From an optimization exercise on the open Yosys and OpenROAD flow, aimed at a short achievable clock period and few clock cycles; shortcuts taken in it are not production practice. Function was checked by simulation only, so behaviour that the tests miss may differ from the original. The series may have gaps, and a smaller design here may also do less where the tests do not look. Power is estimated from default activity; no workload was simulated.

### Metal 3, run 1

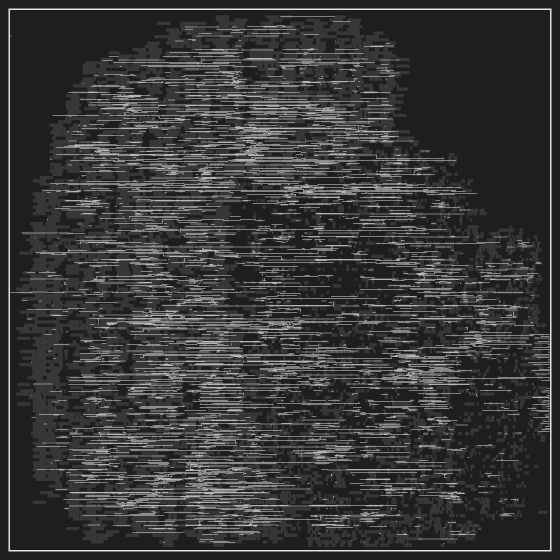
### Sequential cells coloured by netlist name, run 1

Scale bar: 100 um. Other sequential cells in the stronger grey, the rest of the logic in the fainter grey.
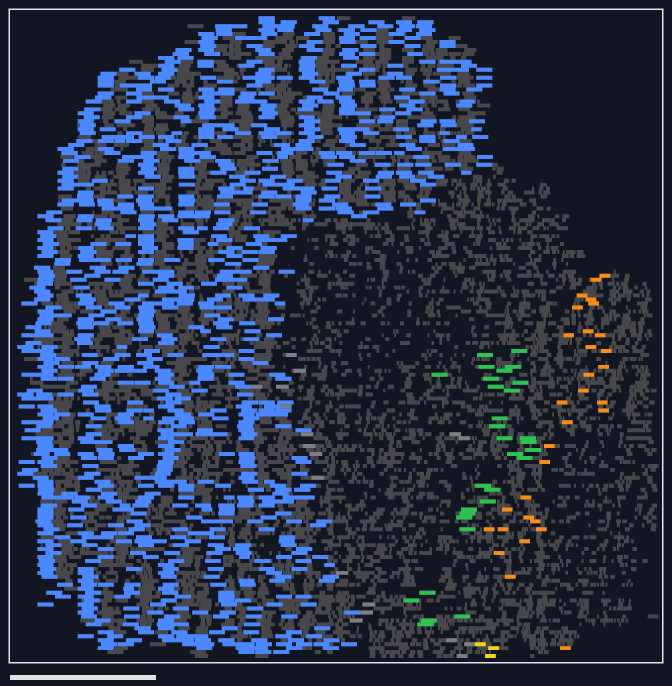
### Wires at chosen ports, followed through buffers, run 1

Scale bar: 100 um.
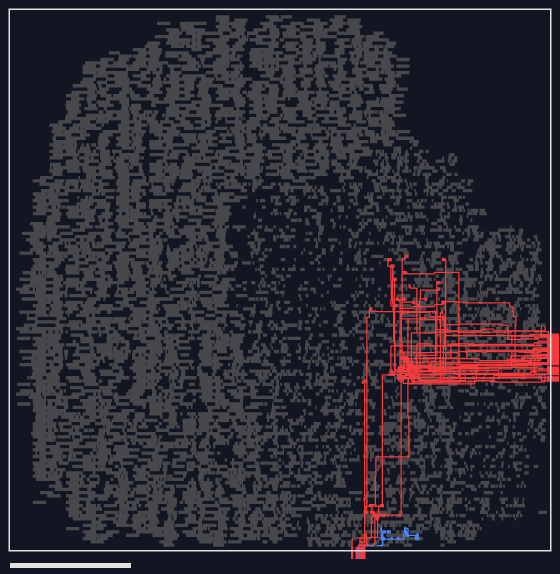
File: design/flow/config.mk
export PLATFORM = sky130hd
export DESIGN_NAME = rv32i_cpu_t
export DESIGN_NICKNAME = rv32i_cpu_t
export VERILOG_FILES = /design/flow/design.v
export SDC_FILE = /design/flow/constraint.sdc
export NUM_CORES = 4
export LEC_CHECK = 0
export CAP_MARGIN = 20
export CORE_MARGIN = 2
export CORE_UTILIZATION = 40
export SLEW_MARGIN = 20
File: design/flow/constraint.sdc
create_clock -name core_clock -period 12.0 [get_ports {clk}]
set_input_delay 2.4000 -clock core_clock [delete_from_list [all_inputs] [get_ports {clk}]]
set_output_delay 2.4000 -clock core_clock [all_outputs]
set_load 0.01 [all_outputs]
File: design/flow/run.sh
#!/bin/bash
# synth_recipe.tcl (not shown) runs the flow's synth.tcl, then flattens the netlist and writes it again
# the make line also repeats each setting of config.mk as NAME=value (left out here)
make -C /OpenROAD-flow-scripts/flow DESIGN_CONFIG=/design/flow/config.mk WORK_HOME=/design/flow/orfs CLKGATE_MAP_FILE= SYNTH_SCRIPT=/design/flow/synth_recipe.tcl finish
File: design/flow/design.v
`default_nettype none
`timescale 1ns / 1ps
module store_mask_t(input wire [1:0] addr,
                    input wire [2:0] width,
                    output reg [3:0] mask
                    );
  always @* begin
  case (addr)
  0: case (width)
    1:       mask = 4'b0001;
    2:       mask = 4'b0011;
    default: mask = 4'b1111;
    endcase
  1: case (width)
    1:       mask = 4'b0010;
    default: mask = 4'b0000;  
    endcase
  2: case (width)
    1:       mask = 4'b0100;
    2:       mask = 4'b1100;
    default: mask = 4'b0000;  
    endcase
  3: case (width)
    1:       mask = 4'b1000;
    default: mask = 4'b0000;  
    endcase
  endcase
  end
endmodule
module out_shifter_t(input wire [1:0] addr,
                     input wire [2:0] width,
                     input wire [31:0] in_data,
                     output reg [31:0] out_data
                     );
  always @* begin
  case (addr)
  0: case (width)
    1:       out_data = {8'd0, 8'd0, 8'd0, in_data[ 7: 0]};
    2:       out_data = {8'd0, 8'd0, in_data[15: 0]      };
    default: out_data = in_data;
    endcase
  1: case (width)
    1:       out_data = {8'd0, 8'd0, in_data[ 7: 0], 8'd0};
    default: out_data = 32'd0;  
    endcase
  2: case (width)
    1:       out_data = {8'd0, in_data[ 7: 0], 8'd0, 8'd0};
    2:       out_data = {in_data[15: 0],       8'd0, 8'd0};
    default: out_data = 32'd0;  
    endcase
  3: case (width)
    1:       out_data = {in_data[ 7: 0], 8'd0, 8'd0, 8'd0};
    default: out_data = 32'd0;  
    endcase
  endcase
  end
endmodule
module in_shifter_t(input wire [1:0] addr,
                    input wire [2:0] width,
                    input wire [31:0] in_data,
                    output reg [31:0] out_data
                    );
  always @* begin
  case (addr)
  0: case (width)
    1:       out_data = {24'd0, in_data[ 7: 0]};
    2:       out_data = {16'd0, in_data[15: 0]};
    default: out_data = in_data;
    endcase
  1: case (width)
    1:       out_data = {24'd0, in_data[15: 8]};
    default: out_data = 32'd0;  
    endcase
  2: case (width)
    1:       out_data = {24'd0, in_data[23:16]};
    2:       out_data = {16'd0, in_data[31:16]};
    default: out_data = 32'd0;  
    endcase
  3: case (width)
    1:       out_data = {24'd0, in_data[31:24]};
    default: out_data = 32'd0;  
    endcase
  endcase
  end
endmodule
module rv32i_cpu_t(
    input wire clk,                    
    input wire reset,                  
    input wire hold,                   
    input wire [31:0] in_data,         
    output wire [3:0] out_write_mask,  
    output wire [31:0] out_mem_addr,   
    output wire [31:0] out_data        
    );
  localparam REG_ZERO = 0;
  localparam REG_SP   = 2;
  parameter RESET_VECTOR  = 32'h00010074;
  parameter STACK_POINTER = 32'hffffffff;
  reg [31:0] pc;     
  reg [31:0] inst;   
  reg [31:0] X[32];  
  wire [4:0]  group  = inst[ 6: 2];
  wire [4:0]  rd     = inst[11: 7];
  wire [2:0]  funct3 = inst[14:12];
  wire [4:0]  rs1    = inst[19:15];
  wire [4:0]  rs2    = inst[24:20];
  wire [6:0]  funct7 = inst[31:25];
  wire [31:0] immi   = { {21{inst[31]}}, inst[30:20] };
  wire [31:0] immb   = { {20{inst[31]}}, inst[7], inst[30:25], inst[11:8], 1'b0 };
  wire [31:0] immu   = { inst[31:12], 12'b0 };
  wire [31:0] immj   = { {13{inst[31]}}, inst[19:12], inst[30:21], 1'b0 };
  wire [31:0] imms   = { {21{inst[31]}}, inst[30:25], inst[11:7] };
  localparam STAGE_IFETCH = 0;   
  localparam STAGE_EXEC   = 1;   
  localparam STAGE_PSTORE = 2;   
  localparam STAGE_PLOAD  = 3;   
  reg [1:0] phi;
  reg mem_write;
  reg mem_read;
  reg [2:0] mem_width;  
  wire [31:0] mem_in;
  in_shifter_t  in_shift (out_mem_addr[1:0], mem_width, in_data, mem_in);
  out_shifter_t out_shift(out_mem_addr[1:0], mem_width, X[rs2], out_data);
  wire [3:0] mask;
  store_mask_t mask_gen(out_mem_addr[1:0], mem_width, mask);
  assign out_write_mask = mem_write ? mask : 4'b0;
  wire bit30 = inst[30];
  wire [2:0] access_width =  (funct3 == 0 || funct3 == 4) ? 1 :   
                            ((funct3 == 1 || funct3 == 5) ? 2 :   
                                                            4);   
  wire [31:0] ld_addr  = X[rs1] + immi;
  wire [31:0] st_addr  = X[rs1] + imms;
  assign out_mem_addr  = (phi == STAGE_IFETCH) ? pc :          
                         (group == 5'b00000) ? ld_addr :       
                                               st_addr;        
  wire will_read  = (group == 5'b00000);                       
  wire will_store = (group == 5'b01000);                       
  wire [31:0] pc_step   = pc + 4;
  wire [31:0] pc_branch = pc + immb;
  reg [31:0] next_pc;
  always @* begin
    casez({funct3, group})
    8'b000_11000: next_pc = (X[rs1] == X[rs2])                   ? pc_branch : pc_step;  
    8'b001_11000: next_pc = (X[rs1] != X[rs2])                   ? pc_branch : pc_step;  
    8'b100_11000: next_pc = ($signed(X[rs1]) <  $signed(X[rs2])) ? pc_branch : pc_step;  
    8'b101_11000: next_pc = ($signed(X[rs1]) >= $signed(X[rs2])) ? pc_branch : pc_step;  
    8'b110_11000: next_pc = (X[rs1] <  X[rs2])                   ? pc_branch : pc_step;  
    8'b111_11000: next_pc = (X[rs1] >= X[rs2])                   ? pc_branch : pc_step;  
    8'b???_11001: next_pc = (immi + X[rs1]) & 32'hfffffffe;                              
    8'b???_11011: next_pc = pc + immj;                                                   
    default:      next_pc = pc_step;
    endcase
  end
  wire [31:0] rhs = (group == 'b01100) ? X[rs2] : immi;
  reg [31:0] res_alu;
  always @* begin
    casez({bit30, funct3, group})
    9'b?_???_01101: res_alu = immu;                                        
    9'b?_???_00101: res_alu = immu + pc;                                   
    9'b?_???_110?1: res_alu = pc_step;                                     
    9'b0_000_01100: res_alu = X[rs1] +    rhs;                             
    9'b?_000_00100: res_alu = X[rs1] +    rhs;                             
    9'b1_000_01100: res_alu = X[rs1] -    rhs;                             
    9'b?_001_0?100: res_alu = X[rs1] <<  (rhs & 31);                       
    9'b?_010_0?100: res_alu = { 31'b0, $signed(X[rs1]) < $signed(rhs)};    
    9'b?_011_0?100: res_alu = { 31'b0,         X[rs1]  <         rhs };    
    9'b?_100_0?100: res_alu = X[rs1] ^    rhs;                             
    9'b0_101_0?100: res_alu = X[rs1] >>  (rhs & 31);                       
    9'b1_101_0?100: res_alu = $signed(X[rs1]) >>> (rhs & 31);              
    9'b?_110_0?100: res_alu = X[rs1] |    rhs;                             
    9'b?_111_0?100: res_alu = X[rs1] &    rhs;                             
    9'b?_000_00000: res_alu = { {24{mem_in[ 7]}}, mem_in[ 7:0] };          
    9'b?_001_00000: res_alu = { {16{mem_in[15]}}, mem_in[15:0] };          
    9'b?_010_00000: res_alu = mem_in;                                      
    9'b?_100_00000: res_alu = { 24'b0, mem_in[ 7:0] };                     
    9'b?_101_00000: res_alu = { 16'b0, mem_in[15:0] };                     
    default:        res_alu = 32'b0;
    endcase
  end
  wire rdnz = (rd != REG_ZERO);
  reg write_rd;
  always @* begin
    casez({group})
    5'b00000: write_rd = rdnz;  
    5'b00100: write_rd = rdnz;  
    5'b00101: write_rd = rdnz;  
    5'b01100: write_rd = rdnz;  
    5'b01101: write_rd = rdnz;  
    5'b11001: write_rd = rdnz;  
    5'b11011: write_rd = rdnz;  
    default:  write_rd = 0;
    endcase
  end
  always @(posedge clk) begin
    if (reset) begin
      pc          <= RESET_VECTOR;       
      X[REG_ZERO] <= 32'd0;              
      X[REG_SP]   <= STACK_POINTER;      
      phi         <= STAGE_IFETCH;       
      mem_write   <= 0;                  
      mem_read    <= 1;                  
      mem_width   <= 4;                  
    end else begin
      if (!hold) begin
        case(phi)
        STAGE_IFETCH: begin  
          mem_read  <= 0;
          mem_write <= 0;
          mem_width <= access_width;
          inst <= mem_in;
          phi <= STAGE_EXEC;
        end
        STAGE_EXEC: begin  
          if (will_read) begin
            mem_read  <= 1;
            mem_write <= 0;
            mem_width <= access_width;
            phi <= STAGE_PLOAD;
          end else if (will_store) begin
            mem_read  <= 0;
            mem_write <= 1;
            mem_width <= access_width;
            phi <= STAGE_PSTORE;
          end else begin
            mem_read  <= 1;
            mem_write <= 0;
            mem_width <= 4;
            X[rd] <= write_rd ? res_alu : X[rd];
            pc <= next_pc;
            phi <= STAGE_IFETCH;
          end
        end
        STAGE_PSTORE: begin   
          mem_read  <= 1;
          mem_write <= 0;
          mem_width <= 4;
          pc <= next_pc;
          phi <= STAGE_IFETCH;
        end
        STAGE_PLOAD: begin   
          mem_read  <= 1;
          mem_write <= 0;
          mem_width <= 4;
          X[rd] <= write_rd ? res_alu : X[rd];
          pc <= next_pc;
          phi <= STAGE_IFETCH;
        end
        endcase
      end
    end
  end
endmodule
==> impl_results.md, run 1 <==
- Status: no timing/DRC/antenna violations
- Unique cell type count in the Yosys netlist: 108
- Global routing's busiest layer: met2
- Fin cells: around 9000
- Initial Util: 40.3%
- TritonCTS clock tree: done
- Top-count cell post-synth: edfxtp_1
- R2r worst-path depth: 20
- Placed cell area: 0.0830 mm2
- Sequential Area: 0.0324 mm2
- All-Layer GR Usage: 36.1%
- #MultiIn Comb: 4652
- Nonclk inv count: 169
- Vias in the first global route: approximately 63000
- Fraction of layout cells with a size suffix above 1: 20.2%
- Sequential area share after synthesis: between 40% and 50%
- RR Endpoint: X[3][30]
- H-tree lvl count: 3
- Crit start category: flop
- Achievable frequency: 96.2 MHz
- Clock-cell share: 4.76%
- Post-CTS setup buffers: 0
- Clock latency (worst-skew pair): roughly 0.82 ns
- Highest-delay cell along the critical path: nor2b_4
- Yosys top cell by area: edfxtp_1
- Hold Slack: 0.529 ns
- Worst-Margin Slew: 1.15 ns
- Synth Area in Simple Gates: roughly 7.7%
- HP Start: mem_write
- Setup violators final: 0
- PwrDens: 139 mW/mm2
- Post-layout instance area: 0.0872 mm2
- Flop pwr share: 35.5%
- Clk. pwr: 3.95 mW
- Grt ovf: 0
- Most frequent cells in the layout: 1022 x edfxtp_1, 678 x mux4_2, 546 x mux2i_1
- Tot Pwr: 12.1 mW
- Synth cell count leaders: 1022 x edfxtp_1, 678 x mux4_2, 562 x mux2i_1
- Synth top area share: 39.0%
- CP Cell Sequence: nor2b_4 -> buf_4 -> a22oi_1 -> nand3_1 -> and4_1 -> inv_1 -> ha_1 -> nand2_1 -> o21ai_0 -> a21oi_1 -> o21ai_0 -> a221oi_1 -> o21ai_0 -> a21oi_1 -> xor2_1 -> a21oi_1 -> clkdlybuf4s50_1
- Gpl congestion: 1.05
- Yosys warning count: 4
- CP Buf/Inv Count: 3
- WP data arrival: roughly 8.0 ns
- Non-clock buffers: 346
- Synth Register Bits: between 1000 and 1500
- Sink Count: 1106
- Area growth from synthesis to layout: 10.8%
- Max FO, Critical Path: 29
Testbench counts for the RTL of run 1, summed over its fixed seeds: cycles 393,462.
Back to the opening pictures, 'Metal 3':
wire length on this layer: 42.2 mm
main direction: horizontal
final wirelength: 369000 um
Global Route met3 Usage: 8.60%
via count: 65100

Back to the opening pictures, 'Sequential cells coloured by netlist name':
[orange] pc | sequential cells: 31
[blue] X | sequential cells: 1024
[green] inst | sequential cells: 30
[yellow] mem_width | sequential cells: 3

Back to the opening pictures, 'Wires at chosen ports, followed through buffers':
[blue] hold | bits: 1 | direction: input | edge: bottom | end cells: 13 | buffers: 1 | wire: 88.5 um
[red] in_data | bits: 32 | direction: input | edge: 27 right, 5 bottom | end cells: 63 | buffers: 34 | wire: 5980 um
Buffers on Ports: 102
I/O pin count: 103

--- run 2 (changed files replaced; the others as in run 1) ---
==> design/flow/design.v <==
`default_nettype none
`timescale 1ns / 1ps
module rv32i_cpu_t(
    input wire clk,                    
    input wire reset,                  
    input wire hold,                   
    input wire [31:0] in_data,         
    output wire [3:0] out_write_mask,  
    output wire [31:0] out_mem_addr,   
    output wire [31:0] out_data        
    );
  localparam RESET_VECTOR  = 32'h00010074;
  localparam STACK_POINTER = 32'hffffffff;
  reg [31:0] fpc;       
  reg [31:0] aq;        
  reg        d_valid;
  reg [31:0] d_inst;
  reg [31:0] d_pc;
  reg [31:0] d_pc4;
  reg        e_valid;
  reg [31:0] e_a;       
  reg [31:0] e_r2;      
  reg [31:0] e_imm;     
  reg [31:0] e_pre;     
  reg [31:0] e_alt;     
  reg [4:0]  e_rd;
  reg        e_wen;
  reg        e_load;    
  reg        e_store;
  reg        e_br;
  reg        e_jalr;
  reg        e_pred;
  reg [2:0]  e_f3;
  reg        e_selimm, e_selpre, e_seladd, e_sub, e_slt, e_sltu,
             e_xor, e_or, e_and, e_sll, e_sr, e_sra;
  reg        e_fm1, e_fw1, e_ld1, e_fm2, e_fw2, e_ld2;
  reg        m_valid;
  reg        m_port;    
  reg        m_load;
  reg        m_wen;
  reg [4:0]  m_rd;
  reg [2:0]  m_f3;
  reg [31:0] m_res;
  reg [31:0] m_sd;
  reg [3:0]  m_mask;
  reg        w_wen;
  reg [4:0]  w_rd;
  reg [31:0] w_data;
  assign out_mem_addr   = aq;
  assign out_write_mask = m_mask;
  assign out_data       = m_sd;
  wire [1023:0] xv;
  assign xv[31:0] = 32'd0;
  genvar gi;
  generate
    for (gi = 1; gi < 32; gi = gi + 1) begin : g_rf
      reg [31:0] r;
      always @(posedge clk) begin
        if (reset && gi == 2)
          r <= STACK_POINTER;
        else if (w_wen && w_rd == gi)
          r <= w_data;
      end
      assign xv[gi*32 +: 32] = r;
    end
  endgenerate
  wire [4:0] d_op  = d_inst[6:2];
  wire [4:0] d_rd  = d_inst[11:7];
  wire [2:0] d_f3  = d_inst[14:12];
  wire [4:0] d_rs1 = d_inst[19:15];
  wire [4:0] d_rs2 = d_inst[24:20];
  wire d_is_load  = d_op == 5'b00000;
  wire d_is_opimm = d_op == 5'b00100;
  wire d_is_auipc = d_op == 5'b00101;
  wire d_is_store = d_op == 5'b01000;
  wire d_is_op    = d_op == 5'b01100;
  wire d_is_lui   = d_op == 5'b01101;
  wire d_is_br    = d_op == 5'b11000;
  wire d_is_jalr  = d_op == 5'b11001;
  wire d_is_jal   = d_op == 5'b11011;
  wire d_rdnz = d_rd != 5'd0;
  wire d_wen  = d_rdnz & (d_is_load | d_is_opimm | d_is_auipc | d_is_op |
                          d_is_lui | d_is_jalr | d_is_jal);
  wire d_use1 = d_is_load | d_is_opimm | d_is_store | d_is_op | d_is_br | d_is_jalr;
  wire d_use2 = d_is_store | d_is_op | d_is_br;
  wire [31:0] d_immi = {{21{d_inst[31]}}, d_inst[30:20]};
  wire [31:0] d_imms = {{21{d_inst[31]}}, d_inst[30:25], d_inst[11:7]};
  wire [31:0] d_immb = {{20{d_inst[31]}}, d_inst[7], d_inst[30:25], d_inst[11:8], 1'b0};
  wire [31:0] d_immu = {d_inst[31:12], 12'b0};
  wire [31:0] d_immj = {{12{d_inst[31]}}, d_inst[19:12], d_inst[20], d_inst[30:21], 1'b0};
  wire [31:0] d_toff = d_is_jal ? d_immj : d_is_br ? d_immb : d_immu;
  wire [31:0] d_tgt  = d_pc + d_toff;
  wire d_pred = d_is_br & d_inst[31] & (d_f3[2:1] != 2'b01);
  wire [31:0] rf1 = (w_wen && w_rd == d_rs1) ? w_data : xv[d_rs1*32 +: 32];
  wire [31:0] rf2 = (w_wen && w_rd == d_rs2) ? w_data : xv[d_rs2*32 +: 32];
  wire [31:0] opa = e_fm1 ? m_res : e_fw1 ? w_data : e_a;
  wire [31:0] r2v = e_fm2 ? m_res : e_fw2 ? w_data : e_r2;
  wire [31:0] opb = e_selimm ? e_imm : r2v;
  wire [31:0] sum = opa + (e_sub ? ~opb : opb) + {31'd0, e_sub};
  wire        eq  = opa == opb;
  wire        ltu = opa < opb;
  wire        lts = $signed(opa) < $signed(opb);
  wire [31:0] sll = opa << opb[4:0];
  wire [31:0] sr  = $signed({e_sra & opa[31], opa}) >>> opb[4:0];
  wire [31:0] res = ({32{e_selpre}} & e_pre) |
                    ({32{e_seladd}} & sum) |
                    ({32{e_slt}}    & {31'd0, lts}) |
                    ({32{e_sltu}}   & {31'd0, ltu}) |
                    ({32{e_xor}}    & (opa ^ opb)) |
                    ({32{e_or}}     & (opa | opb)) |
                    ({32{e_and}}    & (opa & opb)) |
                    ({32{e_sll}}    & sll) |
                    ({32{e_sr}}     & sr);
  reg taken;
  always @* begin
    case (e_f3)
      3'd0:    taken = eq;
      3'd1:    taken = !eq;
      3'd4:    taken = lts;
      3'd5:    taken = !lts;
      3'd6:    taken = ltu;
      3'd7:    taken = !ltu;
      default: taken = 1'b0;
    endcase
  end
  reg [3:0] smask;
  always @* begin
    case (e_f3[1:0])
      2'd0:    smask = 4'b0001 << sum[1:0];
      2'd1:    smask = sum[0] ? 4'b0000 : sum[1] ? 4'b1100 : 4'b0011;
      default: smask = (sum[1:0] == 2'd0) ? 4'b1111 : 4'b0000;
    endcase
  end
  wire [31:0] sdata = (e_f3[1:0] == 2'd0) ? {4{r2v[7:0]}} :
                      (e_f3[1:0] == 2'd1) ? {2{r2v[15:0]}} : r2v;
  wire e_stall    = e_valid & (e_ld1 | e_ld2);
  wire e_adv      = e_valid & ~e_stall;
  wire e_redirect = e_adv & (e_jalr | (e_br & (taken ^ e_pred)));
  wire [31:0] e_target = e_jalr ? {sum[31:1], 1'b0} : e_alt;
  wire e_port     = e_adv & (e_load | (e_store & (smask != 4'd0)));
  wire [1:0] ma = m_res[1:0];
  wire m_byte = m_f3[1:0] == 2'd0;
  wire m_half = m_f3[1:0] == 2'd1;
  wire m_sgn  = ~m_f3[2];
  wire s_w  = (m_f3 == 3'd2) & (ma == 2'd0);
  wire s_h0 = m_half & (ma == 2'd0);
  wire s_h2 = m_half & (ma == 2'd2);
  wire s_b0 = m_byte & (ma == 2'd0);
  wire s_b1 = m_byte & (ma == 2'd1);
  wire s_b2 = m_byte & (ma == 2'd2);
  wire s_b3 = m_byte & (ma == 2'd3);
  wire [7:0] ld_lo = ({8{s_w | s_h0 | s_b0}} & in_data[7:0]) |
                     ({8{s_h2 | s_b2}}       & in_data[23:16]) |
                     ({8{s_b1}}              & in_data[15:8]) |
                     ({8{s_b3}}              & in_data[31:24]);
  wire sign8  = m_sgn & ((s_b0 & in_data[7]) | (s_b1 & in_data[15]) |
                         (s_b2 & in_data[23]) | (s_b3 & in_data[31]));
  wire sign16 = m_sgn & ((s_h0 & in_data[15]) | (s_h2 & in_data[31]));
  wire [7:0] ld_mid = ({8{s_w | s_h0}} & in_data[15:8]) |
                      ({8{s_h2}}       & in_data[31:24]) |
                      {8{sign8}};
  wire [15:0] ld_hi = ({16{s_w}} & in_data[31:16]) | {16{sign8 | sign16}};
  wire [31:0] ld_val = {ld_hi, ld_mid, ld_lo};
  wire d_fire     = d_valid & ~e_stall;
  wire d_redirect = d_fire & ~e_redirect & (d_is_jal | d_pred);
  wire f_fire     = ~m_port & (~d_valid | d_fire);
  wire [31:0] fpc4 = fpc + 32'd4;
  wire [31:0] fpc_next = e_redirect ? e_target :
                         d_redirect ? d_tgt :
                         f_fire     ? fpc4 : fpc;
  always @(posedge clk) begin
    if (reset) begin
      fpc     <= RESET_VECTOR;
      aq      <= RESET_VECTOR;
      d_valid <= 1'b0;
      e_valid <= 1'b0;
      m_valid <= 1'b0;
      m_port  <= 1'b0;
      m_mask  <= 4'd0;
      w_wen   <= 1'b0;
    end else if (!hold) begin
      fpc <= fpc_next;
      aq  <= e_port ? sum : fpc_next;
      if (f_fire) begin
        d_inst <= in_data;
        d_pc   <= fpc;
        d_pc4  <= fpc4;
      end
      d_valid <= f_fire ? ~(e_redirect | d_redirect) :
                 d_fire ? 1'b0 : d_valid & ~e_redirect;
      if (d_fire) begin
        e_a      <= rf1;
        e_r2     <= rf2;
        e_imm    <= d_is_store ? d_imms : d_immi;
        e_pre    <= d_is_lui ? d_immu : d_is_auipc ? d_tgt : d_pc4;
        e_alt    <= d_pred ? d_pc4 : d_tgt;
        e_rd     <= d_rd;
        e_wen    <= d_wen;
        e_load   <= d_is_load & d_rdnz;
        e_store  <= d_is_store;
        e_br     <= d_is_br;
        e_jalr   <= d_is_jalr;
        e_pred   <= d_pred;
        e_f3     <= d_f3;
        e_selimm <= d_is_opimm | d_is_load | d_is_store | d_is_jalr;
        e_selpre <= d_is_lui | d_is_auipc | d_is_jal | d_is_jalr;
        e_seladd <= ((d_is_op | d_is_opimm) & (d_f3 == 3'd0)) | d_is_load | d_is_store;
        e_sub    <= d_is_op & (d_f3 == 3'd0) & d_inst[30];
        e_slt    <= (d_is_op | d_is_opimm) & (d_f3 == 3'd2);
        e_sltu   <= (d_is_op | d_is_opimm) & (d_f3 == 3'd3);
        e_xor    <= (d_is_op | d_is_opimm) & (d_f3 == 3'd4);
        e_or     <= (d_is_op | d_is_opimm) & (d_f3 == 3'd6);
        e_and    <= (d_is_op | d_is_opimm) & (d_f3 == 3'd7);
        e_sll    <= (d_is_op | d_is_opimm) & (d_f3 == 3'd1);
        e_sr     <= (d_is_op | d_is_opimm) & (d_f3 == 3'd5);
        e_sra    <= d_inst[30];
        e_fm1    <= e_valid & e_wen & ~e_load & (e_rd == d_rs1);
        e_ld1    <= e_valid & e_wen &  e_load & (e_rd == d_rs1) & d_use1;
        e_fw1    <= m_valid & m_wen & (m_rd == d_rs1);
        e_fm2    <= e_valid & e_wen & ~e_load & (e_rd == d_rs2);
        e_ld2    <= e_valid & e_wen &  e_load & (e_rd == d_rs2) & d_use2;
        e_fw2    <= m_valid & m_wen & (m_rd == d_rs2);
      end else if (e_stall) begin
        e_a   <= opa;
        e_r2  <= r2v;
        e_fm1 <= 1'b0;
        e_fm2 <= 1'b0;
        e_fw1 <= e_ld1;
        e_fw2 <= e_ld2;
        e_ld1 <= 1'b0;
        e_ld2 <= 1'b0;
      end
      e_valid <= d_fire ? ~e_redirect : e_stall;
      m_valid <= e_adv;
      m_port  <= e_port;
      m_mask  <= (e_adv & e_store) ? smask : 4'd0;
      if (e_adv) begin
        m_load <= e_load;
        m_wen  <= e_wen;
        m_rd   <= e_rd;
        m_f3   <= e_f3;
        m_res  <= res;
        m_sd   <= sdata;
      end
      w_wen <= m_valid & m_wen;
      if (m_valid) begin
        w_rd   <= m_rd;
        w_data <= m_load ? ld_val : m_res;
      end
    end
  end
endmodule
==> run 2 against run 1 <==
Net effect: synthesized cell count is 14% lower; global-route usage is 7.4 points lower; synthesized area is 2.7% lower; sequential power is 28% higher; register-to-register slack better by 2.6 ns; routed wire length is 24% lower; clock skew is 0.011 ns higher; critical endpoint is now fpc[31].
==> impl_results.md, run 2 <==
- HP Class: flop to flop
- CP Buf/Inv Count: 1 (-2)
- Largest power group: sequential cells
- Worst min-delay path endpoint: m_mask[0]
- Clock power share: 41.9%
- Vias/cell: 6.41
- Required time worst endpoint: 12.74 ns
- #MultiIn Comb: 3585 (-23%)
- Final wirelength: 282000 um (-24%)
- Root buf cell: clkbuf_16
- Die ar.: 0.195 mm2
- Pin count of the biggest net entering global routing: between 100 and 150
- Flop pwr share: 48.2% (+13 points)
- Die height: 442 um
- Yosys top cell by area: edfxtp_1
- Chip Width: 442 um
- Fraction of area in registers: 48.9%
- Unique cell type count in the Yosys netlist: 89 (-18%)
- Clkbuf count: 205
- Mapped Avg Cell Area: 13.8 um2
- Max FO, Critical Path: 32 (+10%)
- Sequential area share after synthesis: 55.0% (+14 points)
- WP data arrival: 7.41 ns (-0.59 ns)
- Post-CTS setup buffers: 0 (unchanged)
- Crit Reg-Reg Startpoint: e_fw2
- Hold Slack: 0.451 ns (-0.0776 ns)
- Buffers on Ports: 102 (unchanged)
- All-Layer GR Usage: 28.6% (-7.4 points)
- Fraction of layout cells with a size suffix above 1: 19.4% (-0.83 points)
- Synth top area cells: edfxtp_1 52%, mux4_2 17%, mux2i_1 3.4%
- Dominant kind of cell: sequential cells
- Comb pwr share: 9.9%
- Initial Util: 40.3% (-0.065 points)
- Nonclk inv count: 116 (-31%)
- RR Endpoint: fpc[31]
- Fin cells: 8220 (-10%)
- Grt ovf: 0 (unchanged)
- Post-synth top flop: edfxtp_1
- Worst-Margin Slew: 1.24 ns (+0.0950 ns)
- I/O pin count: 103 (unchanged)
- Post-synth EDFFs: 1334
- ANT nets after route: 0
- P_comb: 1.14 mW
- Synth Register Bits: 1439 (+30%)
- Clk. pwr: 4.81 mW (+22%)
- H-tree lvl count: 4 (+1)
- # hold bufs at CTS: 0
- Dpl cells: 7909
- Gpl congestion: 1.05 (unchanged)
- Crit start category: flop
- Post-layout instance area: 0.0862 mm2 (-1.2%)
- Area growth from synthesis to layout: 12.5%
- Hold depth: 2
- TNS Setup: 0 ns
- Reg2reg setup slack: 5.34 ns
- Seq. pwr: 5.53 mW
- Final design utilization: a little under half
- PwrDens: 133 mW/mm2 (-4.2%)
- Most frequent cells in the layout: 1334 x edfxtp_1, 576 x mux4_2, 506 x nand2_1
- Global-route met2 utilization: 44.2%
- Tot Pwr: 11.5 mW (-5.4%)
- Status: no timing/DRC/antenna violations
- Cell area after synthesis: 0.0766 mm2
- CP Cell Sequence: buf_4 -> mux2i_1 -> nor2_1 -> a21oi_1 -> nor2_1 -> a21oi_1 -> ha_1 -> a21oi_1 -> o21ai_0 -> nand2b_1 -> and3_1 -> a2111oi_4 -> xnor2_1 -> a221o_1 -> nand3_2 -> a211oi_1 -> a211oi_1 -> nor3_1
- Leakage: 29.1 nW
- Seq cells: 1439
- Non-clock buffering overhead: between 3 and 4%
- R2r worst-path depth: 18 (-10%)
- Global Route met3 Usage: 4.81% (-3.8 points)
- Sink Count: 1439 (+30%)
- Initial antenna violation count: 12
- Clock period minus final worst setup slack: 6.66 ns
- RSZ-0062 raised after global routing: no
- Cts bufs inserted: 156
- Setup violators final: 0 (unchanged)
- M1 GR Usage: 39.2%
- Fraction of area in multi-input gates: about two fifths
- Sequential Area: 0.0422 mm2 (+30%)
- Highest-delay cell along the critical path: nand3_2
- Non-clock buffers: 279 (-19%)
- Top reg by flops: g_rf.r
- Yosys warning count: 1 (-3)
- HP Start: m_mask[0]
- Clock-cell share: 5.81% (+1.1 points)
- Clock latency (worst-skew pair): 0.85 ns (+0.03 ns)
- Levels on crit path: 18
- Initial DRC Count: 7248
- Wire length on met3: approximately 26000 um
- WL met2: 129000 um
- Max Used Layer: met5
- TritonCTS clock tree: done
- Mux cell area share after synthesis: between 20% and 30%
- Via count: 52700 (-19%)
- Switching share of power: 25.2%
- Top-count cell post-synth: edfxtp_1
- Global routing's busiest layer: met2
- Post-CTS resize count: 0
- Placed cell area: 0.0808 mm2 (-2.6%)
- Synth Area in Simple Gates: 6.62% (-1.1 points)
- Synth async-reset ratio: 0%
- Vias in the first global route: 50500 (-20%)
- DRC viols: 0
- Achievable frequency: 150 MHz (+56%)
- Max-Cap Viols: 0
- Synth cell count leaders: 1334 x edfxtp_1, 576 x mux4_2, 506 x nand2_1
- Synth top area share: 52.3% (+13 points)
- Synth Area in Compound Gates: 9.88%
- Setup Skew: 0.0590 ns
- Tcrit/Tclk final: 55.5%
Testbench counts for the RTL of run 2, summed over its fixed seeds: cycles 255,392.
### Wires at chosen ports, followed through buffers, run 2

Scale bar: 100 um.
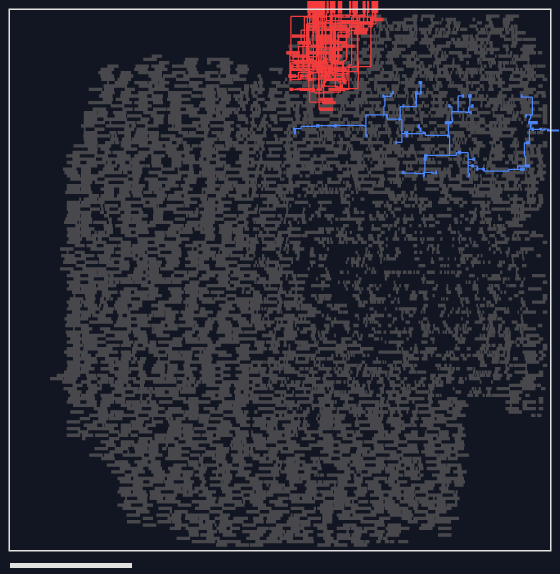
[red] in_data | bits: 32 | direction: input | edge: top | end cells: 74 | buffers: 32 | wire: 3030 um
[blue] hold | bits: 1 | direction: input | edge: right | end cells: 48 | buffers: 2 | wire: 656 um

### Metal 3, run 2

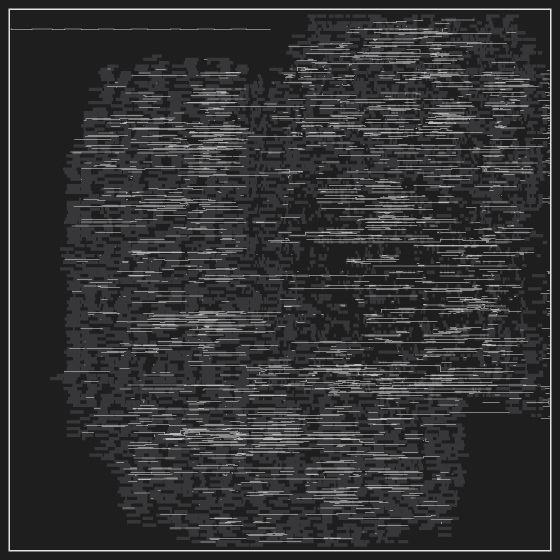
wire length on this layer: 26.4 mm
share of all routed wire: 9.4%
main direction: horizontal

## Run 3: files that changed since run 2, shown whole
removed: design/flow/run.sh
==> design/flow/design.v <==
`default_nettype none
`timescale 1ns / 1ps
module rv32i_cpu_t(
    input wire clk,                    
    input wire reset,                  
    input wire hold,                   
    input wire [31:0] in_data,         
    output wire [3:0] out_write_mask,  
    output wire [31:0] out_mem_addr,   
    output wire [31:0] out_data        
    );
  localparam RESET_VECTOR  = 32'h00010074;
  localparam STACK_POINTER = 32'hffffffff;
  reg [31:0] fpc;       
  reg [31:0] aq;        
  reg        d_valid;
  reg [31:0] d_inst;
  reg [31:0] d_pc;
  reg [31:0] d_pc4;
  reg        e_valid;
  reg [31:0] e_a;       
  reg [31:0] e_b;       
  reg [31:0] e_r2;      
  reg [31:0] e_pre;     
  reg [31:0] e_alt;     
  reg [4:0]  e_rd;
  reg        e_wen;
  reg        e_load;    
  reg        e_store;
  reg        e_br;      
  reg        e_jalr;
  reg        e_inv;     
  reg [2:0]  e_f3;
  reg        e_ceq, e_clt, e_cltu;
  reg        e_sub, e_selpre, e_seladd, e_slt, e_sltu,
             e_xor, e_or, e_and, e_sll, e_sr, e_sra;
  reg        m_valid;
  reg        m_port;    
  reg        m_load;
  reg        m_wen;
  reg [4:0]  m_rd;
  reg [2:0]  m_f3;
  reg [31:0] m_res;
  reg [31:0] m_sd;
  reg [3:0]  m_mask;
  reg        w_wen;
  reg [4:0]  w_rd;
  reg [31:0] w_data;
  assign out_mem_addr   = aq;
  assign out_write_mask = m_mask;
  assign out_data       = m_sd;
  wire [1023:0] xv;
  assign xv[31:0] = 32'd0;
  genvar gi;
  generate
    for (gi = 1; gi < 32; gi = gi + 1) begin : g_rf
      reg [31:0] r;
      always @(posedge clk) begin
        if (reset && gi == 2)
          r <= STACK_POINTER;
        else if (w_wen && w_rd == gi)
          r <= w_data;
      end
      assign xv[gi*32 +: 32] = r;
    end
  endgenerate
  wire [32:0] sum33 = {1'b0, e_a} + {1'b0, e_sub ? ~e_b : e_b} + {32'd0, e_sub};
  wire [31:0] sum   = sum33[31:0];
  wire        eq    = e_a == e_b;
  wire        ltu   = ~sum33[32];
  wire        lts   = (e_a[31] ^ e_b[31]) ? e_a[31] : ltu;
  wire [31:0] sll = e_a << e_b[4:0];
  wire [31:0] sr  = $signed({e_sra & e_a[31], e_a}) >>> e_b[4:0];
  wire [31:0] res = ({32{e_selpre}} & e_pre) |
                    ({32{e_seladd}} & sum) |
                    ({32{e_slt}}    & {31'd0, lts}) |
                    ({32{e_sltu}}   & {31'd0, ltu}) |
                    ({32{e_xor}}    & (e_a ^ e_b)) |
                    ({32{e_or}}     & (e_a | e_b)) |
                    ({32{e_and}}    & (e_a & e_b)) |
                    ({32{e_sll}}    & sll) |
                    ({32{e_sr}}     & sr);
  wire cond = (e_ceq & eq) | (e_clt & lts) | (e_cltu & ltu);
  reg [3:0] smask;
  always @* begin
    case (e_f3[1:0])
      2'd0:    smask = 4'b0001 << sum[1:0];
      2'd1:    smask = sum[0] ? 4'b0000 : sum[1] ? 4'b1100 : 4'b0011;
      default: smask = (sum[1:0] == 2'd0) ? 4'b1111 : 4'b0000;
    endcase
  end
  wire [31:0] sdata = (e_f3[1:0] == 2'd0) ? {4{e_r2[7:0]}} :
                      (e_f3[1:0] == 2'd1) ? {2{e_r2[15:0]}} : e_r2;
  wire e_redirect = e_valid & (e_jalr | (e_br & (cond ^ e_inv)));
  wire [31:0] e_target = e_jalr ? {sum[31:1], 1'b0} : e_alt;
  wire e_port     = e_valid & (e_load | (e_store & (smask != 4'd0)));
  wire [1:0] ma = m_res[1:0];
  wire m_byte = m_f3[1:0] == 2'd0;
  wire m_half = m_f3[1:0] == 2'd1;
  wire m_sgn  = ~m_f3[2];
  wire s_w  = (m_f3 == 3'd2) & (ma == 2'd0);
  wire s_h0 = m_half & (ma == 2'd0);
  wire s_h2 = m_half & (ma == 2'd2);
  wire s_b0 = m_byte & (ma == 2'd0);
  wire s_b1 = m_byte & (ma == 2'd1);
  wire s_b2 = m_byte & (ma == 2'd2);
  wire s_b3 = m_byte & (ma == 2'd3);
  wire [7:0] ld_lo = ({8{s_w | s_h0 | s_b0}} & in_data[7:0]) |
                     ({8{s_h2 | s_b2}}       & in_data[23:16]) |
                     ({8{s_b1}}              & in_data[15:8]) |
                     ({8{s_b3}}              & in_data[31:24]);
  wire sign8  = m_sgn & ((s_b0 & in_data[7]) | (s_b1 & in_data[15]) |
                         (s_b2 & in_data[23]) | (s_b3 & in_data[31]));
  wire sign16 = m_sgn & ((s_h0 & in_data[15]) | (s_h2 & in_data[31]));
  wire [7:0] ld_mid = ({8{s_w | s_h0}} & in_data[15:8]) |
                      ({8{s_h2}}       & in_data[31:24]) |
                      {8{sign8}};
  wire [15:0] ld_hi = ({16{s_w}} & in_data[31:16]) | {16{sign8 | sign16}};
  wire [31:0] ld_val = {ld_hi, ld_mid, ld_lo};
  wire [4:0] d_op  = d_inst[6:2];
  wire [4:0] d_rd  = d_inst[11:7];
  wire [2:0] d_f3  = d_inst[14:12];
  wire [4:0] d_rs1 = d_inst[19:15];
  wire [4:0] d_rs2 = d_inst[24:20];
  wire d_is_load  = d_op == 5'b00000;
  wire d_is_opimm = d_op == 5'b00100;
  wire d_is_auipc = d_op == 5'b00101;
  wire d_is_store = d_op == 5'b01000;
  wire d_is_op    = d_op == 5'b01100;
  wire d_is_lui   = d_op == 5'b01101;
  wire d_is_br    = d_op == 5'b11000;
  wire d_is_jalr  = d_op == 5'b11001;
  wire d_is_jal   = d_op == 5'b11011;
  wire d_alu      = d_is_op | d_is_opimm;
  wire d_rdnz = d_rd != 5'd0;
  wire d_wen  = d_rdnz & (d_is_load | d_is_opimm | d_is_auipc | d_is_op |
                          d_is_lui | d_is_jalr | d_is_jal);
  wire d_use1 = d_is_load | d_is_opimm | d_is_store | d_is_op | d_is_br | d_is_jalr;
  wire d_use2 = d_is_store | d_is_op | d_is_br;
  wire d_selimm = d_is_opimm | d_is_load | d_is_store | d_is_jalr;
  wire d_brv  = d_is_br & (d_f3[2:1] != 2'b01);    
  wire [31:0] d_immi = {{21{d_inst[31]}}, d_inst[30:20]};
  wire [31:0] d_imms = {{21{d_inst[31]}}, d_inst[30:25], d_inst[11:7]};
  wire [31:0] d_immb = {{20{d_inst[31]}}, d_inst[7], d_inst[30:25], d_inst[11:8], 1'b0};
  wire [31:0] d_immu = {d_inst[31:12], 12'b0};
  wire [31:0] d_immj = {{12{d_inst[31]}}, d_inst[19:12], d_inst[20], d_inst[30:21], 1'b0};
  wire [31:0] d_imm  = d_is_store ? d_imms : d_immi;
  wire [31:0] d_toff = d_is_jal ? d_immj : d_is_br ? d_immb : d_immu;
  wire [31:0] d_tgt  = d_pc + d_toff;
  wire d_pred = d_brv & d_inst[31];
  wire d_e1 = e_valid & e_wen & (e_rd == d_rs1);
  wire d_m1 = m_valid & m_wen & (m_rd == d_rs1);
  wire d_w1 = w_wen & (w_rd == d_rs1);
  wire d_e2 = e_valid & e_wen & (e_rd == d_rs2);
  wire d_m2 = m_valid & m_wen & (m_rd == d_rs2);
  wire d_w2 = w_wen & (w_rd == d_rs2);
  wire d_haz = (d_use1 & (d_e1 ? e_load : (d_m1 & m_load))) |
               (d_use2 & (d_e2 ? e_load : (d_m2 & m_load)));
  wire [31:0] o1 = d_m1 ? m_res : d_w1 ? w_data : xv[d_rs1*32 +: 32];
  wire [31:0] o2 = d_m2 ? m_res : d_w2 ? w_data : xv[d_rs2*32 +: 32];
  wire [31:0] a_next  = d_e1 ? res : o1;
  wire [31:0] r2_next = d_e2 ? res : o2;
  wire [31:0] b_next  = d_selimm ? d_imm : r2_next;
  wire d_fire     = d_valid & ~d_haz;
  wire d_redirect = d_fire & ~e_redirect & (d_is_jal | d_pred);
  wire f_fire     = ~m_port & (~d_valid | d_fire);
  wire [31:0] fpc4 = fpc + 32'd4;
  wire [31:0] fpc_next = e_redirect ? e_target :
                         d_redirect ? d_tgt :
                         f_fire     ? fpc4 : fpc;
  always @(posedge clk) begin
    if (reset) begin
      fpc     <= RESET_VECTOR;
      aq      <= RESET_VECTOR;
      d_valid <= 1'b0;
      e_valid <= 1'b0;
      m_valid <= 1'b0;
      m_port  <= 1'b0;
      m_mask  <= 4'd0;
      w_wen   <= 1'b0;
    end else if (!hold) begin
      fpc <= fpc_next;
      aq  <= e_port ? sum : fpc_next;
      if (f_fire) begin
        d_inst <= in_data;
        d_pc   <= fpc;
        d_pc4  <= fpc4;
      end
      d_valid <= f_fire ? ~(e_redirect | d_redirect) :
                 d_fire ? 1'b0 : d_valid & ~e_redirect;
      e_valid  <= d_fire & ~e_redirect;
      e_a      <= a_next;
      e_b      <= b_next;
      e_r2     <= r2_next;
      e_pre    <= d_is_lui ? d_immu : d_is_auipc ? d_tgt : d_pc4;
      e_alt    <= d_pred ? d_pc4 : d_tgt;
      e_rd     <= d_rd;
      e_wen    <= d_wen;
      e_load   <= d_is_load & d_rdnz;
      e_store  <= d_is_store;
      e_br     <= d_brv;
      e_jalr   <= d_is_jalr;
      e_inv    <= d_f3[0] ^ d_pred;
      e_f3     <= d_f3;
      e_ceq    <= d_f3[2:1] == 2'b00;
      e_clt    <= d_f3[2:1] == 2'b10;
      e_cltu   <= d_f3[2:1] == 2'b11;
      e_sub    <= (d_is_op & (d_f3 == 3'd0) & d_inst[30]) |
                  (d_alu & (d_f3[2:1] == 2'b01)) | d_is_br;
      e_selpre <= d_is_lui | d_is_auipc | d_is_jal | d_is_jalr;
      e_seladd <= (d_alu & (d_f3 == 3'd0)) | d_is_load | d_is_store;
      e_slt    <= d_alu & (d_f3 == 3'd2);
      e_sltu   <= d_alu & (d_f3 == 3'd3);
      e_xor    <= d_alu & (d_f3 == 3'd4);
      e_or     <= d_alu & (d_f3 == 3'd6);
      e_and    <= d_alu & (d_f3 == 3'd7);
      e_sll    <= d_alu & (d_f3 == 3'd1);
      e_sr     <= d_alu & (d_f3 == 3'd5);
      e_sra    <= d_inst[30];
      m_valid <= e_valid;
      m_port  <= e_port;
      m_mask  <= (e_valid & e_store) ? smask : 4'd0;
      m_load  <= e_load;
      m_wen   <= e_wen;
      m_rd    <= e_rd;
      m_f3    <= e_f3;
      m_res   <= res;
      m_sd    <= sdata;
      w_wen  <= m_valid & m_wen;
      w_rd   <= m_rd;
      w_data <= m_load ? ld_val : m_res;
    end
  end
endmodule
==> design/flow/flow/run.sh <==
#!/bin/bash
set -euo pipefail
bash standard.sh SETUP_SLACK_MARGIN=8 finish > layout.log 2>&1
==> design/flow/standard.sh <==
#!/bin/bash
# synth_recipe.tcl (not shown) runs the flow's synth.tcl, then flattens the netlist and writes it again
# the make line also repeats each setting of config.mk as NAME=value (left out here)
make -C /OpenROAD-flow-scripts/flow DESIGN_CONFIG=/design/flow/config.mk WORK_HOME=/design/flow/orfs CLKGATE_MAP_FILE= SYNTH_SCRIPT=/design/flow/synth_recipe.tcl "${@:-finish}"
==> design/flow/config.mk <==
export PLATFORM = sky130hd
export DESIGN_NAME = rv32i_cpu_t
export DESIGN_NICKNAME = rv32i_cpu_t
export VERILOG_FILES = /design/flow/design.v
export SDC_FILE = /design/flow/constraint.sdc
export NUM_CORES = 4
export LEC_CHECK = 0
export ABC_CLOCK_PERIOD_IN_PS = 4000
export CAP_MARGIN = 20
export CORE_MARGIN = 2
export CORE_UTILIZATION = 40
export SLEW_MARGIN = 20
==> run 3 against run 2 <==
Net effect: routed wire length fell by 2.2%; clock power grew 4%; synthesized cell count fell by 3.9%; critical path type unchanged; highest routed layer unchanged.
==> impl_results.md, run 3 <==
- WL met2: 131000 um (+1.7%)
- Post-synth EDFFs: 1351 (+1.3%)
- Chip Width: 442 um (about the same)
- Achievable frequency: 245 MHz (+63%)
- ANT nets after route: 0 (unchanged)
- CP Cell Sequence: buf_12 -> and3b_2 -> and3_4 -> a22o_2 -> ha_1 -> a211o_1 -> a21oi_4 -> a2111o_1 -> nand2_2 -> o211a_1 -> o211a_1 -> mux2_2 -> a221oi_4 -> a21oi_1 -> a21o_1
- Synth Area in Simple Gates: 5.99% (-0.63 points)
- Max Used Layer: met5
- Required time worst endpoint: 12.74 ns (about the same)
- Initial DRC Count: 6797 (-6.2%)
- Sequential area share after synthesis: 55.7% (+0.62 points)
- Fraction of area in multi-input gates: 37.8% (-0.25 points)
- Wire length on met3: 24300 um (-8.0%)
- Area growth from synthesis to layout: 16.5%
- Pin count of the biggest net entering global routing: 76 (-39%)
- Status: no timing/DRC/antenna violations
- Top reg by flops: g_rf.r
- Switching share of power: 26.4% (+1.2 points)
- Max-Cap Viols: 0 (unchanged)
- Dominant kind of cell: sequential cells
- All-Layer GR Usage: 27.6% (-1.1 points)
- Most frequent cells in the layout: 1351 x edfxtp_1, 636 x mux4_2, 387 x nand2_1
- Unique cell type count in the Yosys netlist: 98 (+10%)
- Post-CTS resize count: 310 (+310)
- Final design utilization: 46.9% (+1.6 points)
- Sequential Area: 0.0427 mm2 (+1.2%)
- Seq cells: 1456 (+1.2%)
- Mapped Avg Cell Area: 14.4 um2 (+4.2%)
- Tot Pwr: 12.3 mW (+7.4%)
- Via count: 52000 (-1.4%)
- Tcrit/Tclk final: 34.1% (-21 points)
- Setup violators final: 0 (unchanged)
- Nonclk inv count: 135 (+16%)
- Die height: 442 um (about the same)
- Synth top area share: 52.9% (+0.63 points)
- Die ar.: 0.195 mm2 (about the same)
- Worst-Margin Slew: 1.16 ns (-0.0821 ns)
- Seq. pwr: 5.77 mW (+4.3%)
- Yosys top cell by area: edfxtp_1
- Hold Slack: 0.422 ns (-0.0292 ns)
- Vias in the first global route: 50700 (+0.39%)
Testbench counts for the RTL of run 3, summed over its fixed seeds: cycles 255,909.
### Routed metal, one colour a layer, run 3

Scale bar: 100 um. Two of the layers only.
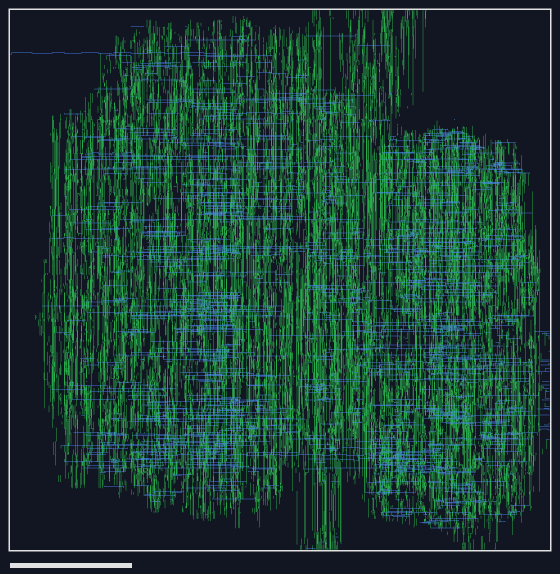
[green] metal 2 | wire length: 131 mm
[blue] metal 3 | wire length: 24.3 mm

### Clock tree branches, run 3

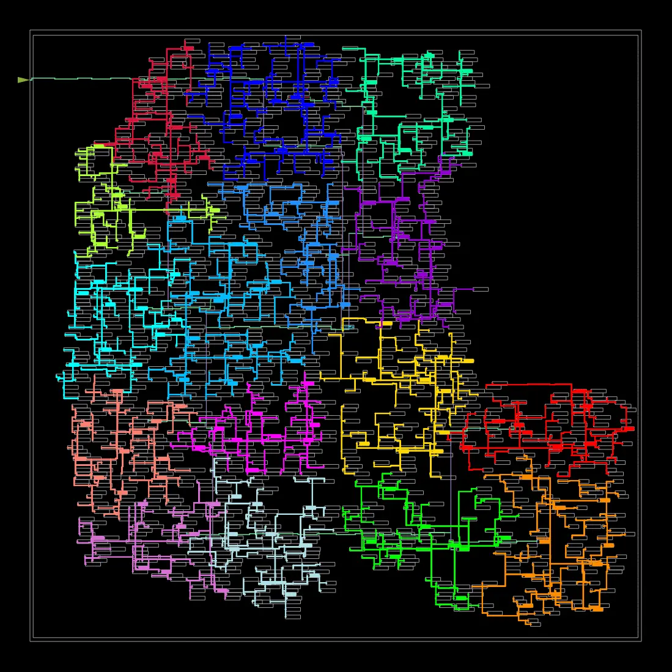
H-tree lvl count: 4
cts bufs inserted: 159
Sink Count: 1456

==> inputs of run 4 (changes only) <==
==> design/flow/run.sh (new file) <==
#!/bin/bash
# synth_recipe.tcl (not shown) runs the flow's synth.tcl, then flattens the netlist and writes it again
# the make line also repeats each setting of config.mk as NAME=value (left out here)
make -C /OpenROAD-flow-scripts/flow DESIGN_CONFIG=/design/flow/config.mk WORK_HOME=/design/flow/orfs CLKGATE_MAP_FILE= SYNTH_SCRIPT=/design/flow/synth_recipe.tcl finish
removed: design/flow/flow/run.sh
removed: design/flow/standard.sh
==> run 4 against run 3 <==
Net effect: highest routed layer is now met4; design area fell by 3.2%; critical endpoint is now e_a[17]; cell count fell by 1.1%; first-iteration DRC count did not move.
==> impl_results.md, run 4 <==
- Achievable frequency: 178 MHz (-27%)
- Chip Width: 442 um (unchanged)
- Max Used Layer: met4
- Comb pwr share: between 10 and 15%
- Crit start category: flop
- Pin count of the biggest net entering global routing: 162 (+110%)
- Synth Register Bits: 1456
- Required time worst endpoint: 12.53 ns (-0.21 ns)
- Mapped Avg Cell Area: 14.4 um2 (unchanged)
- Max-Cap Viols: 0 (unchanged)
- Synth top area share: 52.9% (unchanged)
- Post-synth EDFFs: 1351 (unchanged)
- Vias in the first global route: 50300 (-0.82%)
- Yosys top cell by area: edfxtp_1
- Wire length on met3: 22600 um (-7.2%)
- Clock period minus final worst setup slack: 5.61 ns
- Initial Util: 40.3%
- WL met2: 126000 um (-4.0%)
- Top reg by flops: g_rf.r
- Dominant kind of cell: sequential cells
- Nets@finish: 5521
- Fin cells: 8001
- All-Layer GR Usage: 26.9% (-0.69 points)
- Post-CTS resize count: 0 (-100%)
- Seq cells: 1456 (unchanged)
- Levels on crit path: 9
- Nonclk inv count: 134 (-0.74%)
- Setup violators final: 0 (unchanged)
- Delay-heaviest family, CP: buffers and inverters
- Tcrit/Tclk final: 46.7% (+13 points)
- Die height: 442 um (unchanged)
- Worst Setup SP: d_inst[15]
- Unique cell type count in the Yosys netlist: 98 (unchanged)
- Most frequent cells in the layout: 1351 x edfxtp_1, 636 x mux4_2, 391 x nand2_1
- First-pass GRT wire length: 377000 um
- Status: no timing/DRC/antenna violations
- Hold Slack: 0.445 ns (+0.0229 ns)
- Fraction of area in multi-input gates: 37.2% (-0.60 points)
- Synth Area in Simple Gates: 5.99% (unchanged)
- H-tree lvl count: 4 (unchanged)
- Die ar.: 0.195 mm2 (unchanged)
- CP Cell Sequence: buf_4 -> buf_12 -> buf_4 -> mux4_2 -> mux4_2 -> mux2i_1 -> o211ai_1 -> o211ai_1 -> o21ai_0
- ANT nets after route: 0 (unchanged)
- Crit Reg-Reg Startpoint: d_inst[15]
- Buffers on Ports: a little over 100
- Via count: 50900 (-2.1%)
- Worst-Margin Slew: 1.25 ns (+0.0915 ns)
- PnR worst setup slack: ~6.4 ns
- Cts bufs inserted: 159 (unchanged)
- Initial DRC Count: 6797 (unchanged)
- Sequential area share after synthesis: 55.7% (unchanged)
- Switching share of power: 25.5% (-0.92 points)
- Post-Synth Adder-Cell Area: roughly 2.1%
- Sink Count: 1456 (unchanged)
### Sequential cells coloured by netlist name, run 4

Scale bar: 100 um. Other sequential cells in the stronger grey, the rest of the logic in the fainter grey.
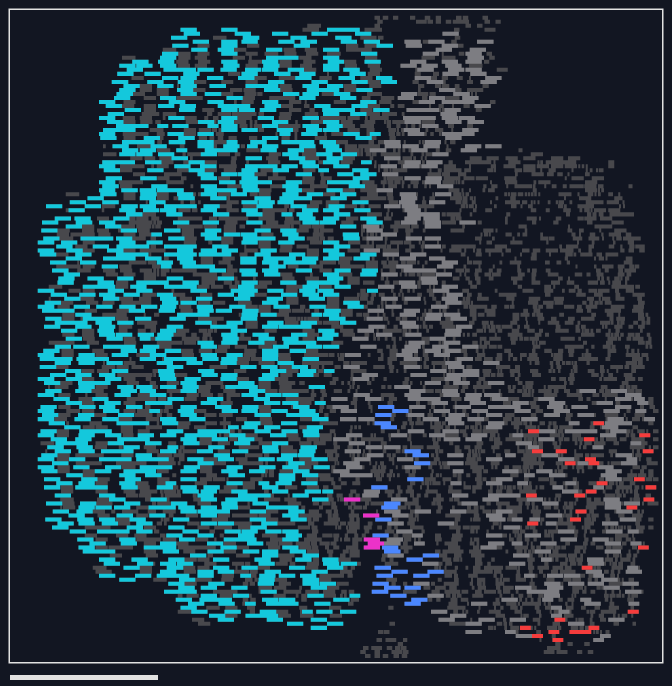
[blue] d_inst | sequential cells: 30 | where: bottom middle
[cyan] g_rf.r | sequential cells: 992
[magenta] w_rd | sequential cells: 5 | where: bottom middle
[red] aq | sequential cells: 32 | where: bottom right
not coloured: 397
final design utilization: 45.4%
Sequential Area: 0.0427 mm2
Seq. pwr: 5.76 mW
fraction of area in registers: 49.4%

### Wires at chosen ports, followed through buffers, run 4

Scale bar: 100 um.
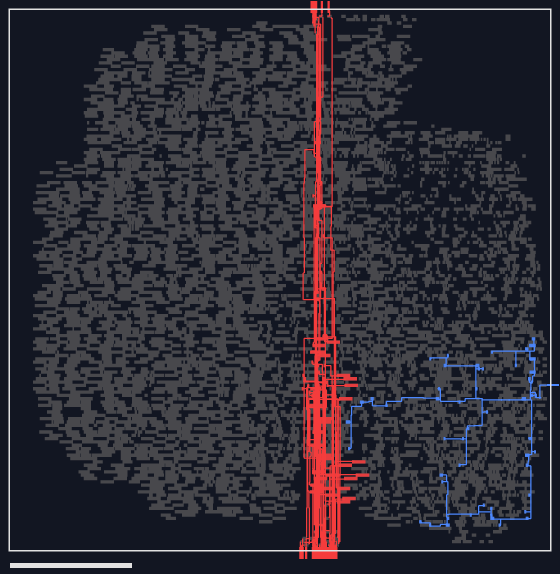
[blue] hold | bits: 1 | direction: input | edge: right | end cells: 56 | buffers: 2 | wire: 847 um
[red] in_data | bits: 32 | direction: input | edge: 25 bottom, 7 top | end cells: 72 | buffers: 32 | wire: 6840 um

==> inputs of run 5 (changes only) <==
--- a/design/flow/design.v
+++ b/design/flow/design.v
@@ -19,2 +19,5 @@
   reg [31:0] d_pc4;
+  reg        d_bp;      
+  reg [7:0]  d_bpsel;   
+  reg [31:0] d_bptgt;   
   reg        e_valid;
@@ -32,2 +35,8 @@
   reg        e_inv;     
+  reg [31:0] e_pc;
+  reg [31:0] e_btgt;    
+  reg        e_jal;
+  reg        e_bp;
+  reg [7:0]  e_bpsel;
+  reg [31:0] e_v0, e_v1;  
   reg [2:0]  e_f3;
@@ -45,2 +54,11 @@
   reg [3:0]  m_mask;
+  reg [29:0] m_pc;
+  reg        m_ctl;     
+  reg        m_taken;
+  reg [29:0] m_tgt;
+  reg        m_bp;
+  reg [7:0]  m_bpsel;
+  reg        u_alloc, u_fix, u_clear;
+  reg [7:0]  u_sel;
+  reg [29:0] u_tag, u_tgt;
   reg        w_wen;
@@ -66,6 +84,44 @@
   endgenerate
-  wire [32:0] sum33 = {1'b0, e_a} + {1'b0, e_sub ? ~e_b : e_b} + {32'd0, e_sub};
-  wire [31:0] sum   = sum33[31:0];
+  reg [7:0]  bt_v;
+  reg [29:0] bt_tag [0:7];
+  reg [29:0] bt_tgt [0:7];
+  reg [2:0]  bt_rr;
+  wire [7:0] bt_hit;
+  reg  [29:0] bt_htgt;
+  integer bi;
+  genvar gb;
+  generate
+    for (gb = 0; gb < 8; gb = gb + 1) begin : g_bt
+      assign bt_hit[gb] = bt_v[gb] & (bt_tag[gb] == fpc[31:2]);
+    end
+  endgenerate
+  always @* begin
+    bt_htgt = 30'd0;
+    for (bi = 0; bi < 8; bi = bi + 1)
+      bt_htgt = bt_htgt | ({30{bt_hit[bi]}} & bt_tgt[bi]);
+  end
+  wire bt_any = |bt_hit;
+  wire [7:0] bt_rrsel = 8'd1 << bt_rr;
+  always @(posedge clk) begin
+    if (reset) begin
+      bt_v  <= 8'd0;
+      bt_rr <= 3'd0;
+    end else begin
+      for (bi = 0; bi < 8; bi = bi + 1) begin
+        if ((u_alloc && bt_rrsel[bi]) || (u_fix && u_sel[bi])) begin
+          bt_v[bi]   <= 1'b1;
+          bt_tag[bi] <= u_tag;
+          bt_tgt[bi] <= u_tgt;
+        end else if (u_clear && u_sel[bi]) begin
+          bt_v[bi]   <= 1'b0;
+        end
+      end
+      if (u_alloc) bt_rr <= bt_rr + 3'd1;
+    end
+  end
+  wire [31:0] sum   = e_a + e_b;
+  wire [32:0] dif33 = {1'b0, e_a} + {1'b0, ~e_b} + 33'd1;
+  wire [31:0] dif   = dif33[31:0];
   wire        eq    = e_a == e_b;
-  wire        ltu   = ~sum33[32];
+  wire        ltu   = ~dif33[32];
   wire        lts   = (e_a[31] ^ e_b[31]) ? e_a[31] : ltu;
@@ -75,2 +131,3 @@
                     ({32{e_seladd}} & sum) |
+                    ({32{e_sub}}    & dif) |
                     ({32{e_slt}}    & {31'd0, lts}) |
@@ -93,5 +150,7 @@
                       (e_f3[1:0] == 2'd1) ? {2{e_r2[15:0]}} : e_r2;
-  wire e_redirect = e_valid & (e_jalr | (e_br & (cond ^ e_inv)));
+  wire e_jok      = e_bp & ((e_a == e_v0) | (e_a == e_v1));
+  wire e_redirect = e_valid & ((e_jalr & ~e_jok) | (e_br & (cond ^ e_inv)));
+  wire e_taken    = e_jal | e_jalr | (e_br & (cond ^ e_f3[0]));
   wire [31:0] e_target = e_jalr ? {sum[31:1], 1'b0} : e_alt;
-  wire e_port     = e_valid & (e_load | (e_store & (smask != 4'd0)));
+  wire e_port     = e_valid & (e_load | e_store);
   wire [1:0] ma = m_res[1:0];
@@ -147,5 +206,10 @@
   wire [31:0] d_imm  = d_is_store ? d_imms : d_immi;
-  wire [31:0] d_toff = d_is_jal ? d_immj : d_is_br ? d_immb : d_immu;
-  wire [31:0] d_tgt  = d_pc + d_toff;
-  wire d_pred = d_brv & d_inst[31];
+  wire [31:0] d_tj   = d_pc + d_immj;
+  wire [31:0] d_tb   = d_pc + d_immb;
+  wire [31:0] d_tu   = d_pc + d_immu;
+  wire [31:0] d_tgt  = ({32{d_is_jal}} & d_tj) | ({32{~d_is_jal}} & d_tb);
+  wire d_spred = d_brv & d_inst[31] & ~d_bp;
+  wire d_pred  = d_spred | d_bp;
+  wire [31:0] d_v0 = d_bptgt - d_immi;
+  wire [31:0] d_v1 = {d_bptgt[31:1], 1'b1} - d_immi;
   wire d_e1 = e_valid & e_wen & (e_rd == d_rs1);
@@ -164,3 +228,3 @@
   wire d_fire     = d_valid & ~d_haz;
-  wire d_redirect = d_fire & ~e_redirect & (d_is_jal | d_pred);
+  wire d_redirect = d_fire & ~e_redirect & ~d_bp & (d_is_jal | d_spred);
   wire f_fire     = ~m_port & (~d_valid | d_fire);
@@ -169,3 +233,3 @@
                          d_redirect ? d_tgt :
-                         f_fire     ? fpc4 : fpc;
+                         f_fire     ? (bt_any ? {bt_htgt, 2'b00} : fpc4) : fpc;
   always @(posedge clk) begin
@@ -180,5 +244,26 @@
       w_wen   <= 1'b0;
-    end else if (!hold) begin
-      fpc <= fpc_next;
-      aq  <= e_port ? sum : fpc_next;
+      u_alloc <= 1'b0;
+      u_fix   <= 1'b0;
+      u_clear <= 1'b0;
+    end else if (hold) begin
+      u_alloc <= 1'b0;
+      u_fix   <= 1'b0;
+      u_clear <= 1'b0;
+    end else begin
+      fpc     <= fpc_next;
+      aq      <= e_port ? sum : fpc_next;
+      d_valid <= f_fire ? ~(e_redirect | d_redirect) :
+                 d_fire ? 1'b0 : d_valid & ~e_redirect;
+      e_valid <= d_fire & ~e_redirect;
+      m_valid <= e_valid;
+      m_port  <= e_port;
+      m_mask  <= (e_valid & e_store) ? smask : 4'd0;
+      w_wen   <= m_valid & m_wen;
+      u_alloc <= m_valid & m_ctl & m_taken & ~m_bp;
+      u_fix   <= m_valid & m_ctl & m_taken & m_bp;
+      u_clear <= m_valid & m_ctl & ~m_taken & m_bp;
+    end
+  end
+  always @(posedge clk) begin
+    if (!hold) begin
       if (f_fire) begin
@@ -187,6 +272,6 @@
         d_pc4  <= fpc4;
+        d_bp    <= bt_any;
+        d_bpsel <= bt_hit;
+        d_bptgt <= {bt_htgt, 2'b00};
       end
-      d_valid <= f_fire ? ~(e_redirect | d_redirect) :
-                 d_fire ? 1'b0 : d_valid & ~e_redirect;
-      e_valid  <= d_fire & ~e_redirect;
       e_a      <= a_next;
@@ -194,3 +279,4 @@
       e_r2     <= r2_next;
-      e_pre    <= d_is_lui ? d_immu : d_is_auipc ? d_tgt : d_pc4;
+      e_pre    <= ({32{d_is_lui}} & d_immu) | ({32{d_is_auipc}} & d_tu) |
+                  ({32{~d_is_lui & ~d_is_auipc}} & d_pc4);
       e_alt    <= d_pred ? d_pc4 : d_tgt;
@@ -203,2 +289,9 @@
       e_inv    <= d_f3[0] ^ d_pred;
+      e_pc     <= d_pc;
+      e_btgt   <= d_tgt;
+      e_jal    <= d_is_jal;
+      e_bp     <= d_bp;
+      e_bpsel  <= d_bpsel;
+      e_v0     <= d_v0;
+      e_v1     <= d_v1;
       e_f3     <= d_f3;
@@ -207,6 +300,5 @@
       e_cltu   <= d_f3[2:1] == 2'b11;
-      e_sub    <= (d_is_op & (d_f3 == 3'd0) & d_inst[30]) |
-                  (d_alu & (d_f3[2:1] == 2'b01)) | d_is_br;
+      e_sub    <= d_is_op & (d_f3 == 3'd0) & d_inst[30];
       e_selpre <= d_is_lui | d_is_auipc | d_is_jal | d_is_jalr;
-      e_seladd <= (d_alu & (d_f3 == 3'd0)) | d_is_load | d_is_store;
+      e_seladd <= (d_alu & (d_f3 == 3'd0) & ~(d_is_op & d_inst[30])) | d_is_load | d_is_store;
       e_slt    <= d_alu & (d_f3 == 3'd2);
@@ -219,5 +311,2 @@
       e_sra    <= d_inst[30];
-      m_valid <= e_valid;
-      m_port  <= e_port;
-      m_mask  <= (e_valid & e_store) ? smask : 4'd0;
       m_load  <= e_load;
@@ -228,3 +317,11 @@
       m_sd    <= sdata;
-      w_wen  <= m_valid & m_wen;
+      m_pc    <= e_pc[31:2];
+      m_ctl   <= e_valid & (e_br | e_jal | e_jalr);
+      m_taken <= e_taken;
+      m_tgt   <= e_jalr ? sum[31:2] : e_btgt[31:2];
+      m_bp    <= e_bp;
+      m_bpsel <= e_bpsel;
+      u_sel   <= m_bpsel;
+      u_tag   <= m_pc;
+      u_tgt   <= m_tgt;
       w_rd   <= m_rd;
==> design/flow/flow/run.sh (new file) <==
#!/bin/bash
set -euo pipefail
bash standard.sh SETUP_SLACK_MARGIN=9 "BUFFER_PORTS_ARGS=-buffer_cell sky130_fd_sc_hd__buf_4" finish > layout.log 2>&1
==> design/flow/standard.sh (new file) <==
#!/bin/bash
# synth_recipe.tcl (not shown) runs the flow's synth.tcl, then flattens the netlist and writes it again
# the make line also repeats each setting of config.mk as NAME=value (left out here)
make -C /OpenROAD-flow-scripts/flow DESIGN_CONFIG=/design/flow/config.mk WORK_HOME=/design/flow/orfs CLKGATE_MAP_FILE= SYNTH_SCRIPT=/design/flow/synth_recipe.tcl "${@:-finish}"
removed: design/flow/run.sh
==> run 5 against run 4 <==
Net effect: worst setup slack better by 1.5 ns; design area is 63% higher; die area is 45% higher; routed wire length is 69% higher; total power up 70%; synthesized cell count grew 47%; count of clock-buffer cells in the layout up 117; fmax rose by 35%; synthesized area increased by 45%; flip-flop and latch count is 806 higher; worst hold slack got worse by 0.063 ns; register-to-register slack gained 1.5 ns; largest power group unchanged.
==> impl_results.md, run 5 <==
- Status: no timing/DRC/antenna violations
- Mapped Avg Cell Area: 14.2 um2 (-1.0%)
- Reg2reg setup slack: 7.85 ns
- Yosys top cell by area: edfxtp_1
- Max-Cap Viols: 0 (unchanged)
- Sink Count: 2262 (+55%)
- Comb pwr share: 19.6% (+8.4 points)
- Clk slew on worst S/H paths: ~0.070 ns
- Worst-Margin Slew: 1.34 ns (+0.0886 ns)
- Initial DRC Count: 12200 (+79%)
- Top reg by flops: g_rf.r
- First-pass GRT wire length: 610000 um (+62%)
- Worst Setup SP: e_b[11]
- WL met2: 199000 um (+58%)
- Global-route met2 utilization: 46.2%
- Via count: 80300 (+58%)
- Post-synth EDFFs: 2143 (+59%)
- Fin cells: 12500 (+56%)
- Max FO, Critical Path: 5
- Clk. pwr: 7.49 mW
- Tcrit/Tclk final: 34.6% (-12 points)
- Setup violators final: 0 (unchanged)
- Buffers on Ports: 102 (unchanged)
- Fraction of area in multi-input gates: 33.9% (-3.3 points)
- Chip Width: 532 um (+20%)
- Worst vdd ir: 148 uV
- PnR worst setup slack: 7.85 ns (+1.45 ns)
- Most frequent cells in the layout: 2143 x edfxtp_1, 622 x mux4_2, 539 x nand2_1
- Hold Slack: 0.382 ns (-0.0625 ns)
- CP Cell Sequence: inv_2 -> ha_4 -> or4_4 -> nor3_4 -> o211a_4 -> o311ai_4 -> buf_6 -> a21boi_4 -> nor3_4 -> buf_6 -> buf_6 -> o31a_1 -> a221o_1 -> a21oi_2 -> mux2i_1 -> mux2_2
- Nonclk inv count: 220 (+64%)
- Seq cells: 2262 (+55%)
- Switching share of power: 28.3% (+2.7 points)
- Clock power share: between 30% and 40%
- Levels on crit path: 16 (+7)
- Die ar.: 0.283 mm2 (+45%)
- Post-Synth Adder-Cell Area: 2.23% (+0.10 points)
- Initial Util: 40.3% (about the same)
- Max Used Layer: met5
- Nets@finish: 8778 (+59%)
- Synth Area in Simple Gates: 6.33% (+0.34 points)
- Tap Count: about 3700
- Die height: 532 um (+20%)
- Vias in the first global route: 76600 (+52%)
- Synth top area share: 57.7% (+4.8 points)
- Post-CTS resize count: 1328 (+1328)
- Crit start category: flop
- Initial antenna violation count: 22
- Antenna diode count: 12
- Synth Register Bits: 2262 (+55%)
- Delay-heaviest family, CP: compound AO/OA/AOI/OAI gates
- ANT nets after route: 0 (unchanged)
- Crit Reg-Reg Startpoint: e_b[11]
- Post-synth top flop: edfxtp_1
- All-Layer GR Usage: 30.5% (+3.6 points)
- Sequential area share after synthesis: 59.9% (+4.2 points)
- Cts bufs inserted: 241 (+52%)
- Dominant kind of cell: sequential cells
- Unique cell type count in the Yosys netlist: 94 (-4.1%)
- Clock period minus final worst setup slack: 4.15 ns (-1.45 ns)
- Pin count of the biggest net entering global routing: 133 (-18%)
- Wire length on met3: 52300 um (+130%)
Testbench counts for the RTL of run 5, summed over its fixed seeds: cycles 235,509.
### Sequential cells coloured by netlist name, run 5

Scale bar: 200 um. Other sequential cells in the stronger grey, the rest of the logic in the fainter grey.
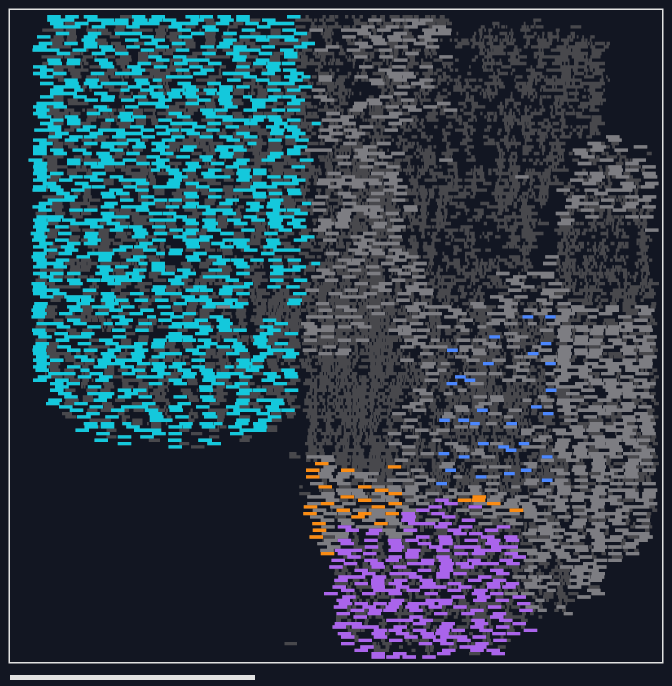
[blue] aq | sequential cells: 32
[purple] bt_tag | sequential cells: 240
[cyan] g_rf.r | sequential cells: 992
[orange] e_pc | sequential cells: 30 | where: bottom middle
fraction of area in registers: 47.5%
Sequential Area: 0.0669 mm2
Seq. pwr: 9.26 mW
final design utilization: 50.9%

### Metal 3, run 5

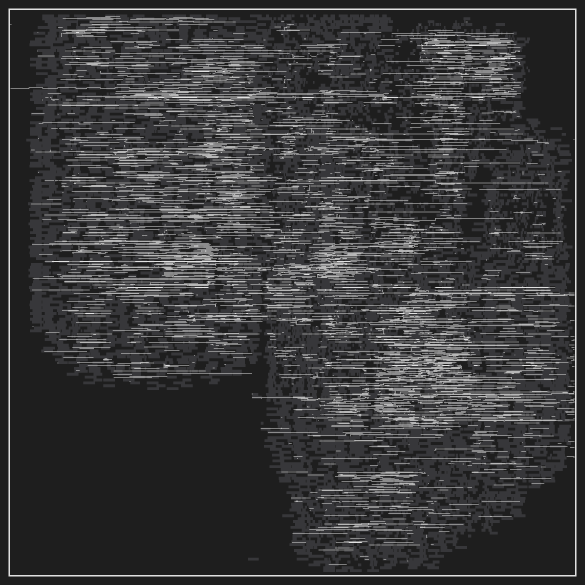
wire length on this layer: 52.3 mm
nets with wire on the layer: 1389
share of all routed wire: 12%
main direction: horizontal
longest straight run: 214 um

==> inputs of run 6 (changes only) <==
--- a/design/flow/design.v
+++ b/design/flow/design.v
@@ -22,2 +22,3 @@
   reg [31:0] d_bptgt;   
+  reg        d_fill;    
   reg        e_valid;
@@ -28,2 +29,3 @@
   reg [31:0] e_alt;     
+  reg [31:0] e_alt4;    
   reg [4:0]  e_rd;
@@ -121,2 +123,36 @@
   end
+  reg [24:0] ic_tag [0:7];
+  reg [3:0]  ic_v   [0:7];
+  reg [31:0] ic_d   [0:31];
+  wire [2:0] ic_li  = fpc[6:4];
+  wire [1:0] ic_wi  = fpc[3:2];
+  wire [7:0] ic_teq;
+  wire [7:0] ic_vw;
+  genvar gc;
+  generate
+    for (gc = 0; gc < 8; gc = gc + 1) begin : g_ict
+      assign ic_teq[gc] = ic_tag[gc] == fpc[31:7];
+      assign ic_vw[gc]  = ic_v[gc][ic_wi];
+    end
+  endgenerate
+  wire       ic_hit = ic_teq[ic_li] & ic_vw[ic_li];
+  wire [31:0] ic_q  = ic_d[fpc[6:2]];
+  wire [2:0] fl_li  = d_pc[6:4];
+  wire [1:0] fl_wi  = d_pc[3:2];
+  wire       fl_same = ic_tag[fl_li] == d_pc[31:7];
+  integer ci;
+  always @(posedge clk) begin
+    if (reset) begin
+      for (ci = 0; ci < 8; ci = ci + 1) ic_v[ci] <= 4'd0;
+    end else if (d_fill) begin
+      ic_v[fl_li]   <= (fl_same ? ic_v[fl_li] : 4'd0) | (4'd1 << fl_wi);
+      ic_tag[fl_li] <= d_pc[31:7];
+      ic_d[d_pc[6:2]] <= d_inst;
+    end
+  end
+  wire [2:0] al_li  = e_alt[6:4];
+  wire [1:0] al_wi  = e_alt[3:2];
+  wire       al_hit = ic_v[al_li][al_wi] & (ic_tag[al_li] == e_alt[31:7]);
+  wire [31:0] al_q  = ic_d[e_alt[6:2]];
+  wire       e_altok = e_br & al_hit;
   wire [31:0] sum   = e_a + e_b;
@@ -229,5 +265,6 @@
   wire d_redirect = d_fire & ~e_redirect & ~d_bp & (d_is_jal | d_spred);
-  wire f_fire     = ~m_port & (~d_valid | d_fire);
+  wire f_fire     = (ic_hit | ~m_port) & (~d_valid | d_fire);
   wire [31:0] fpc4 = fpc + 32'd4;
-  wire [31:0] fpc_next = e_redirect ? e_target :
+  wire e_fast = e_redirect & e_altok;
+  wire [31:0] fpc_next = e_redirect ? (e_altok ? e_alt4 : e_target) :
                          d_redirect ? d_tgt :
@@ -243,3 +280,5 @@
       m_mask  <= 4'd0;
+      m_sd    <= 32'd0;    
       w_wen   <= 1'b0;
+      d_fill  <= 1'b0;
       u_alloc <= 1'b0;
@@ -254,4 +293,4 @@
       aq      <= e_port ? sum : fpc_next;
-      d_valid <= f_fire ? ~(e_redirect | d_redirect) :
-                 d_fire ? 1'b0 : d_valid & ~e_redirect;
+      d_valid <= e_fast | (f_fire ? ~(e_redirect | d_redirect) :
+                           d_fire ? 1'b0 : d_valid & ~e_redirect);
       e_valid <= d_fire & ~e_redirect;
@@ -260,3 +299,5 @@
       m_mask  <= (e_valid & e_store) ? smask : 4'd0;
+      m_sd    <= sdata;
       w_wen   <= m_valid & m_wen;
+      d_fill  <= f_fire & ~ic_hit;
       u_alloc <= m_valid & m_ctl & m_taken & ~m_bp;
@@ -268,4 +309,9 @@
     if (!hold) begin
-      if (f_fire) begin
-        d_inst <= in_data;
+      if (e_fast) begin
+        d_inst  <= al_q;
+        d_pc    <= e_alt;
+        d_pc4   <= e_alt4;
+        d_bp    <= 1'b0;
+      end else if (f_fire) begin
+        d_inst <= ic_hit ? ic_q : in_data;
         d_pc   <= fpc;
@@ -282,2 +328,3 @@
       e_alt    <= d_pred ? d_pc4 : d_tgt;
+      e_alt4   <= d_pred ? d_pc4 + 32'd4 : d_pc4 + d_immb;
       e_rd     <= d_rd;
@@ -316,3 +363,2 @@
       m_res   <= res;
-      m_sd    <= sdata;
       m_pc    <= e_pc[31:2];
==> run 6 against run 5 <==
Net effect: still clean; non-clock buffer count is 781 higher; synthesized area increased by 57%; fmax down 6.0%; synthesized cell count is 47% higher; combinational power is 100% higher; register-to-register slack got worse by 0.27 ns; die area is 56% higher; clock power is 62% higher; utilization up 1.3 points; clock skew barely moved; routed wire length grew 69%; critical endpoint is now d_inst[3]; largest cell class unchanged; highest routed layer unchanged.
==> impl_results.md, run 6 <==
- Dominant kind of cell: sequential cells
- Setup violators final: 0 (unchanged)
- Tap Count: 5734 (+55%)
- Clock power share: 34.8% (-1.1 points)
- First-pass GRT wire length: 1010000 um (+65%)
- Clk. pwr: 12.1 mW (+62%)
- Delay-heaviest family, CP: compound AO/OA/AOI/OAI gates
- Status: no timing/DRC/antenna violations
- Worst Setup SP: e_a[0]
- Synth async-reset ratio: 0%
- Initial DRC Count: 18100 (+49%)
- TritonCTS clock tree: done
- PnR worst setup slack: 7.58 ns (-0.266 ns)
- Worst-Margin Slew: 1.20 ns (-0.144 ns)
- Clk slew on worst S/H paths: 0.06 ns (about the same)
- Synth top area share: 57.3% (-0.46 points)
- ANT nets after route: 0 (unchanged)
- Switching share of power: 29.7% (+1.5 points)
- Fraction of area in multi-input gates: 34.2% (+0.36 points)
- Final design utilization: 52.2% (+1.3 points)
- WL met2: 335000 um (+69%)
- Tcrit/Tclk final: 36.8% (+2.2 points)
- Nets@finish: 13100 (+50%)
- Die ar.: 0.443 mm2 (+56%)
- All-Layer GR Usage: 32.8% (+2.3 points)
- Sequential area share after synthesis: 59.2% (-0.71 points)
- Max FO, Critical Path: 7 (+2)
- CP Cell Sequence: inv_2 -> ha_4 -> inv_2 -> fa_2 -> nor3b_4 -> o31a_1 -> buf_4 -> o41a_1 -> o211ai_1 -> a41oi_2 -> mux2i_2 -> a31o_4 -> buf_12 -> nand2_8 -> a21oi_4 -> buf_12 -> buf_12 -> buf_12 -> buf_16
- Vias in the first global route: 120000 (+57%)
- Antenna diode count: 27 (+15)
- Cts bufs inserted: 387 (+61%)
- Synth Area in Simple Gates: 5.68% (-0.65 points)
- Clock period minus final worst setup slack: 4.42 ns (+0.266 ns)
- Comb pwr share: 23.7% (+4.1 points)
- Levels on crit path: 19 (+3)
- Post-Synth Adder-Cell Area: 1.65% (-0.58 points)
- Global routing's busiest layer: met2
- Post-synth top flop: edfxtp_1
- Yosys top cell by area: edfxtp_1
- Hold Slack: 0.417 ns (+0.0342 ns)
- Wire length on met3: 91000 um (+74%)
- Max Used Layer: met5
- Initial Util: 40.2% (-0.067 points)
- Die height: 665 um (+25%)
- Nonclk inv count: 248 (+13%)
- Unique cell type count in the Yosys netlist: 87 (-7.4%)
- Pin count of the biggest net entering global routing: 84 (-37%)
- Mapped Avg Cell Area: 15.2 um2 (+7.1%)
- Sink Count: 3502 (+55%)
- Synth Register Bits: 3502 (+55%)
- Seq. pwr: 14.4 mW (+56%)
- Initial antenna violation count: 55 (+150%)
- Top reg by flops: g_rf.r
- Global-route met2 utilization: 49.7% (+3.4 points)
- Reg2reg setup slack: 7.58 ns (-0.27 ns)
- Max-Cap Viols: 0 (unchanged)
- Cell area after synthesis: 0.175 mm2
- Crit start category: flop
- Fin cells: 19000 (+52%)
- Via count: 125000 (+56%)
- Flop pwr share: 41.5%
- Achievable frequency: 226 MHz
- Fraction of area in registers: 45.7% (-1.7 points)
- Post-CTS resize count: 2525 (+90%)
- Seq cells: 3502 (+55%)
- Chip Width: 665 um (+25%)
- Post-synth EDFFs: 3337 (+56%)
- Largest power group: sequential cells
- Buffers on Ports: 102 (unchanged)
- Row count: around 240
- Sequential Area: 0.104 mm2 (+55%)
- Most frequent cells in the layout: 3337 x edfxtp_1, 1353 x mux4_2, 772 x buf_4
- Crit Reg-Reg Startpoint: e_a[0]
Testbench counts for the RTL of run 6, summed over its fixed seeds: cycles 206,256.
### Metal 3, run 6

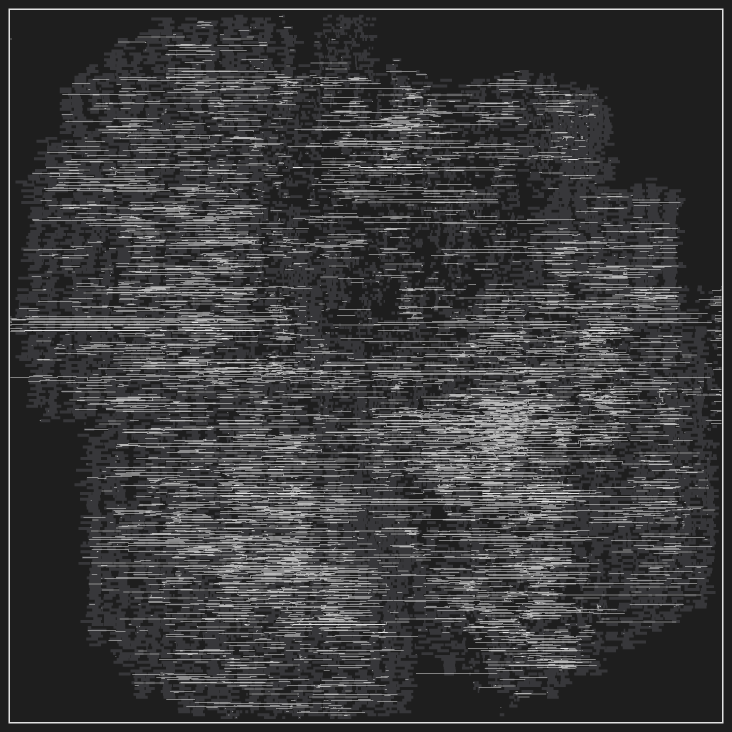
main direction: horizontal
wire length on this layer: 91.0 mm

### Sequential cells coloured by netlist name, run 6

Scale bar: 200 um. Other sequential cells in the stronger grey, the rest of the logic in the fainter grey.
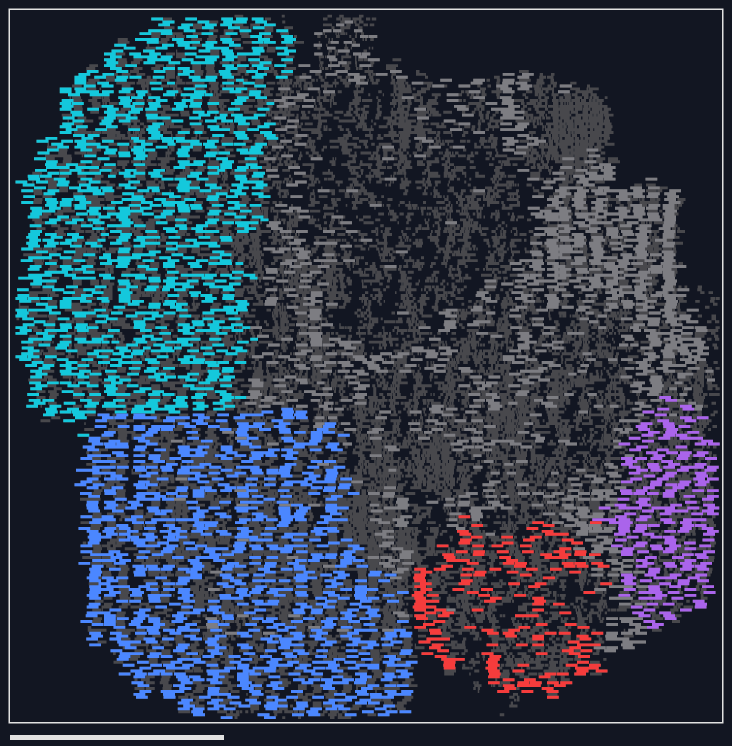
[red] ic_tag | sequential cells: 200
[cyan] g_rf.r | sequential cells: 992
[purple] bt_tag | sequential cells: 240
[blue] ic_d | sequential cells: 960
not coloured: 1110

==> inputs of run 7 (changes only) <==
--- a/design/flow/design.v
+++ b/design/flow/design.v
@@ -154,3 +154,11 @@
   wire [1:0] al_wi  = e_alt[3:2];
-  wire       al_hit = ic_v[al_li][al_wi] & (ic_tag[al_li] == e_alt[31:7]);
+  wire [7:0] al_teq;
+  wire [7:0] al_vw;
+  generate
+    for (gc = 0; gc < 8; gc = gc + 1) begin : g_alt
+      assign al_teq[gc] = ic_tag[gc] == e_alt[31:7];
+      assign al_vw[gc]  = ic_v[gc][al_wi];
+    end
+  endgenerate
+  wire       al_hit = al_teq[al_li] & al_vw[al_li];
   wire [31:0] al_q  = ic_d[e_alt[6:2]];
@@ -158,6 +166,6 @@
   wire [31:0] sum   = e_a + e_b;
-  wire [32:0] dif33 = {1'b0, e_a} + {1'b0, ~e_b} + 33'd1;
+  wire [32:0] dif33 = {1'b0, e_a} - {1'b0, e_b};
   wire [31:0] dif   = dif33[31:0];
   wire        eq    = e_a == e_b;
-  wire        ltu   = ~dif33[32];
+  wire        ltu   = dif33[32];
   wire        lts   = (e_a[31] ^ e_b[31]) ? e_a[31] : ltu;
@@ -260,5 +268,27 @@
   wire [31:0] o2 = d_m2 ? m_res : d_w2 ? w_data : xv[d_rs2*32 +: 32];
-  wire [31:0] a_next  = d_e1 ? res : o1;
-  wire [31:0] r2_next = d_e2 ? res : o2;
-  wire [31:0] b_next  = d_selimm ? d_imm : r2_next;
+  wire [31:0] v_pre = e_pre;
+  wire [31:0] v_slt = {31'd0, lts};
+  wire [31:0] v_sltu = {31'd0, ltu};
+  wire [31:0] v_xor = e_a ^ e_b;
+  wire [31:0] v_or  = e_a | e_b;
+  wire [31:0] v_and = e_a & e_b;
+  wire fb = d_e2 & ~d_selimm;
+  wire [31:0] a_next  = ({32{d_e1 & e_selpre}} & v_pre) | ({32{d_e1 & e_seladd}} & sum) |
+                        ({32{d_e1 & e_sub}} & dif) | ({32{d_e1 & e_slt}} & v_slt) |
+                        ({32{d_e1 & e_sltu}} & v_sltu) | ({32{d_e1 & e_xor}} & v_xor) |
+                        ({32{d_e1 & e_or}} & v_or) | ({32{d_e1 & e_and}} & v_and) |
+                        ({32{d_e1 & e_sll}} & sll) | ({32{d_e1 & e_sr}} & sr) |
+                        ({32{~d_e1}} & o1);
+  wire [31:0] r2_next = ({32{d_e2 & e_selpre}} & v_pre) | ({32{d_e2 & e_seladd}} & sum) |
+                        ({32{d_e2 & e_sub}} & dif) | ({32{d_e2 & e_slt}} & v_slt) |
+                        ({32{d_e2 & e_sltu}} & v_sltu) | ({32{d_e2 & e_xor}} & v_xor) |
+                        ({32{d_e2 & e_or}} & v_or) | ({32{d_e2 & e_and}} & v_and) |
+                        ({32{d_e2 & e_sll}} & sll) | ({32{d_e2 & e_sr}} & sr) |
+                        ({32{~d_e2}} & o2);
+  wire [31:0] b_next  = ({32{fb & e_selpre}} & v_pre) | ({32{fb & e_seladd}} & sum) |
+                        ({32{fb & e_sub}} & dif) | ({32{fb & e_slt}} & v_slt) |
+                        ({32{fb & e_sltu}} & v_sltu) | ({32{fb & e_xor}} & v_xor) |
+                        ({32{fb & e_or}} & v_or) | ({32{fb & e_and}} & v_and) |
+                        ({32{fb & e_sll}} & sll) | ({32{fb & e_sr}} & sr) |
+                        ({32{~fb}} & (d_selimm ? d_imm : o2));
   wire d_fire     = d_valid & ~d_haz;
==> design/flow/flow/run.sh (replaced) <==
#!/bin/bash
set -euo pipefail
bash standard.sh SETUP_SLACK_MARGIN=8.5 "BUFFER_PORTS_ARGS=-buffer_cell sky130_fd_sc_hd__buf_4" finish > layout.log 2>&1
==> run 7 against run 6 <==
Net effect: design area decreased by 5.1%; fmax increased by 3.9%; non-clock buffer count decreased by 468; sequential power about the same; cell count decreased by 2.2%; clock skew increased by 0.0042 ns; register-to-register slack improved by 0.17 ns; synthesized area increased by 0.11%; combinational power decreased by 15%; worst hold slack got worse by 0.034 ns; via count decreased by 2.8%; total power decreased by 4.4%.
==> impl_results.md, run 7 <==
- Post-synthesis xor/xnor area fraction: roughly 5.0%
- Die ar.: 0.443 mm2 (+0.11%)
- Initial Util: 40.1% (-0.12 points)
- Global-route met2 utilization: 47.3% (-2.4 points)
- Vias in the first global route: 118000 (-1.9%)
- Levels on crit path: 16 (-3)
- Cell area after synthesis: 0.175 mm2 (+0.11%)
- Nonclk inv count: 242 (-2.4%)
- Worst-Margin Slew: 1.28 ns (+0.0847 ns)
- Sequential Area: 0.104 mm2 (about the same)
- Crit Reg-Reg Startpoint: e_alt[18]
- Crit start category: flop
- Final design utilization: 49.3% (-2.9 points)
- Flop pwr share: 43.3% (+1.8 points)
- Wire length on met3: 87500 um (-3.8%)
- Yosys top cell by area: edfxtp_1
- All-Layer GR Usage: 31.1% (-1.7 points)
- Unique cell type count in the Yosys netlist: 99 (+14%)
- Post-synth EDFFs: 3337 (unchanged)
- WL met2: 315000 um (-5.9%)
- CP Cell Sequence: buf_4 -> xor2_1 -> nor4_4 -> nand4_1 -> a221o_1 -> nand2_1 -> a32o_1 -> buf_6 -> o31ai_4 -> buf_12 -> buf_6 -> a21oi_4 -> buf_6 -> buf_12 -> buf_12 -> buf_16
- Max-Cap Viols: 0 (unchanged)
- Mux cell area share after synthesis: 19.1%
- Tcrit/Tclk final: 35.4% (-1.4 points)
- Chip Width: 666 um (about the same)
- Pin count of the biggest net entering global routing: 162 (+93%)
- Synth Register Bits: 3502 (unchanged)
- Antenna diode count: 30 (+11%)
- Max FO, Critical Path: 9 (+2)
- Dominant kind of cell: sequential cells
- Clk slew on worst S/H paths: 0.07 ns (about the same)
- Clock period minus final worst setup slack: 4.25 ns (-0.166 ns)
- Synth async-reset ratio: 0% (unchanged)
- Synth top area share: 57.2% (-0.061 points)
- Post-Synth Adder-Cell Area: 1.65% (-0.0018 points)
- RR Endpoint: d_inst[31]
- Most frequent cells in the layout: 3337 x edfxtp_1, 1308 x mux4_2, 682 x buf_4
- Switching share of power: 29.0% (-0.71 points)
- Setup violators final: 0 (unchanged)
- Mapped Avg Cell Area: 15.2 um2 (-0.50%)
- Worst Setup SP: e_alt[18]
- Delay-heaviest family, CP: buffers and inverters
- Status: no timing/DRC/antenna violations
- Fraction of area in registers: 48.2% (+2.4 points)
- Clock power share: 35.6% (+0.8 points)
- Global routing's busiest layer: met2
- Max Used Layer: met5
- Post-CTS resize count: 1580 (-37%)
- Buffers on Ports: 102 (unchanged)
- Initial DRC Count: 17600 (-3.0%)
- Grt ovf: 0
- Die height: 666 um (about the same)
- TritonCTS clock tree: done
- Row count: 243 (+0.41%)
- Largest power group: sequential cells
- Reg2reg setup slack: 7.75 ns (+0.17 ns)
- Nets@finish: 12700 (-3.3%)
- Achievable frequency: 235 MHz (+3.9%)
- Initial antenna violation count: 51 (-7.3%)
- Tap Count: 5757 (+0.40%)
- Comb pwr share: 21.1% (-2.6 points)
- Fraction of area in multi-input gates: 34.2% (-0.048 points)
- Fin cells: 18500 (-2.2%)
- Cts bufs inserted: 378 (-2.3%)
- Clock latency (worst-skew pair): 1.04 ns
- Clock-cell share: 5.68%
- ANT nets after route: 0 (unchanged)
Testbench counts for the RTL of run 7, summed over its fixed seeds: cycles 206,256.
### Metal 3, run 7

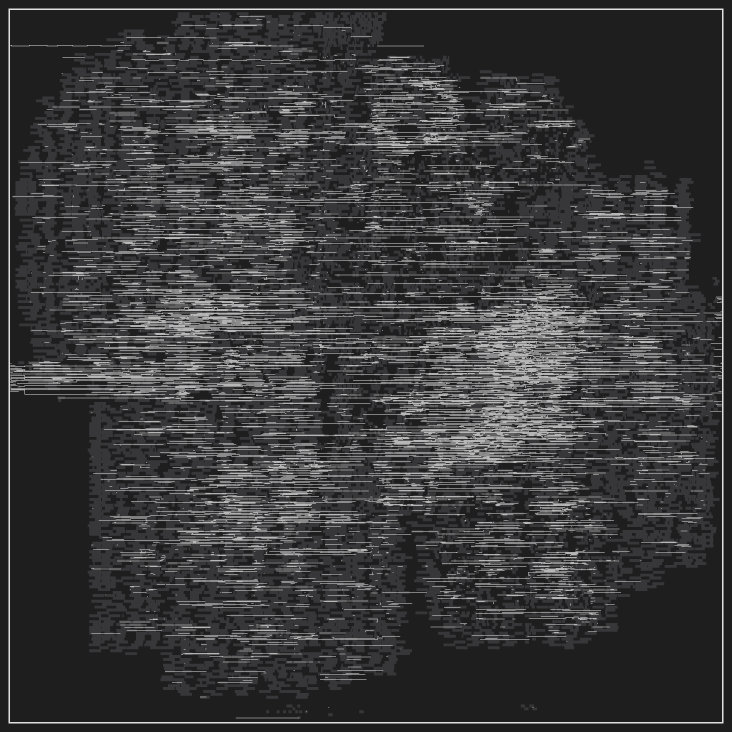
nets with wire on the layer: 2014
longest straight run: 264 um
via count: 121000
final wirelength: 711000 um

### Wires at chosen ports, followed through buffers, run 7

Scale bar: 200 um.
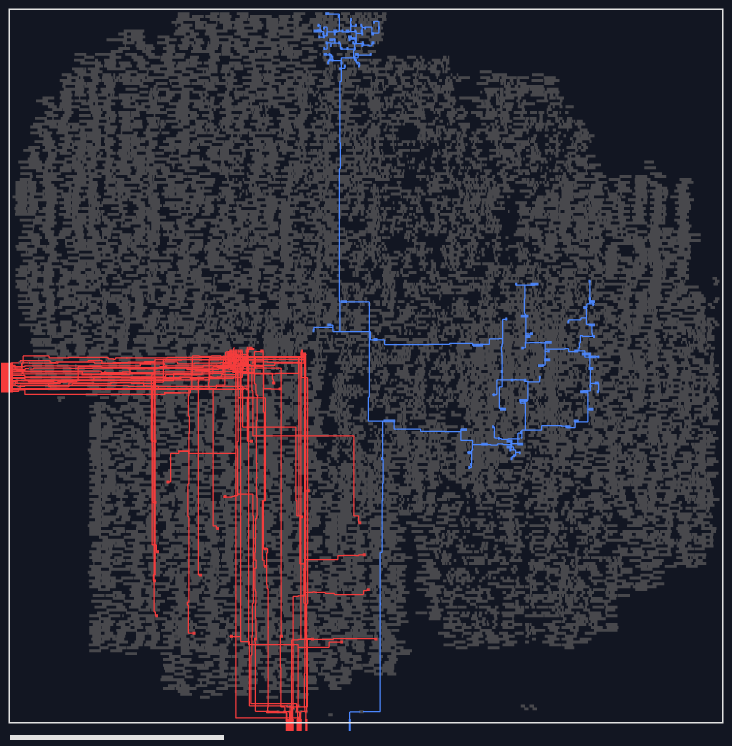
[red] in_data | bits: 32 | direction: input | edge: 20 left, 12 bottom | end cells: 73 | buffers: 32 | wire: 12400 um
[blue] hold | bits: 1 | direction: input | edge: bottom | end cells: 126 | buffers: 3 | wire: 2250 um

==> inputs of run 8 (changes only) <==
--- a/design/flow/design.v
+++ b/design/flow/design.v
@@ -311,2 +311,7 @@
       m_sd    <= 32'd0;    
+      e_a     <= 32'd0;
+      e_b     <= 32'd0;
+      e_r2    <= 32'd0;
+      d_inst  <= 32'd0;
+      d_pc    <= 32'd0;
       w_wen   <= 1'b0;
@@ -330,2 +335,12 @@
       m_sd    <= sdata;
+      e_a     <= a_next;
+      e_b     <= b_next;
+      e_r2    <= r2_next;
+      if (e_fast) begin
+        d_inst  <= al_q;
+        d_pc    <= e_alt;
+      end else if (f_fire) begin
+        d_inst <= ic_hit ? ic_q : in_data;
+        d_pc   <= fpc;
+      end
       w_wen   <= m_valid & m_wen;
@@ -340,4 +355,2 @@
       if (e_fast) begin
-        d_inst  <= al_q;
-        d_pc    <= e_alt;
         d_pc4   <= e_alt4;
@@ -345,4 +358,2 @@
       end else if (f_fire) begin
-        d_inst <= ic_hit ? ic_q : in_data;
-        d_pc   <= fpc;
         d_pc4  <= fpc4;
@@ -352,5 +363,2 @@
       end
-      e_a      <= a_next;
-      e_b      <= b_next;
-      e_r2     <= r2_next;
       e_pre    <= ({32{d_is_lui}} & d_immu) | ({32{d_is_auipc}} & d_tu) |
==> run 8 against run 7 <==
Net effect: global-route usage up 0.39 points; count of clock-buffer cells in the layout is 10 higher; routed wire length rose by 2.9%; clock power about the same; sequential power hardly changed; register-to-register slack gained 0.15 ns; critical path type unchanged.
==> impl_results.md, run 8 <==
- Status: no timing/DRC/antenna violations
- I/O pin count: 103
- Nonclk inv count: 249 (+2.9%)
- Max Used Layer: met5
- Die height: 667 um (+0.18%)
- Largest power group: sequential cells
- Pin count of the biggest net entering global routing: 126 (-22%)
- WL met2: 321000 um (+1.9%)
- Grt ovf: 0 (unchanged)
- CP Capture Point: d_inst[24]
- Post-CTS resize count: 1718 (+8.7%)
- Wire length on met3: 90100 um (+2.9%)
- Crit Reg-Reg Startpoint: e_alt[16]
- Cts bufs inserted: 375 (-0.79%)
- Synth top area cells: edfxtp_1 54%, mux4_2 17%, dfxtp_1 3.7%
- Post-CTS setup buffers: just over 500
- Max FO, Critical Path: 10 (+1)
- Clock-cell share: 5.62% (-0.063 points)
- All-Layer GR Usage: 31.5% (+0.39 points)
- Vias in the first global route: 122000 (+3.1%)
- Commonest non-fill, non-tap cell in the layout: edfxtp_1
- Post-Synth Adder-Cell Area: 1.65% (-0.0059 points)
- Clock latency (worst-skew pair): 1.04 ns (about the same)
- Final design utilization: 50.1% (+0.76 points)
- Tap Count: 5757 (unchanged)
- Post-synth EDFFs: 3179 (-4.7%)
- Antenna diode count: 37 (+23%)
- Fin cells: 19100 (+2.9%)
- Chip Width: 667 um (+0.18%)
- M1 GR Usage: 40.7%
- Post-synthesis xor/xnor area fraction: 4.93% (-0.033 points)
- Initial antenna violation count: 50 (-2.0%)
- HP Class: flop to flop
- Global routing's busiest layer: met2
- Clock period minus final worst setup slack: 4.10 ns (-0.148 ns)
- Initial DRC Count: 20200 (+15%)
- Worst-Margin Slew: 1.22 ns (-0.0651 ns)
- Comb pwr share: 19.0% (-2.1 points)
- Row count: 243 (unchanged)
- RR Endpoint: d_inst[24]
- Yosys top cell by area: edfxtp_1
- Max reg flops: 992
- Achievable frequency: 244 MHz (+3.6%)
- Fraction of area in registers: 46.7% (-1.5 points)
- Unique cell type count in the Yosys netlist: 97 (-2.0%)
- Dominant kind of cell: sequential cells
- Crit start category: flop
- CP Cell Sequence: buf_4 -> xor2_1 -> nor4_4 -> nand4_1 -> a221oi_2 -> a311o_2 -> nand3_4 -> buf_12 -> nor2_4 -> buf_12 -> buf_16 -> buf_16 -> buf_12 -> a211oi_2 -> o21ai_1 -> a21oi_1
- Setup Skew: 0.0965 ns
- Cell area after synthesis: 0.176 mm2 (+0.36%)
- Top reg by flops: g_rf.r
- Synth async-reset ratio: 0% (unchanged)
- Tcrit/Tclk final: 34.2% (-1.2 points)
- Fraction of area in multi-input gates: 35.2% (+1.0 points)
- Flop pwr share: 44.2% (+0.9 points)
- Buffers on Ports: 102 (unchanged)
- Delay-heaviest family, CP: simple AND/OR/NAND/NOR gates
- Initial Util: 40.1% (+0.059 points)
- Slew Limit Headroom: 18.0%
- Max-Cap Viols: 0 (unchanged)
- ANT nets after route: 0 (unchanged)
- Core area: between 0.4 and 0.5 mm2
- Most frequent cells in the layout: 3179 x edfxtp_1, 1313 x mux4_2, 830 x buf_4
- Tot Pwr: roughly 32 mW
- # hold bufs at CTS: 0
- Worst vdd ir: about 140 uV
- Hold Fails Final Rpt: 0
- Switching share of power: 28.5% (-0.55 points)
- Mux cell area share after synthesis: 19.2% (+0.028 points)
- Worst Setup SP: e_alt[16]
- Synth top area share: 54.3% (-2.9 points)
- Levels on crit path: 16 (unchanged)
- Clk slew on worst S/H paths: 0.07 ns (about the same)
- Longest Clk Path Bufs: 4
- Multi-input logic area: a little under 0.08 mm2
- Sequential Area: 0.102 mm2 (-1.4%)
- Seq cells: roughly 3500
- Clock power share: 36.8% (+1.2 points)
- TritonCTS clock tree: done
- Reg2reg setup slack: 7.90 ns (+0.15 ns)
- Mapped Avg Cell Area: 14.7 um2 (-3.1%)
- Synth Register Bits: 3502 (unchanged)
- Global-route met2 utilization: 47.1% (-0.16 points)
- Setup violators final: 0 (unchanged)
- Internal power: 23.0 mW
- Die ar.: 0.445 mm2 (+0.35%)
- Nets@finish: 13200 (+4.2%)
Testbench counts for the RTL of run 8, summed over its fixed seeds: cycles 206,256.
### Wires at chosen ports, followed through buffers, run 8

Scale bar: 200 um.
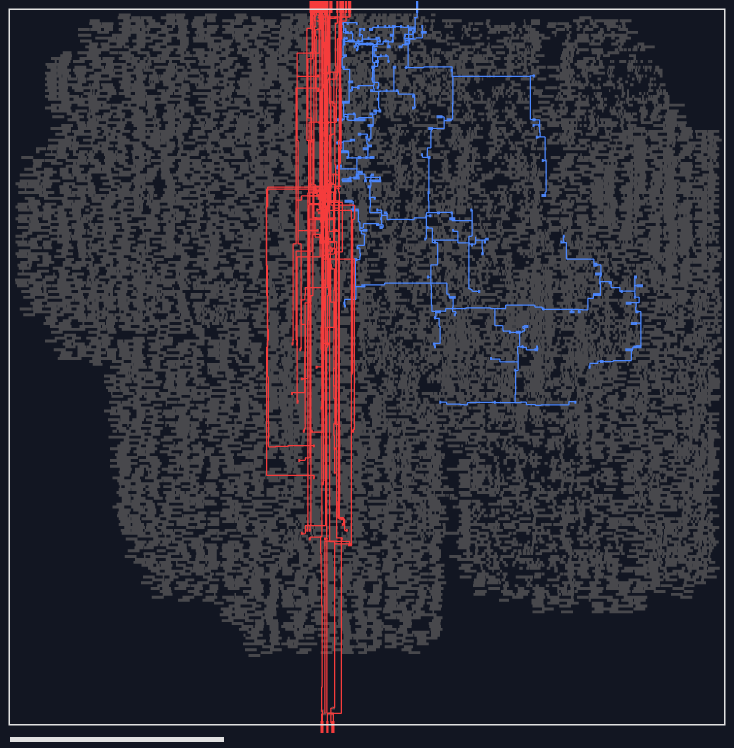
[blue] hold | bits: 1 | direction: input | edge: top | end cells: 199 | buffers: 4 | wire: 3090 um
[red] in_data | bits: 32 | direction: input | edge: 27 top, 5 bottom | end cells: 80 | buffers: 32 | wire: 14000 um

### Metal 3, run 8

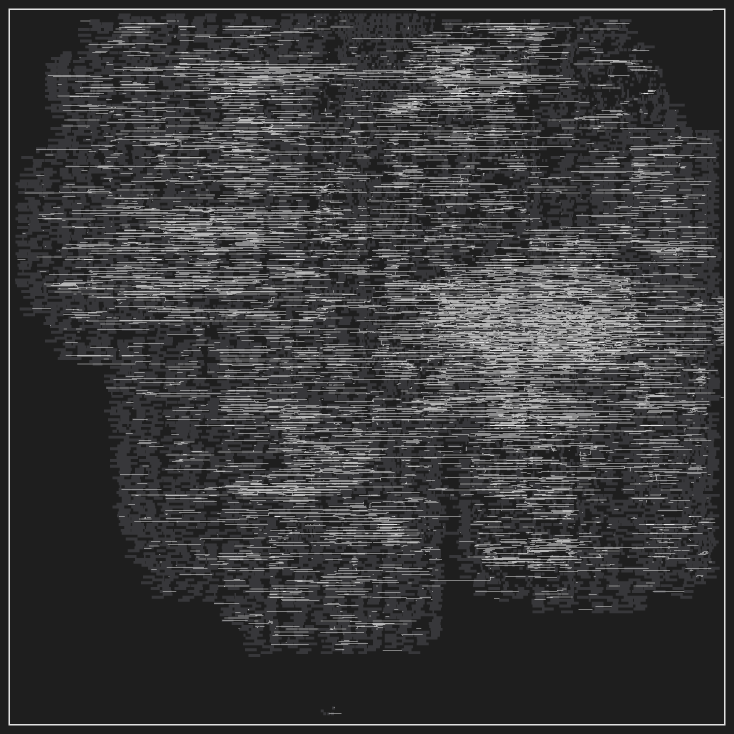
wire length on this layer: 90.1 mm
main direction: horizontal
share of all routed wire: 12%
via count: 127000
Global Route met3 Usage: 8.24%
final wirelength: 731000 um

==> inputs of run 9 (changes only) <==
--- a/design/flow/design.v
+++ b/design/flow/design.v
@@ -264,6 +264,6 @@
   wire d_w2 = w_wen & (w_rd == d_rs2);
-  wire d_haz = (d_use1 & (d_e1 ? e_load : (d_m1 & m_load))) |
-               (d_use2 & (d_e2 ? e_load : (d_m2 & m_load)));
-  wire [31:0] o1 = d_m1 ? m_res : d_w1 ? w_data : xv[d_rs1*32 +: 32];
-  wire [31:0] o2 = d_m2 ? m_res : d_w2 ? w_data : xv[d_rs2*32 +: 32];
+  wire d_haz = (d_use1 & d_e1 & e_load) | (d_use2 & d_e2 & e_load);
+  wire [31:0] m_val = m_load ? ld_val : m_res;
+  wire [31:0] o1 = d_m1 ? m_val : d_w1 ? w_data : xv[d_rs1*32 +: 32];
+  wire [31:0] o2 = d_m2 ? m_val : d_w2 ? w_data : xv[d_rs2*32 +: 32];
   wire [31:0] v_pre = e_pre;
==> run 9 against run 8 <==
Net effect: largest power group unchanged; highest routed layer unchanged; largest cell class unchanged; count of clock-buffer cells in the layout rose by 22; non-clock buffer count fell by 116; flip-flop and latch count did not move; clock power rose by 3%; critical endpoint is now fpc[5]; design area fell by 0.37%; combinational power fell by 8.9%.
==> impl_results.md, run 9 <==
- Total nets after synthesis: 12300
- Switching share of power: 28.1% (-0.41 points)
- Synth Area in Compound Gates: 7.66%
- Setup Skew: 0.0903 ns (-0.00624 ns)
- Post-synthesis xor/xnor area fraction: 4.93% (about the same)
- Tot Pwr: 31.8 mW (-0.78%)
- I/O pin count: 103 (unchanged)
- Reg2reg setup slack: 7.89 ns (about the same)
- PnR worst setup slack: just under 8 ns
- Die height: 666 um (-0.16%)
- Die ar.: 0.443 mm2 (-0.32%)
- Top reg by flops: g_rf.r
- Tap Count: 5757 (unchanged)
- Commonest non-fill, non-tap cell in the layout: edfxtp_1
- Max-Cap Viols: 0 (unchanged)
- Internal power: 22.9 mW (-0.21%)
- ANT nets after route: 0 (unchanged)
- Mapped Avg Cell Area: 14.6 um2 (-0.70%)
- Crit start category: flop
- Fraction of area in multi-input gates: 35.1% (-0.15 points)
- Worst min-delay path endpoint: m_pc[2]
- Most frequent cells in the layout: 3179 x edfxtp_1, 1295 x mux4_2, 736 x nand2_1
- Crit Reg-Reg Startpoint: fpc[8]
- Grt ovf: 0 (unchanged)
- M1 GR Usage: 40.6% (-0.063 points)
- Levels on crit path: 17 (+1)
- Global Route met3 Usage: 8.01% (-0.22 points)
- TNS Setup: 0 ns
- DRC viols: 0
- HP Class: flop to flop
- Clock period minus final worst setup slack: 4.11 ns (+0.00903 ns)
- Cell area after synthesis: 0.175 mm2 (-0.32%)
- Yosys top cell by area: edfxtp_1
- Max reg flops: 992 (unchanged)
- Row count: 243 (unchanged)
- Non-clock buffering overhead: 8.24%
- Comb pwr share: 17.4% (-1.6 points)
- Clk slew on worst S/H paths: 0.07 ns (about the same)
- Unique cell type count in the Yosys netlist: 89 (-8.2%)
- Hold Fails Final Rpt: 0 (unchanged)
- Flop pwr share: 44.4% (+0.2 points)
- Synth top area cells: edfxtp_1 54%, mux4_2 17%, dfxtp_1 3.7%
- Achievable frequency: 243 MHz (-0.22%)
- Switching power of the nets: about 9 mW
- Worst vdd ir: 134 uV (-6.2%)
- Setup violators final: 0 (unchanged)
- Global-route met2 utilization: 47.6% (+0.48 points)
- Largest power group: sequential cells
- Nets@finish: 13200 (-0.48%)
- # hold bufs at CTS: 0 (unchanged)
- Nonclk inv count: 245 (-1.6%)
- Max FO, Critical Path: 7 (-3)
- CP Cell Sequence: buf_12 -> buf_6 -> xnor2_1 -> nand4_1 -> nor4_2 -> buf_4 -> and3_4 -> buf_12 -> or4_4 -> or4b_4 -> buf_12 -> buf_12 -> buf_4 -> nor3_1 -> o21ai_4 -> a31oi_4 -> a2bb2oi_4
- Clock power share: 38.2% (+1.4 points)
- RR Endpoint: fpc[5]
- Tcrit/Tclk final: 34.3% (+0.075 points)
- Sequential Area: 0.102 mm2 (about the same)
- Highest-delay cell along the critical path: or4b_4
- Vias in the first global route: 121000 (-0.52%)
- Seq. pwr: 14.1 mW
- CP Capture Point: fpc[5]
- Fin cells: 19000 (-0.28%)
- Hold Slack: a little under 0.4 ns
- Buffers on Ports: 102 (unchanged)
- Chip Width: 666 um (-0.16%)
- Post-Synth Adder-Cell Area: 1.65% (+0.0053 points)
- Post-CTS setup buffers: 566 (+11%)
- Worst-Margin Slew: 1.38 ns (+0.160 ns)
- WL met2: 320000 um (-0.45%)
- Synth Register Bits: 3502 (unchanged)
- Clock-cell share: 5.89% (+0.27 points)
- Global routing's busiest layer: met2
- Core area: 0.437 mm2 (-0.14%)
- Synth cell count leaders: 3179 x edfxtp_1, 1295 x mux4_2, 815 x nor2_1
- Initial Util: 40.1% (-0.073 points)
- Pin count of the biggest net entering global routing: 136 (+7.9%)
- Slew Limit Headroom: 7.52% (-10 points)
- Fraction of area in registers: 46.9% (+0.22 points)
- TritonCTS clock tree: done
- Synth async-reset ratio: 0% (unchanged)
- Mux cell area share after synthesis: 19.0% (-0.17 points)
- Delay-heaviest family, CP: simple AND/OR/NAND/NOR gates
- Max Used Layer: met5
- Setup crit end kind: flop
- Status: no timing/DRC/antenna violations
- Post-CTS resize count: 1845 (+7.4%)
- Final design utilization: 49.9% (-0.12 points)
- Post-synth EDFFs: 3179 (unchanged)
- Worst Setup SP: fpc[8]
- Wire length on met3: 87800 um (-2.5%)
- Synth top area share: 54.5% (+0.17 points)
- Seq cells: 3502 (unchanged)
- P_comb: 5.55 mW
- Initial DRC Count: 19500 (-3.5%)
- Antenna diode count: 39 (+5.4%)
- Clock latency (worst-skew pair): 1.03 ns (about the same)
- Initial antenna violation count: 47 (-6.0%)
- Dominant kind of cell: sequential cells
- Multi-input logic area: 0.0766 mm2 (-0.79%)
- Fraction of layout cells with a size suffix above 1: 35.5%
- Longest Clk Path Bufs: 4 (unchanged)
Testbench counts for the RTL of run 9, summed over its fixed seeds: cycles 205,507.
### Clock tree branches, run 9

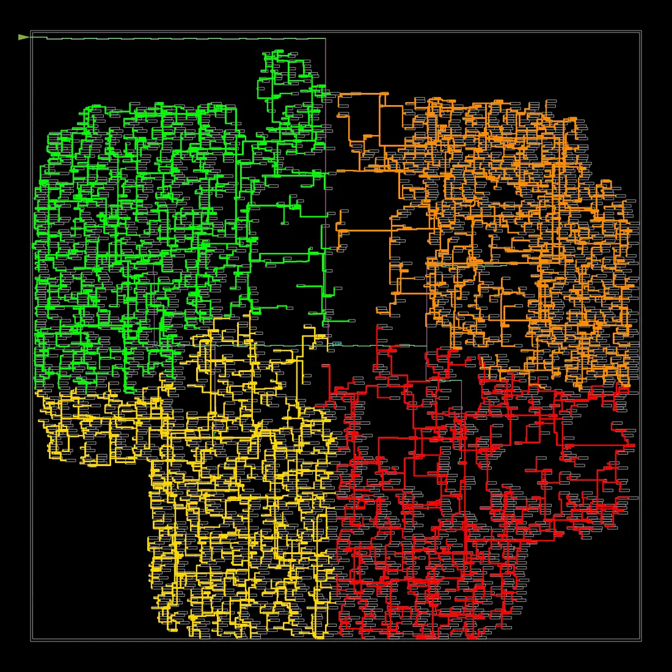
root buf cell: clkbuf_16
cts bufs inserted: 382

### Routed metal, one colour a layer, run 9

Scale bar: 200 um. Two of the layers only.
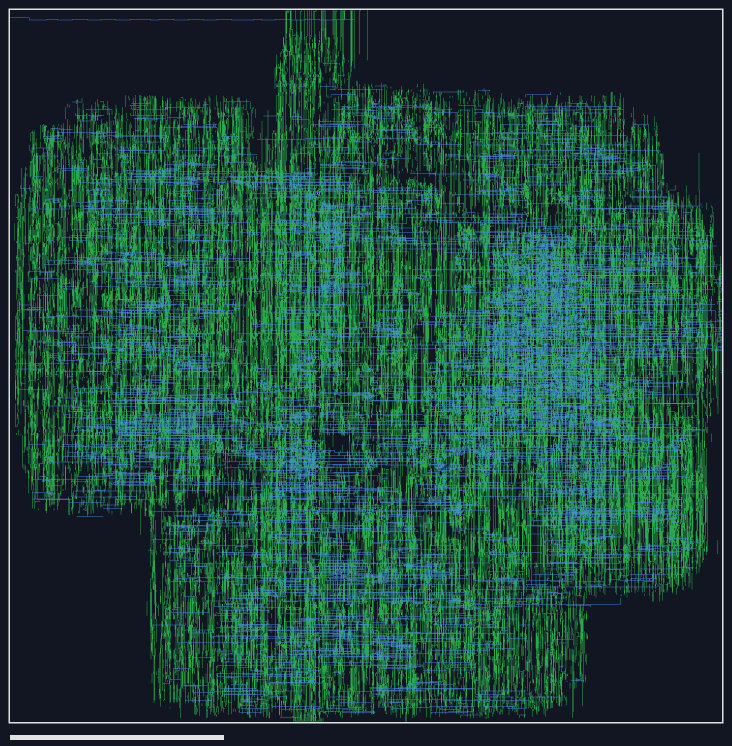
[green] metal 2 | wire length: 320 mm
[blue] metal 3 | wire length: 87.8 mm
All-Layer GR Usage: 31.5%
wire length per cell: 38.2 um
final wirelength: 726000 um
via count: 126000

==> inputs of run 10 (changes only) <==
--- a/design/flow/design.v
+++ b/design/flow/design.v
@@ -29,3 +29,2 @@
   reg [31:0] e_alt;     
-  reg [31:0] e_alt4;    
   reg [4:0]  e_rd;
@@ -152,15 +151,2 @@
   end
-  wire [2:0] al_li  = e_alt[6:4];
-  wire [1:0] al_wi  = e_alt[3:2];
-  wire [7:0] al_teq;
-  wire [7:0] al_vw;
-  generate
-    for (gc = 0; gc < 8; gc = gc + 1) begin : g_alt
-      assign al_teq[gc] = ic_tag[gc] == e_alt[31:7];
-      assign al_vw[gc]  = ic_v[gc][al_wi];
-    end
-  endgenerate
-  wire       al_hit = al_teq[al_li] & al_vw[al_li];
-  wire [31:0] al_q  = ic_d[e_alt[6:2]];
-  wire       e_altok = e_br & al_hit;
   wire [31:0] sum   = e_a + e_b;
@@ -297,4 +283,3 @@
   wire [31:0] fpc4 = fpc + 32'd4;
-  wire e_fast = e_redirect & e_altok;
-  wire [31:0] fpc_next = e_redirect ? (e_altok ? e_alt4 : e_target) :
+  wire [31:0] fpc_next = e_redirect ? e_target :
                          d_redirect ? d_tgt :
@@ -328,4 +313,4 @@
       aq      <= e_port ? sum : fpc_next;
-      d_valid <= e_fast | (f_fire ? ~(e_redirect | d_redirect) :
-                           d_fire ? 1'b0 : d_valid & ~e_redirect);
+      d_valid <= f_fire ? ~(e_redirect | d_redirect) :
+                 d_fire ? 1'b0 : d_valid & ~e_redirect;
       e_valid <= d_fire & ~e_redirect;
@@ -338,6 +323,3 @@
       e_r2    <= r2_next;
-      if (e_fast) begin
-        d_inst  <= al_q;
-        d_pc    <= e_alt;
-      end else if (f_fire) begin
+      if (f_fire) begin
         d_inst <= ic_hit ? ic_q : in_data;
@@ -354,6 +336,3 @@
     if (!hold) begin
-      if (e_fast) begin
-        d_pc4   <= e_alt4;
-        d_bp    <= 1'b0;
-      end else if (f_fire) begin
+      if (f_fire) begin
         d_pc4  <= fpc4;
@@ -366,3 +345,2 @@
       e_alt    <= d_pred ? d_pc4 : d_tgt;
-      e_alt4   <= d_pred ? d_pc4 + 32'd4 : d_pc4 + d_immb;
       e_rd     <= d_rd;
==> run 10 against run 9 <==
Net effect: still clean on timing, DRC and antenna; routed wire length decreased by 18%; design area decreased by 10%; first-iteration DRC count decreased by 21%; utilization decreased by 0.80 points; synthesized cell count decreased by 13%; register-to-register slack improved by 0.24 ns; non-clock buffer count decreased by 316; total power decreased by 6.8%; cell count decreased by 12%; clock power decreased by 7%; sequential share of layout area increased by 4.7 points; count of clock-buffer cells in the layout decreased by 47; critical path type is now flop to output port; largest power group unchanged.
==> impl_results.md, run 10 <==
- Synth Area in Compound Gates: 7.49% (-0.17 points)
- Internal power: 21.7 mW (-5.1%)
- Die ar.: 0.406 mm2 (-8.4%)
- Post-CTS setup buffers: 367 (-35%)
- Total nets after synthesis: 10700 (-13%)
- Fin cells: 16800 (-12%)
- Post-synth EDFFs: 3147 (-1.0%)
- Switching share of power: 26.8% (-1.3 points)
- Most frequent cells in the layout: 3147 x edfxtp_1, 987 x mux4_2, 626 x nand2_1
- Worst-Margin Slew: 1.24 ns (-0.137 ns)
- Setup crit end kind: output port
- Synth cell count leaders: 3147 x edfxtp_1, 987 x mux4_2, 657 x nand2_1
- Initial Util: 40.2% (+0.10 points)
- Worst Setup SP: m_sd[3]
- I/O pin count: 103 (unchanged)
- Levels on crit path: 1 (-16)
- Largest power group: sequential cells
- Root buf cell: clkbuf_16
- PnR worst setup slack: 8.01 ns (+0.120 ns)
- RR Endpoint: aq[29]
- Crit start category: flop
- Clk slew on worst S/H paths: 0.06 ns (about the same)
- CP Capture Point: out_data[3]
- Cts bufs inserted: 368 (-3.7%)
- Setup violators final: 0 (unchanged)
- Crit Reg-Reg Startpoint: e_a[22]
- CP Cell Sequence: buf_6
- HP Class: flop to flop
- Yosys top cell by area: edfxtp_1
- Switching power of the nets: 7.94 mW (-11%)
- Unique cell type count in the Yosys netlist: 96 (+7.9%)
- Highest-delay cell along the critical path: dfxtp_4
- Initial antenna violation count: 27 (-43%)
- Post-synthesis xor/xnor area fraction: 4.03% (-0.90 points)
- Tcrit/Tclk final: 33.3% (-1.0 points)
- M1 GR Usage: 38.0% (-2.7 points)
- Worst vdd ir: 120 uV (-11%)
- Hold depth: 0
- Delay-heaviest family, CP: flip-flops
- Synth async-reset ratio: 0% (unchanged)
- Sequential Area: 0.101 mm2 (-1.1%)
- Pin count of the biggest net entering global routing: 137 (+0.74%)
- Setup Skew: 0.0832 ns (-0.00706 ns)
- Seq. pwr: 13.9 mW (about the same)
- Antenna diode count: 8 (-79%)
- Core area: 0.399 mm2 (-8.6%)
- Mapped Avg Cell Area: 15.3 um2 (+5.2%)
- DP HPWL: 346000 um
- Die height: 637 um (-4.3%)
- Post-Synth Adder-Cell Area: 1.55% (-0.10 points)
- Clock latency (worst-skew pair): 1.00 ns (-0.03 ns)
- P_comb: 4.50 mW (-19%)
- Max reg flops: 992 (unchanged)
- WL met2: 268000 um (-16%)
- Top reg by flops: g_rf.r
- CP Buf/Inv Count: 1
- Nets@finish: 11400 (-13%)
- Synth Register Bits: 3465 (-1.1%)
- Synth top area cells: edfxtp_1 59%, mux4_2 14%, dfxtp_1 4.0%
- Global-route met2 utilization: 43.3% (-4.2 points)
- TritonCTS clock tree: done
- Worst min-delay path endpoint: u_tgt[11]
- Buffers on Ports: 102 (unchanged)
- Max Used Layer: met5
- Synth top area share: 58.9% (+4.4 points)
- Achievable frequency: 250 MHz (+3.0%)
- Non-clock buffers: 1072
- Vias in the first global route: 103000 (-15%)
- Tap Count: 5265 (-8.5%)
- Max FO, Critical Path: 2 (-5)
- Commonest non-fill, non-tap cell in the layout: edfxtp_1
- Wire length on met3: 64700 um (-26%)
- ANT nets after route: 0 (unchanged)
- Dominant kind of cell: sequential cells
- Clock power share: 38.1% (about the same)
- Grt ovf: 0 (unchanged)
- Post-CTS resize count: 1429 (-23%)
- Chip Width: 637 um (-4.3%)
- Global routing's busiest layer: met2
- Comb pwr share: 15.2% (-2.2 points)
- Flop pwr share: 46.8% (+2.4 points)
- Post-layout instance area: 0.196 mm2
- Nonclk inv count: 248 (+1.2%)
- Seq cells: 3465 (-1.1%)
- Synth Area in Simple Gates: 5.28%
- Tot Pwr: 29.7 mW (-6.8%)
- Mux cell area share after synthesis: 16.3% (-2.7 points)
- Fraction of layout cells with a size suffix above 1: 33.2% (-2.3 points)
- Slew Limit Headroom: 17.3% (+9.8 points)
- Hold Fails Final Rpt: 0 (unchanged)
- Fraction of area in multi-input gates: 31.6% (-3.5 points)
- Non-clock buffering overhead: 6.80% (-1.4 points)
- Clock period minus final worst setup slack: 3.99 ns (-0.120 ns)
- Cell area after synthesis: 0.160 mm2 (-8.4%)
- Clock-cell share: 6.00% (+0.11 points)
- TNS Setup: 0 ns (unchanged)
- Final design utilization: 49.1% (-0.80 points)
- Reg2reg setup slack: 8.13 ns (+0.24 ns)
- Multi-input logic area: 0.0620 mm2 (-19%)
- # hold bufs at CTS: 0 (unchanged)
- WL met1: 224000 um
- Row count: 232 (-4.5%)
- Longest Clk Path Bufs: 4 (unchanged)
- Hold Slack: 0.405 ns (+0.0112 ns)
- Fraction of area in registers: 51.6% (+4.7 points)
- Max-Cap Viols: 0 (unchanged)
- Status: no timing/DRC/antenna violations
- Initial DRC Count: 15500 (-21%)
Testbench counts for the RTL of run 10, summed over its fixed seeds: cycles 207,906.
### Metal 3, run 10

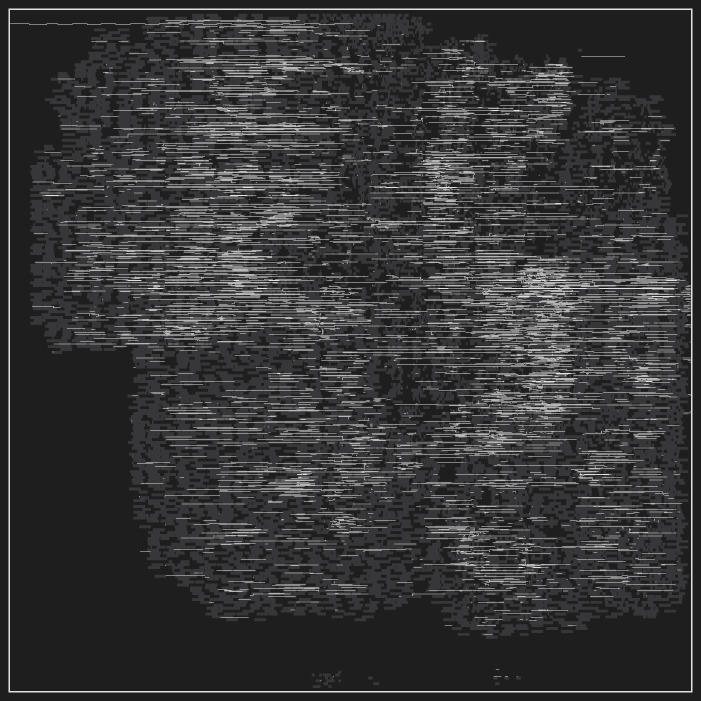
wire length on this layer: 64.7 mm
nets with wire on the layer: 1669
longest straight run: 176 um
main direction: horizontal
via count: 107000
Global Route met3 Usage: 5.53%
final wirelength: 595000 um

### Routed metal, one colour a layer, run 10

Scale bar: 200 um. Two of the layers only.
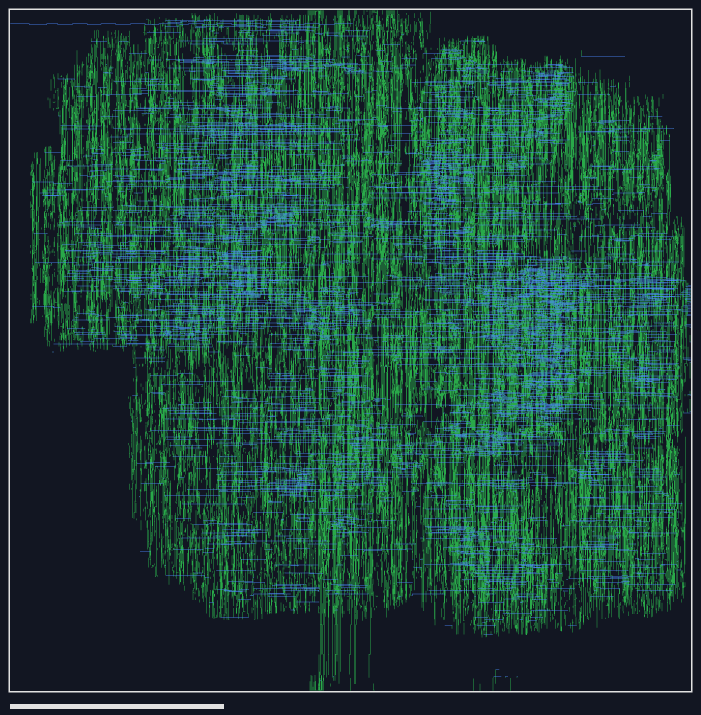
[blue] metal 3 | wire length: 64.7 mm
[green] metal 2 | wire length: 268 mm
All-Layer GR Usage: 28.1%
wire length per cell: 35.5 um


==> layout pictures side by side <==
Routed metal, one colour a layer.
shot_01.png
Scale bar: 100 um. Two of the layers only.
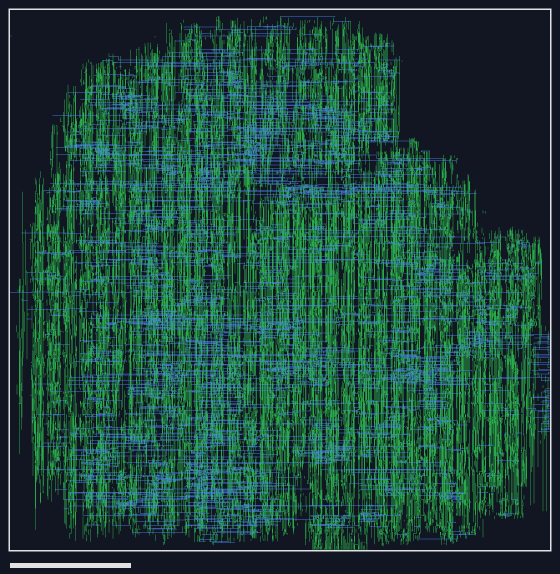
shot_02.png
Scale bar: 100 um. Two of the layers only.
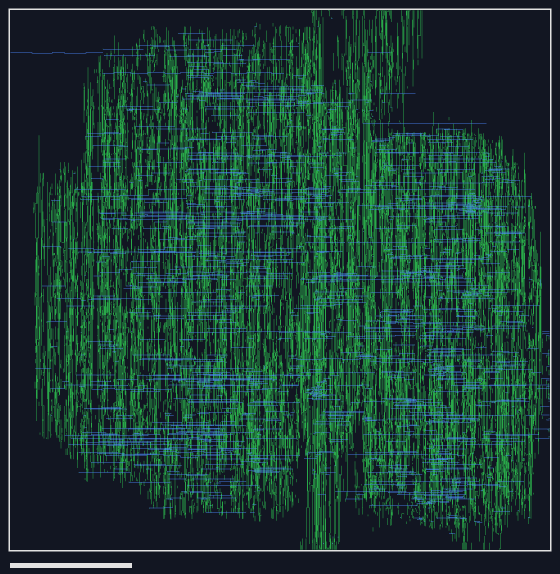
shot_03.png
Scale bar: 200 um. Two of the layers only.
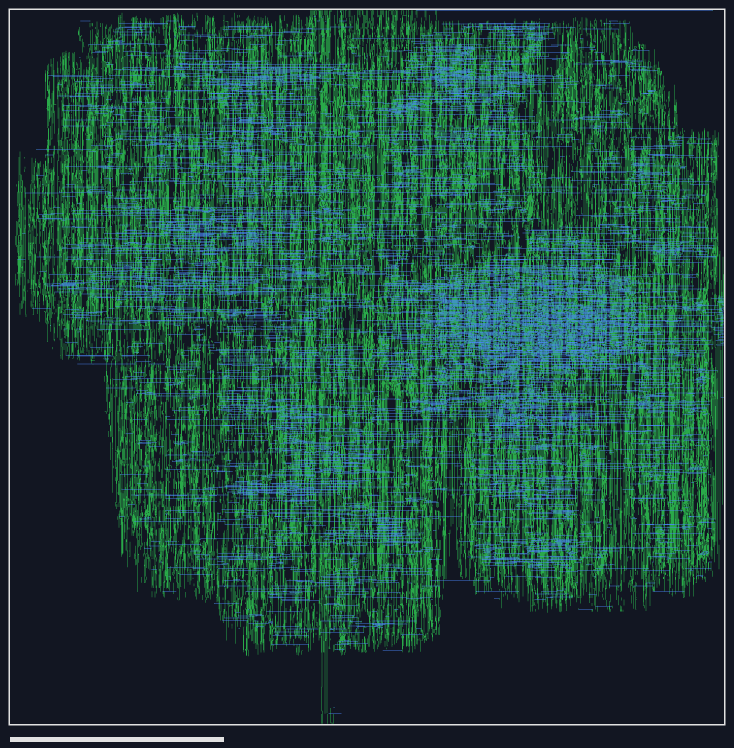
shot_04.png
Scale bar: 200 um. Two of the layers only.
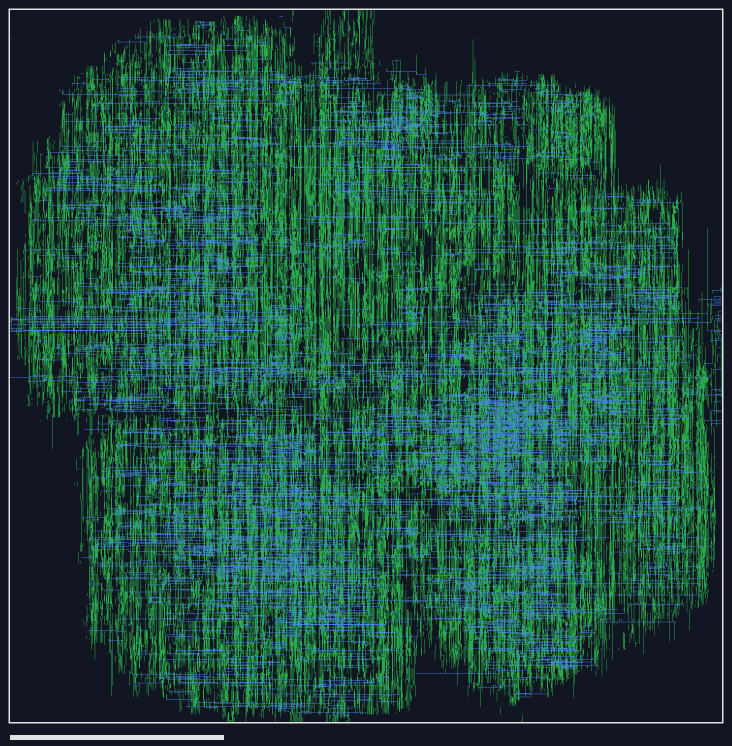
shot_05.png
Scale bar: 200 um. Two of the layers only.
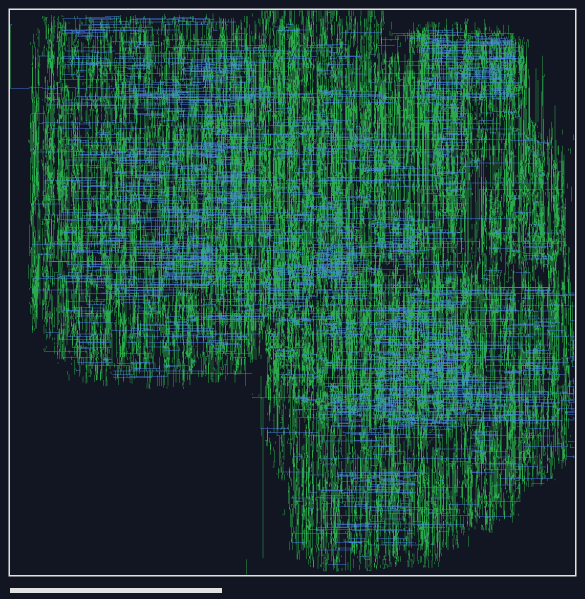
shot_06.png
Scale bar: 100 um. Two of the layers only.
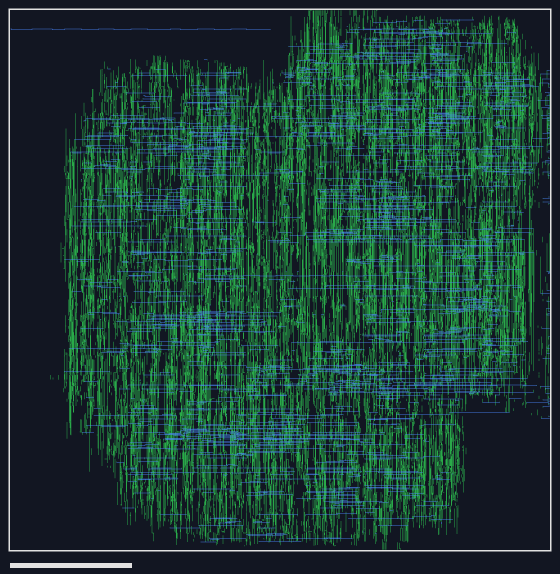
run 2: shot_06.png
run 1: shot_01.png
run 6: shot_04.png
run 8: shot_03.png
run 5: shot_05.png
run 4: shot_02.png

Key to shot_02.png:
[blue] metal 3 | wire length: 22.6 mm
[green] metal 2 | wire length: 126 mm

port drivers added, routing unchanged:
Ports are ideal in the flow. The routed layouts listed here were re-timed in OpenROAD.
Step 1, drivers: a clkbuf_16 drives clk and a buf_2 each remaining input, both assumed.
Step 2 also shifts input and output timing later by t, the mid clock arrival at the registers, as if the neighbouring blocks saw the same clock.
Slacks: ideal ports / drivers / drivers and shift; pairs: ideal ports / drivers.
run	t, ns	slack for setup (ns)	hold slack, ns	worst setup path at the end	worst data-port slew with drivers (ns)
run 1	0.883	1.604 / 1.520 / 2.402	0.529 / 0.529 / 0.529	register to output	0.13
run 2	0.906	5.339 / 5.339 / 5.339	0.451 / 0.451 / 0.451	register to register	0.06
run 3	0.915	7.912 / 7.912 / 7.106	0.422 / 0.422 / 0.422	input to register	0.13
run 4	0.905	6.394 / 6.394 / 6.332	0.445 / 0.445 / 0.445	input to register	0.07
run 5	0.999	7.848 / 7.848 / 7.754	0.382 / 0.382 / 0.382	input to register	0.11
run 6	1.094	7.582 / 7.582 / 6.991	0.417 / 0.417 / 0.417	input to register	0.43
run 7	1.113	7.748 / 7.748 / 7.301	0.382 / 0.382 / 0.382	input to register	0.25
run 8	1.107	7.896 / 7.854 / 7.242	0.414 / 0.414 / 0.414	input to register	0.18
run 9	1.112	7.887 / 7.881 / 6.961	0.394 / 0.394 / 0.394	input to register	0.16
run 10	1.069	8.006 / 7.887 / 7.317	0.405 / 0.405 / 0.405	input to register	0.13
After both steps every run listed still meets setup and hold. The setup slack of run 9, which loses most, moves by -0.006 ns with the drivers and by -0.926 ns with both steps.
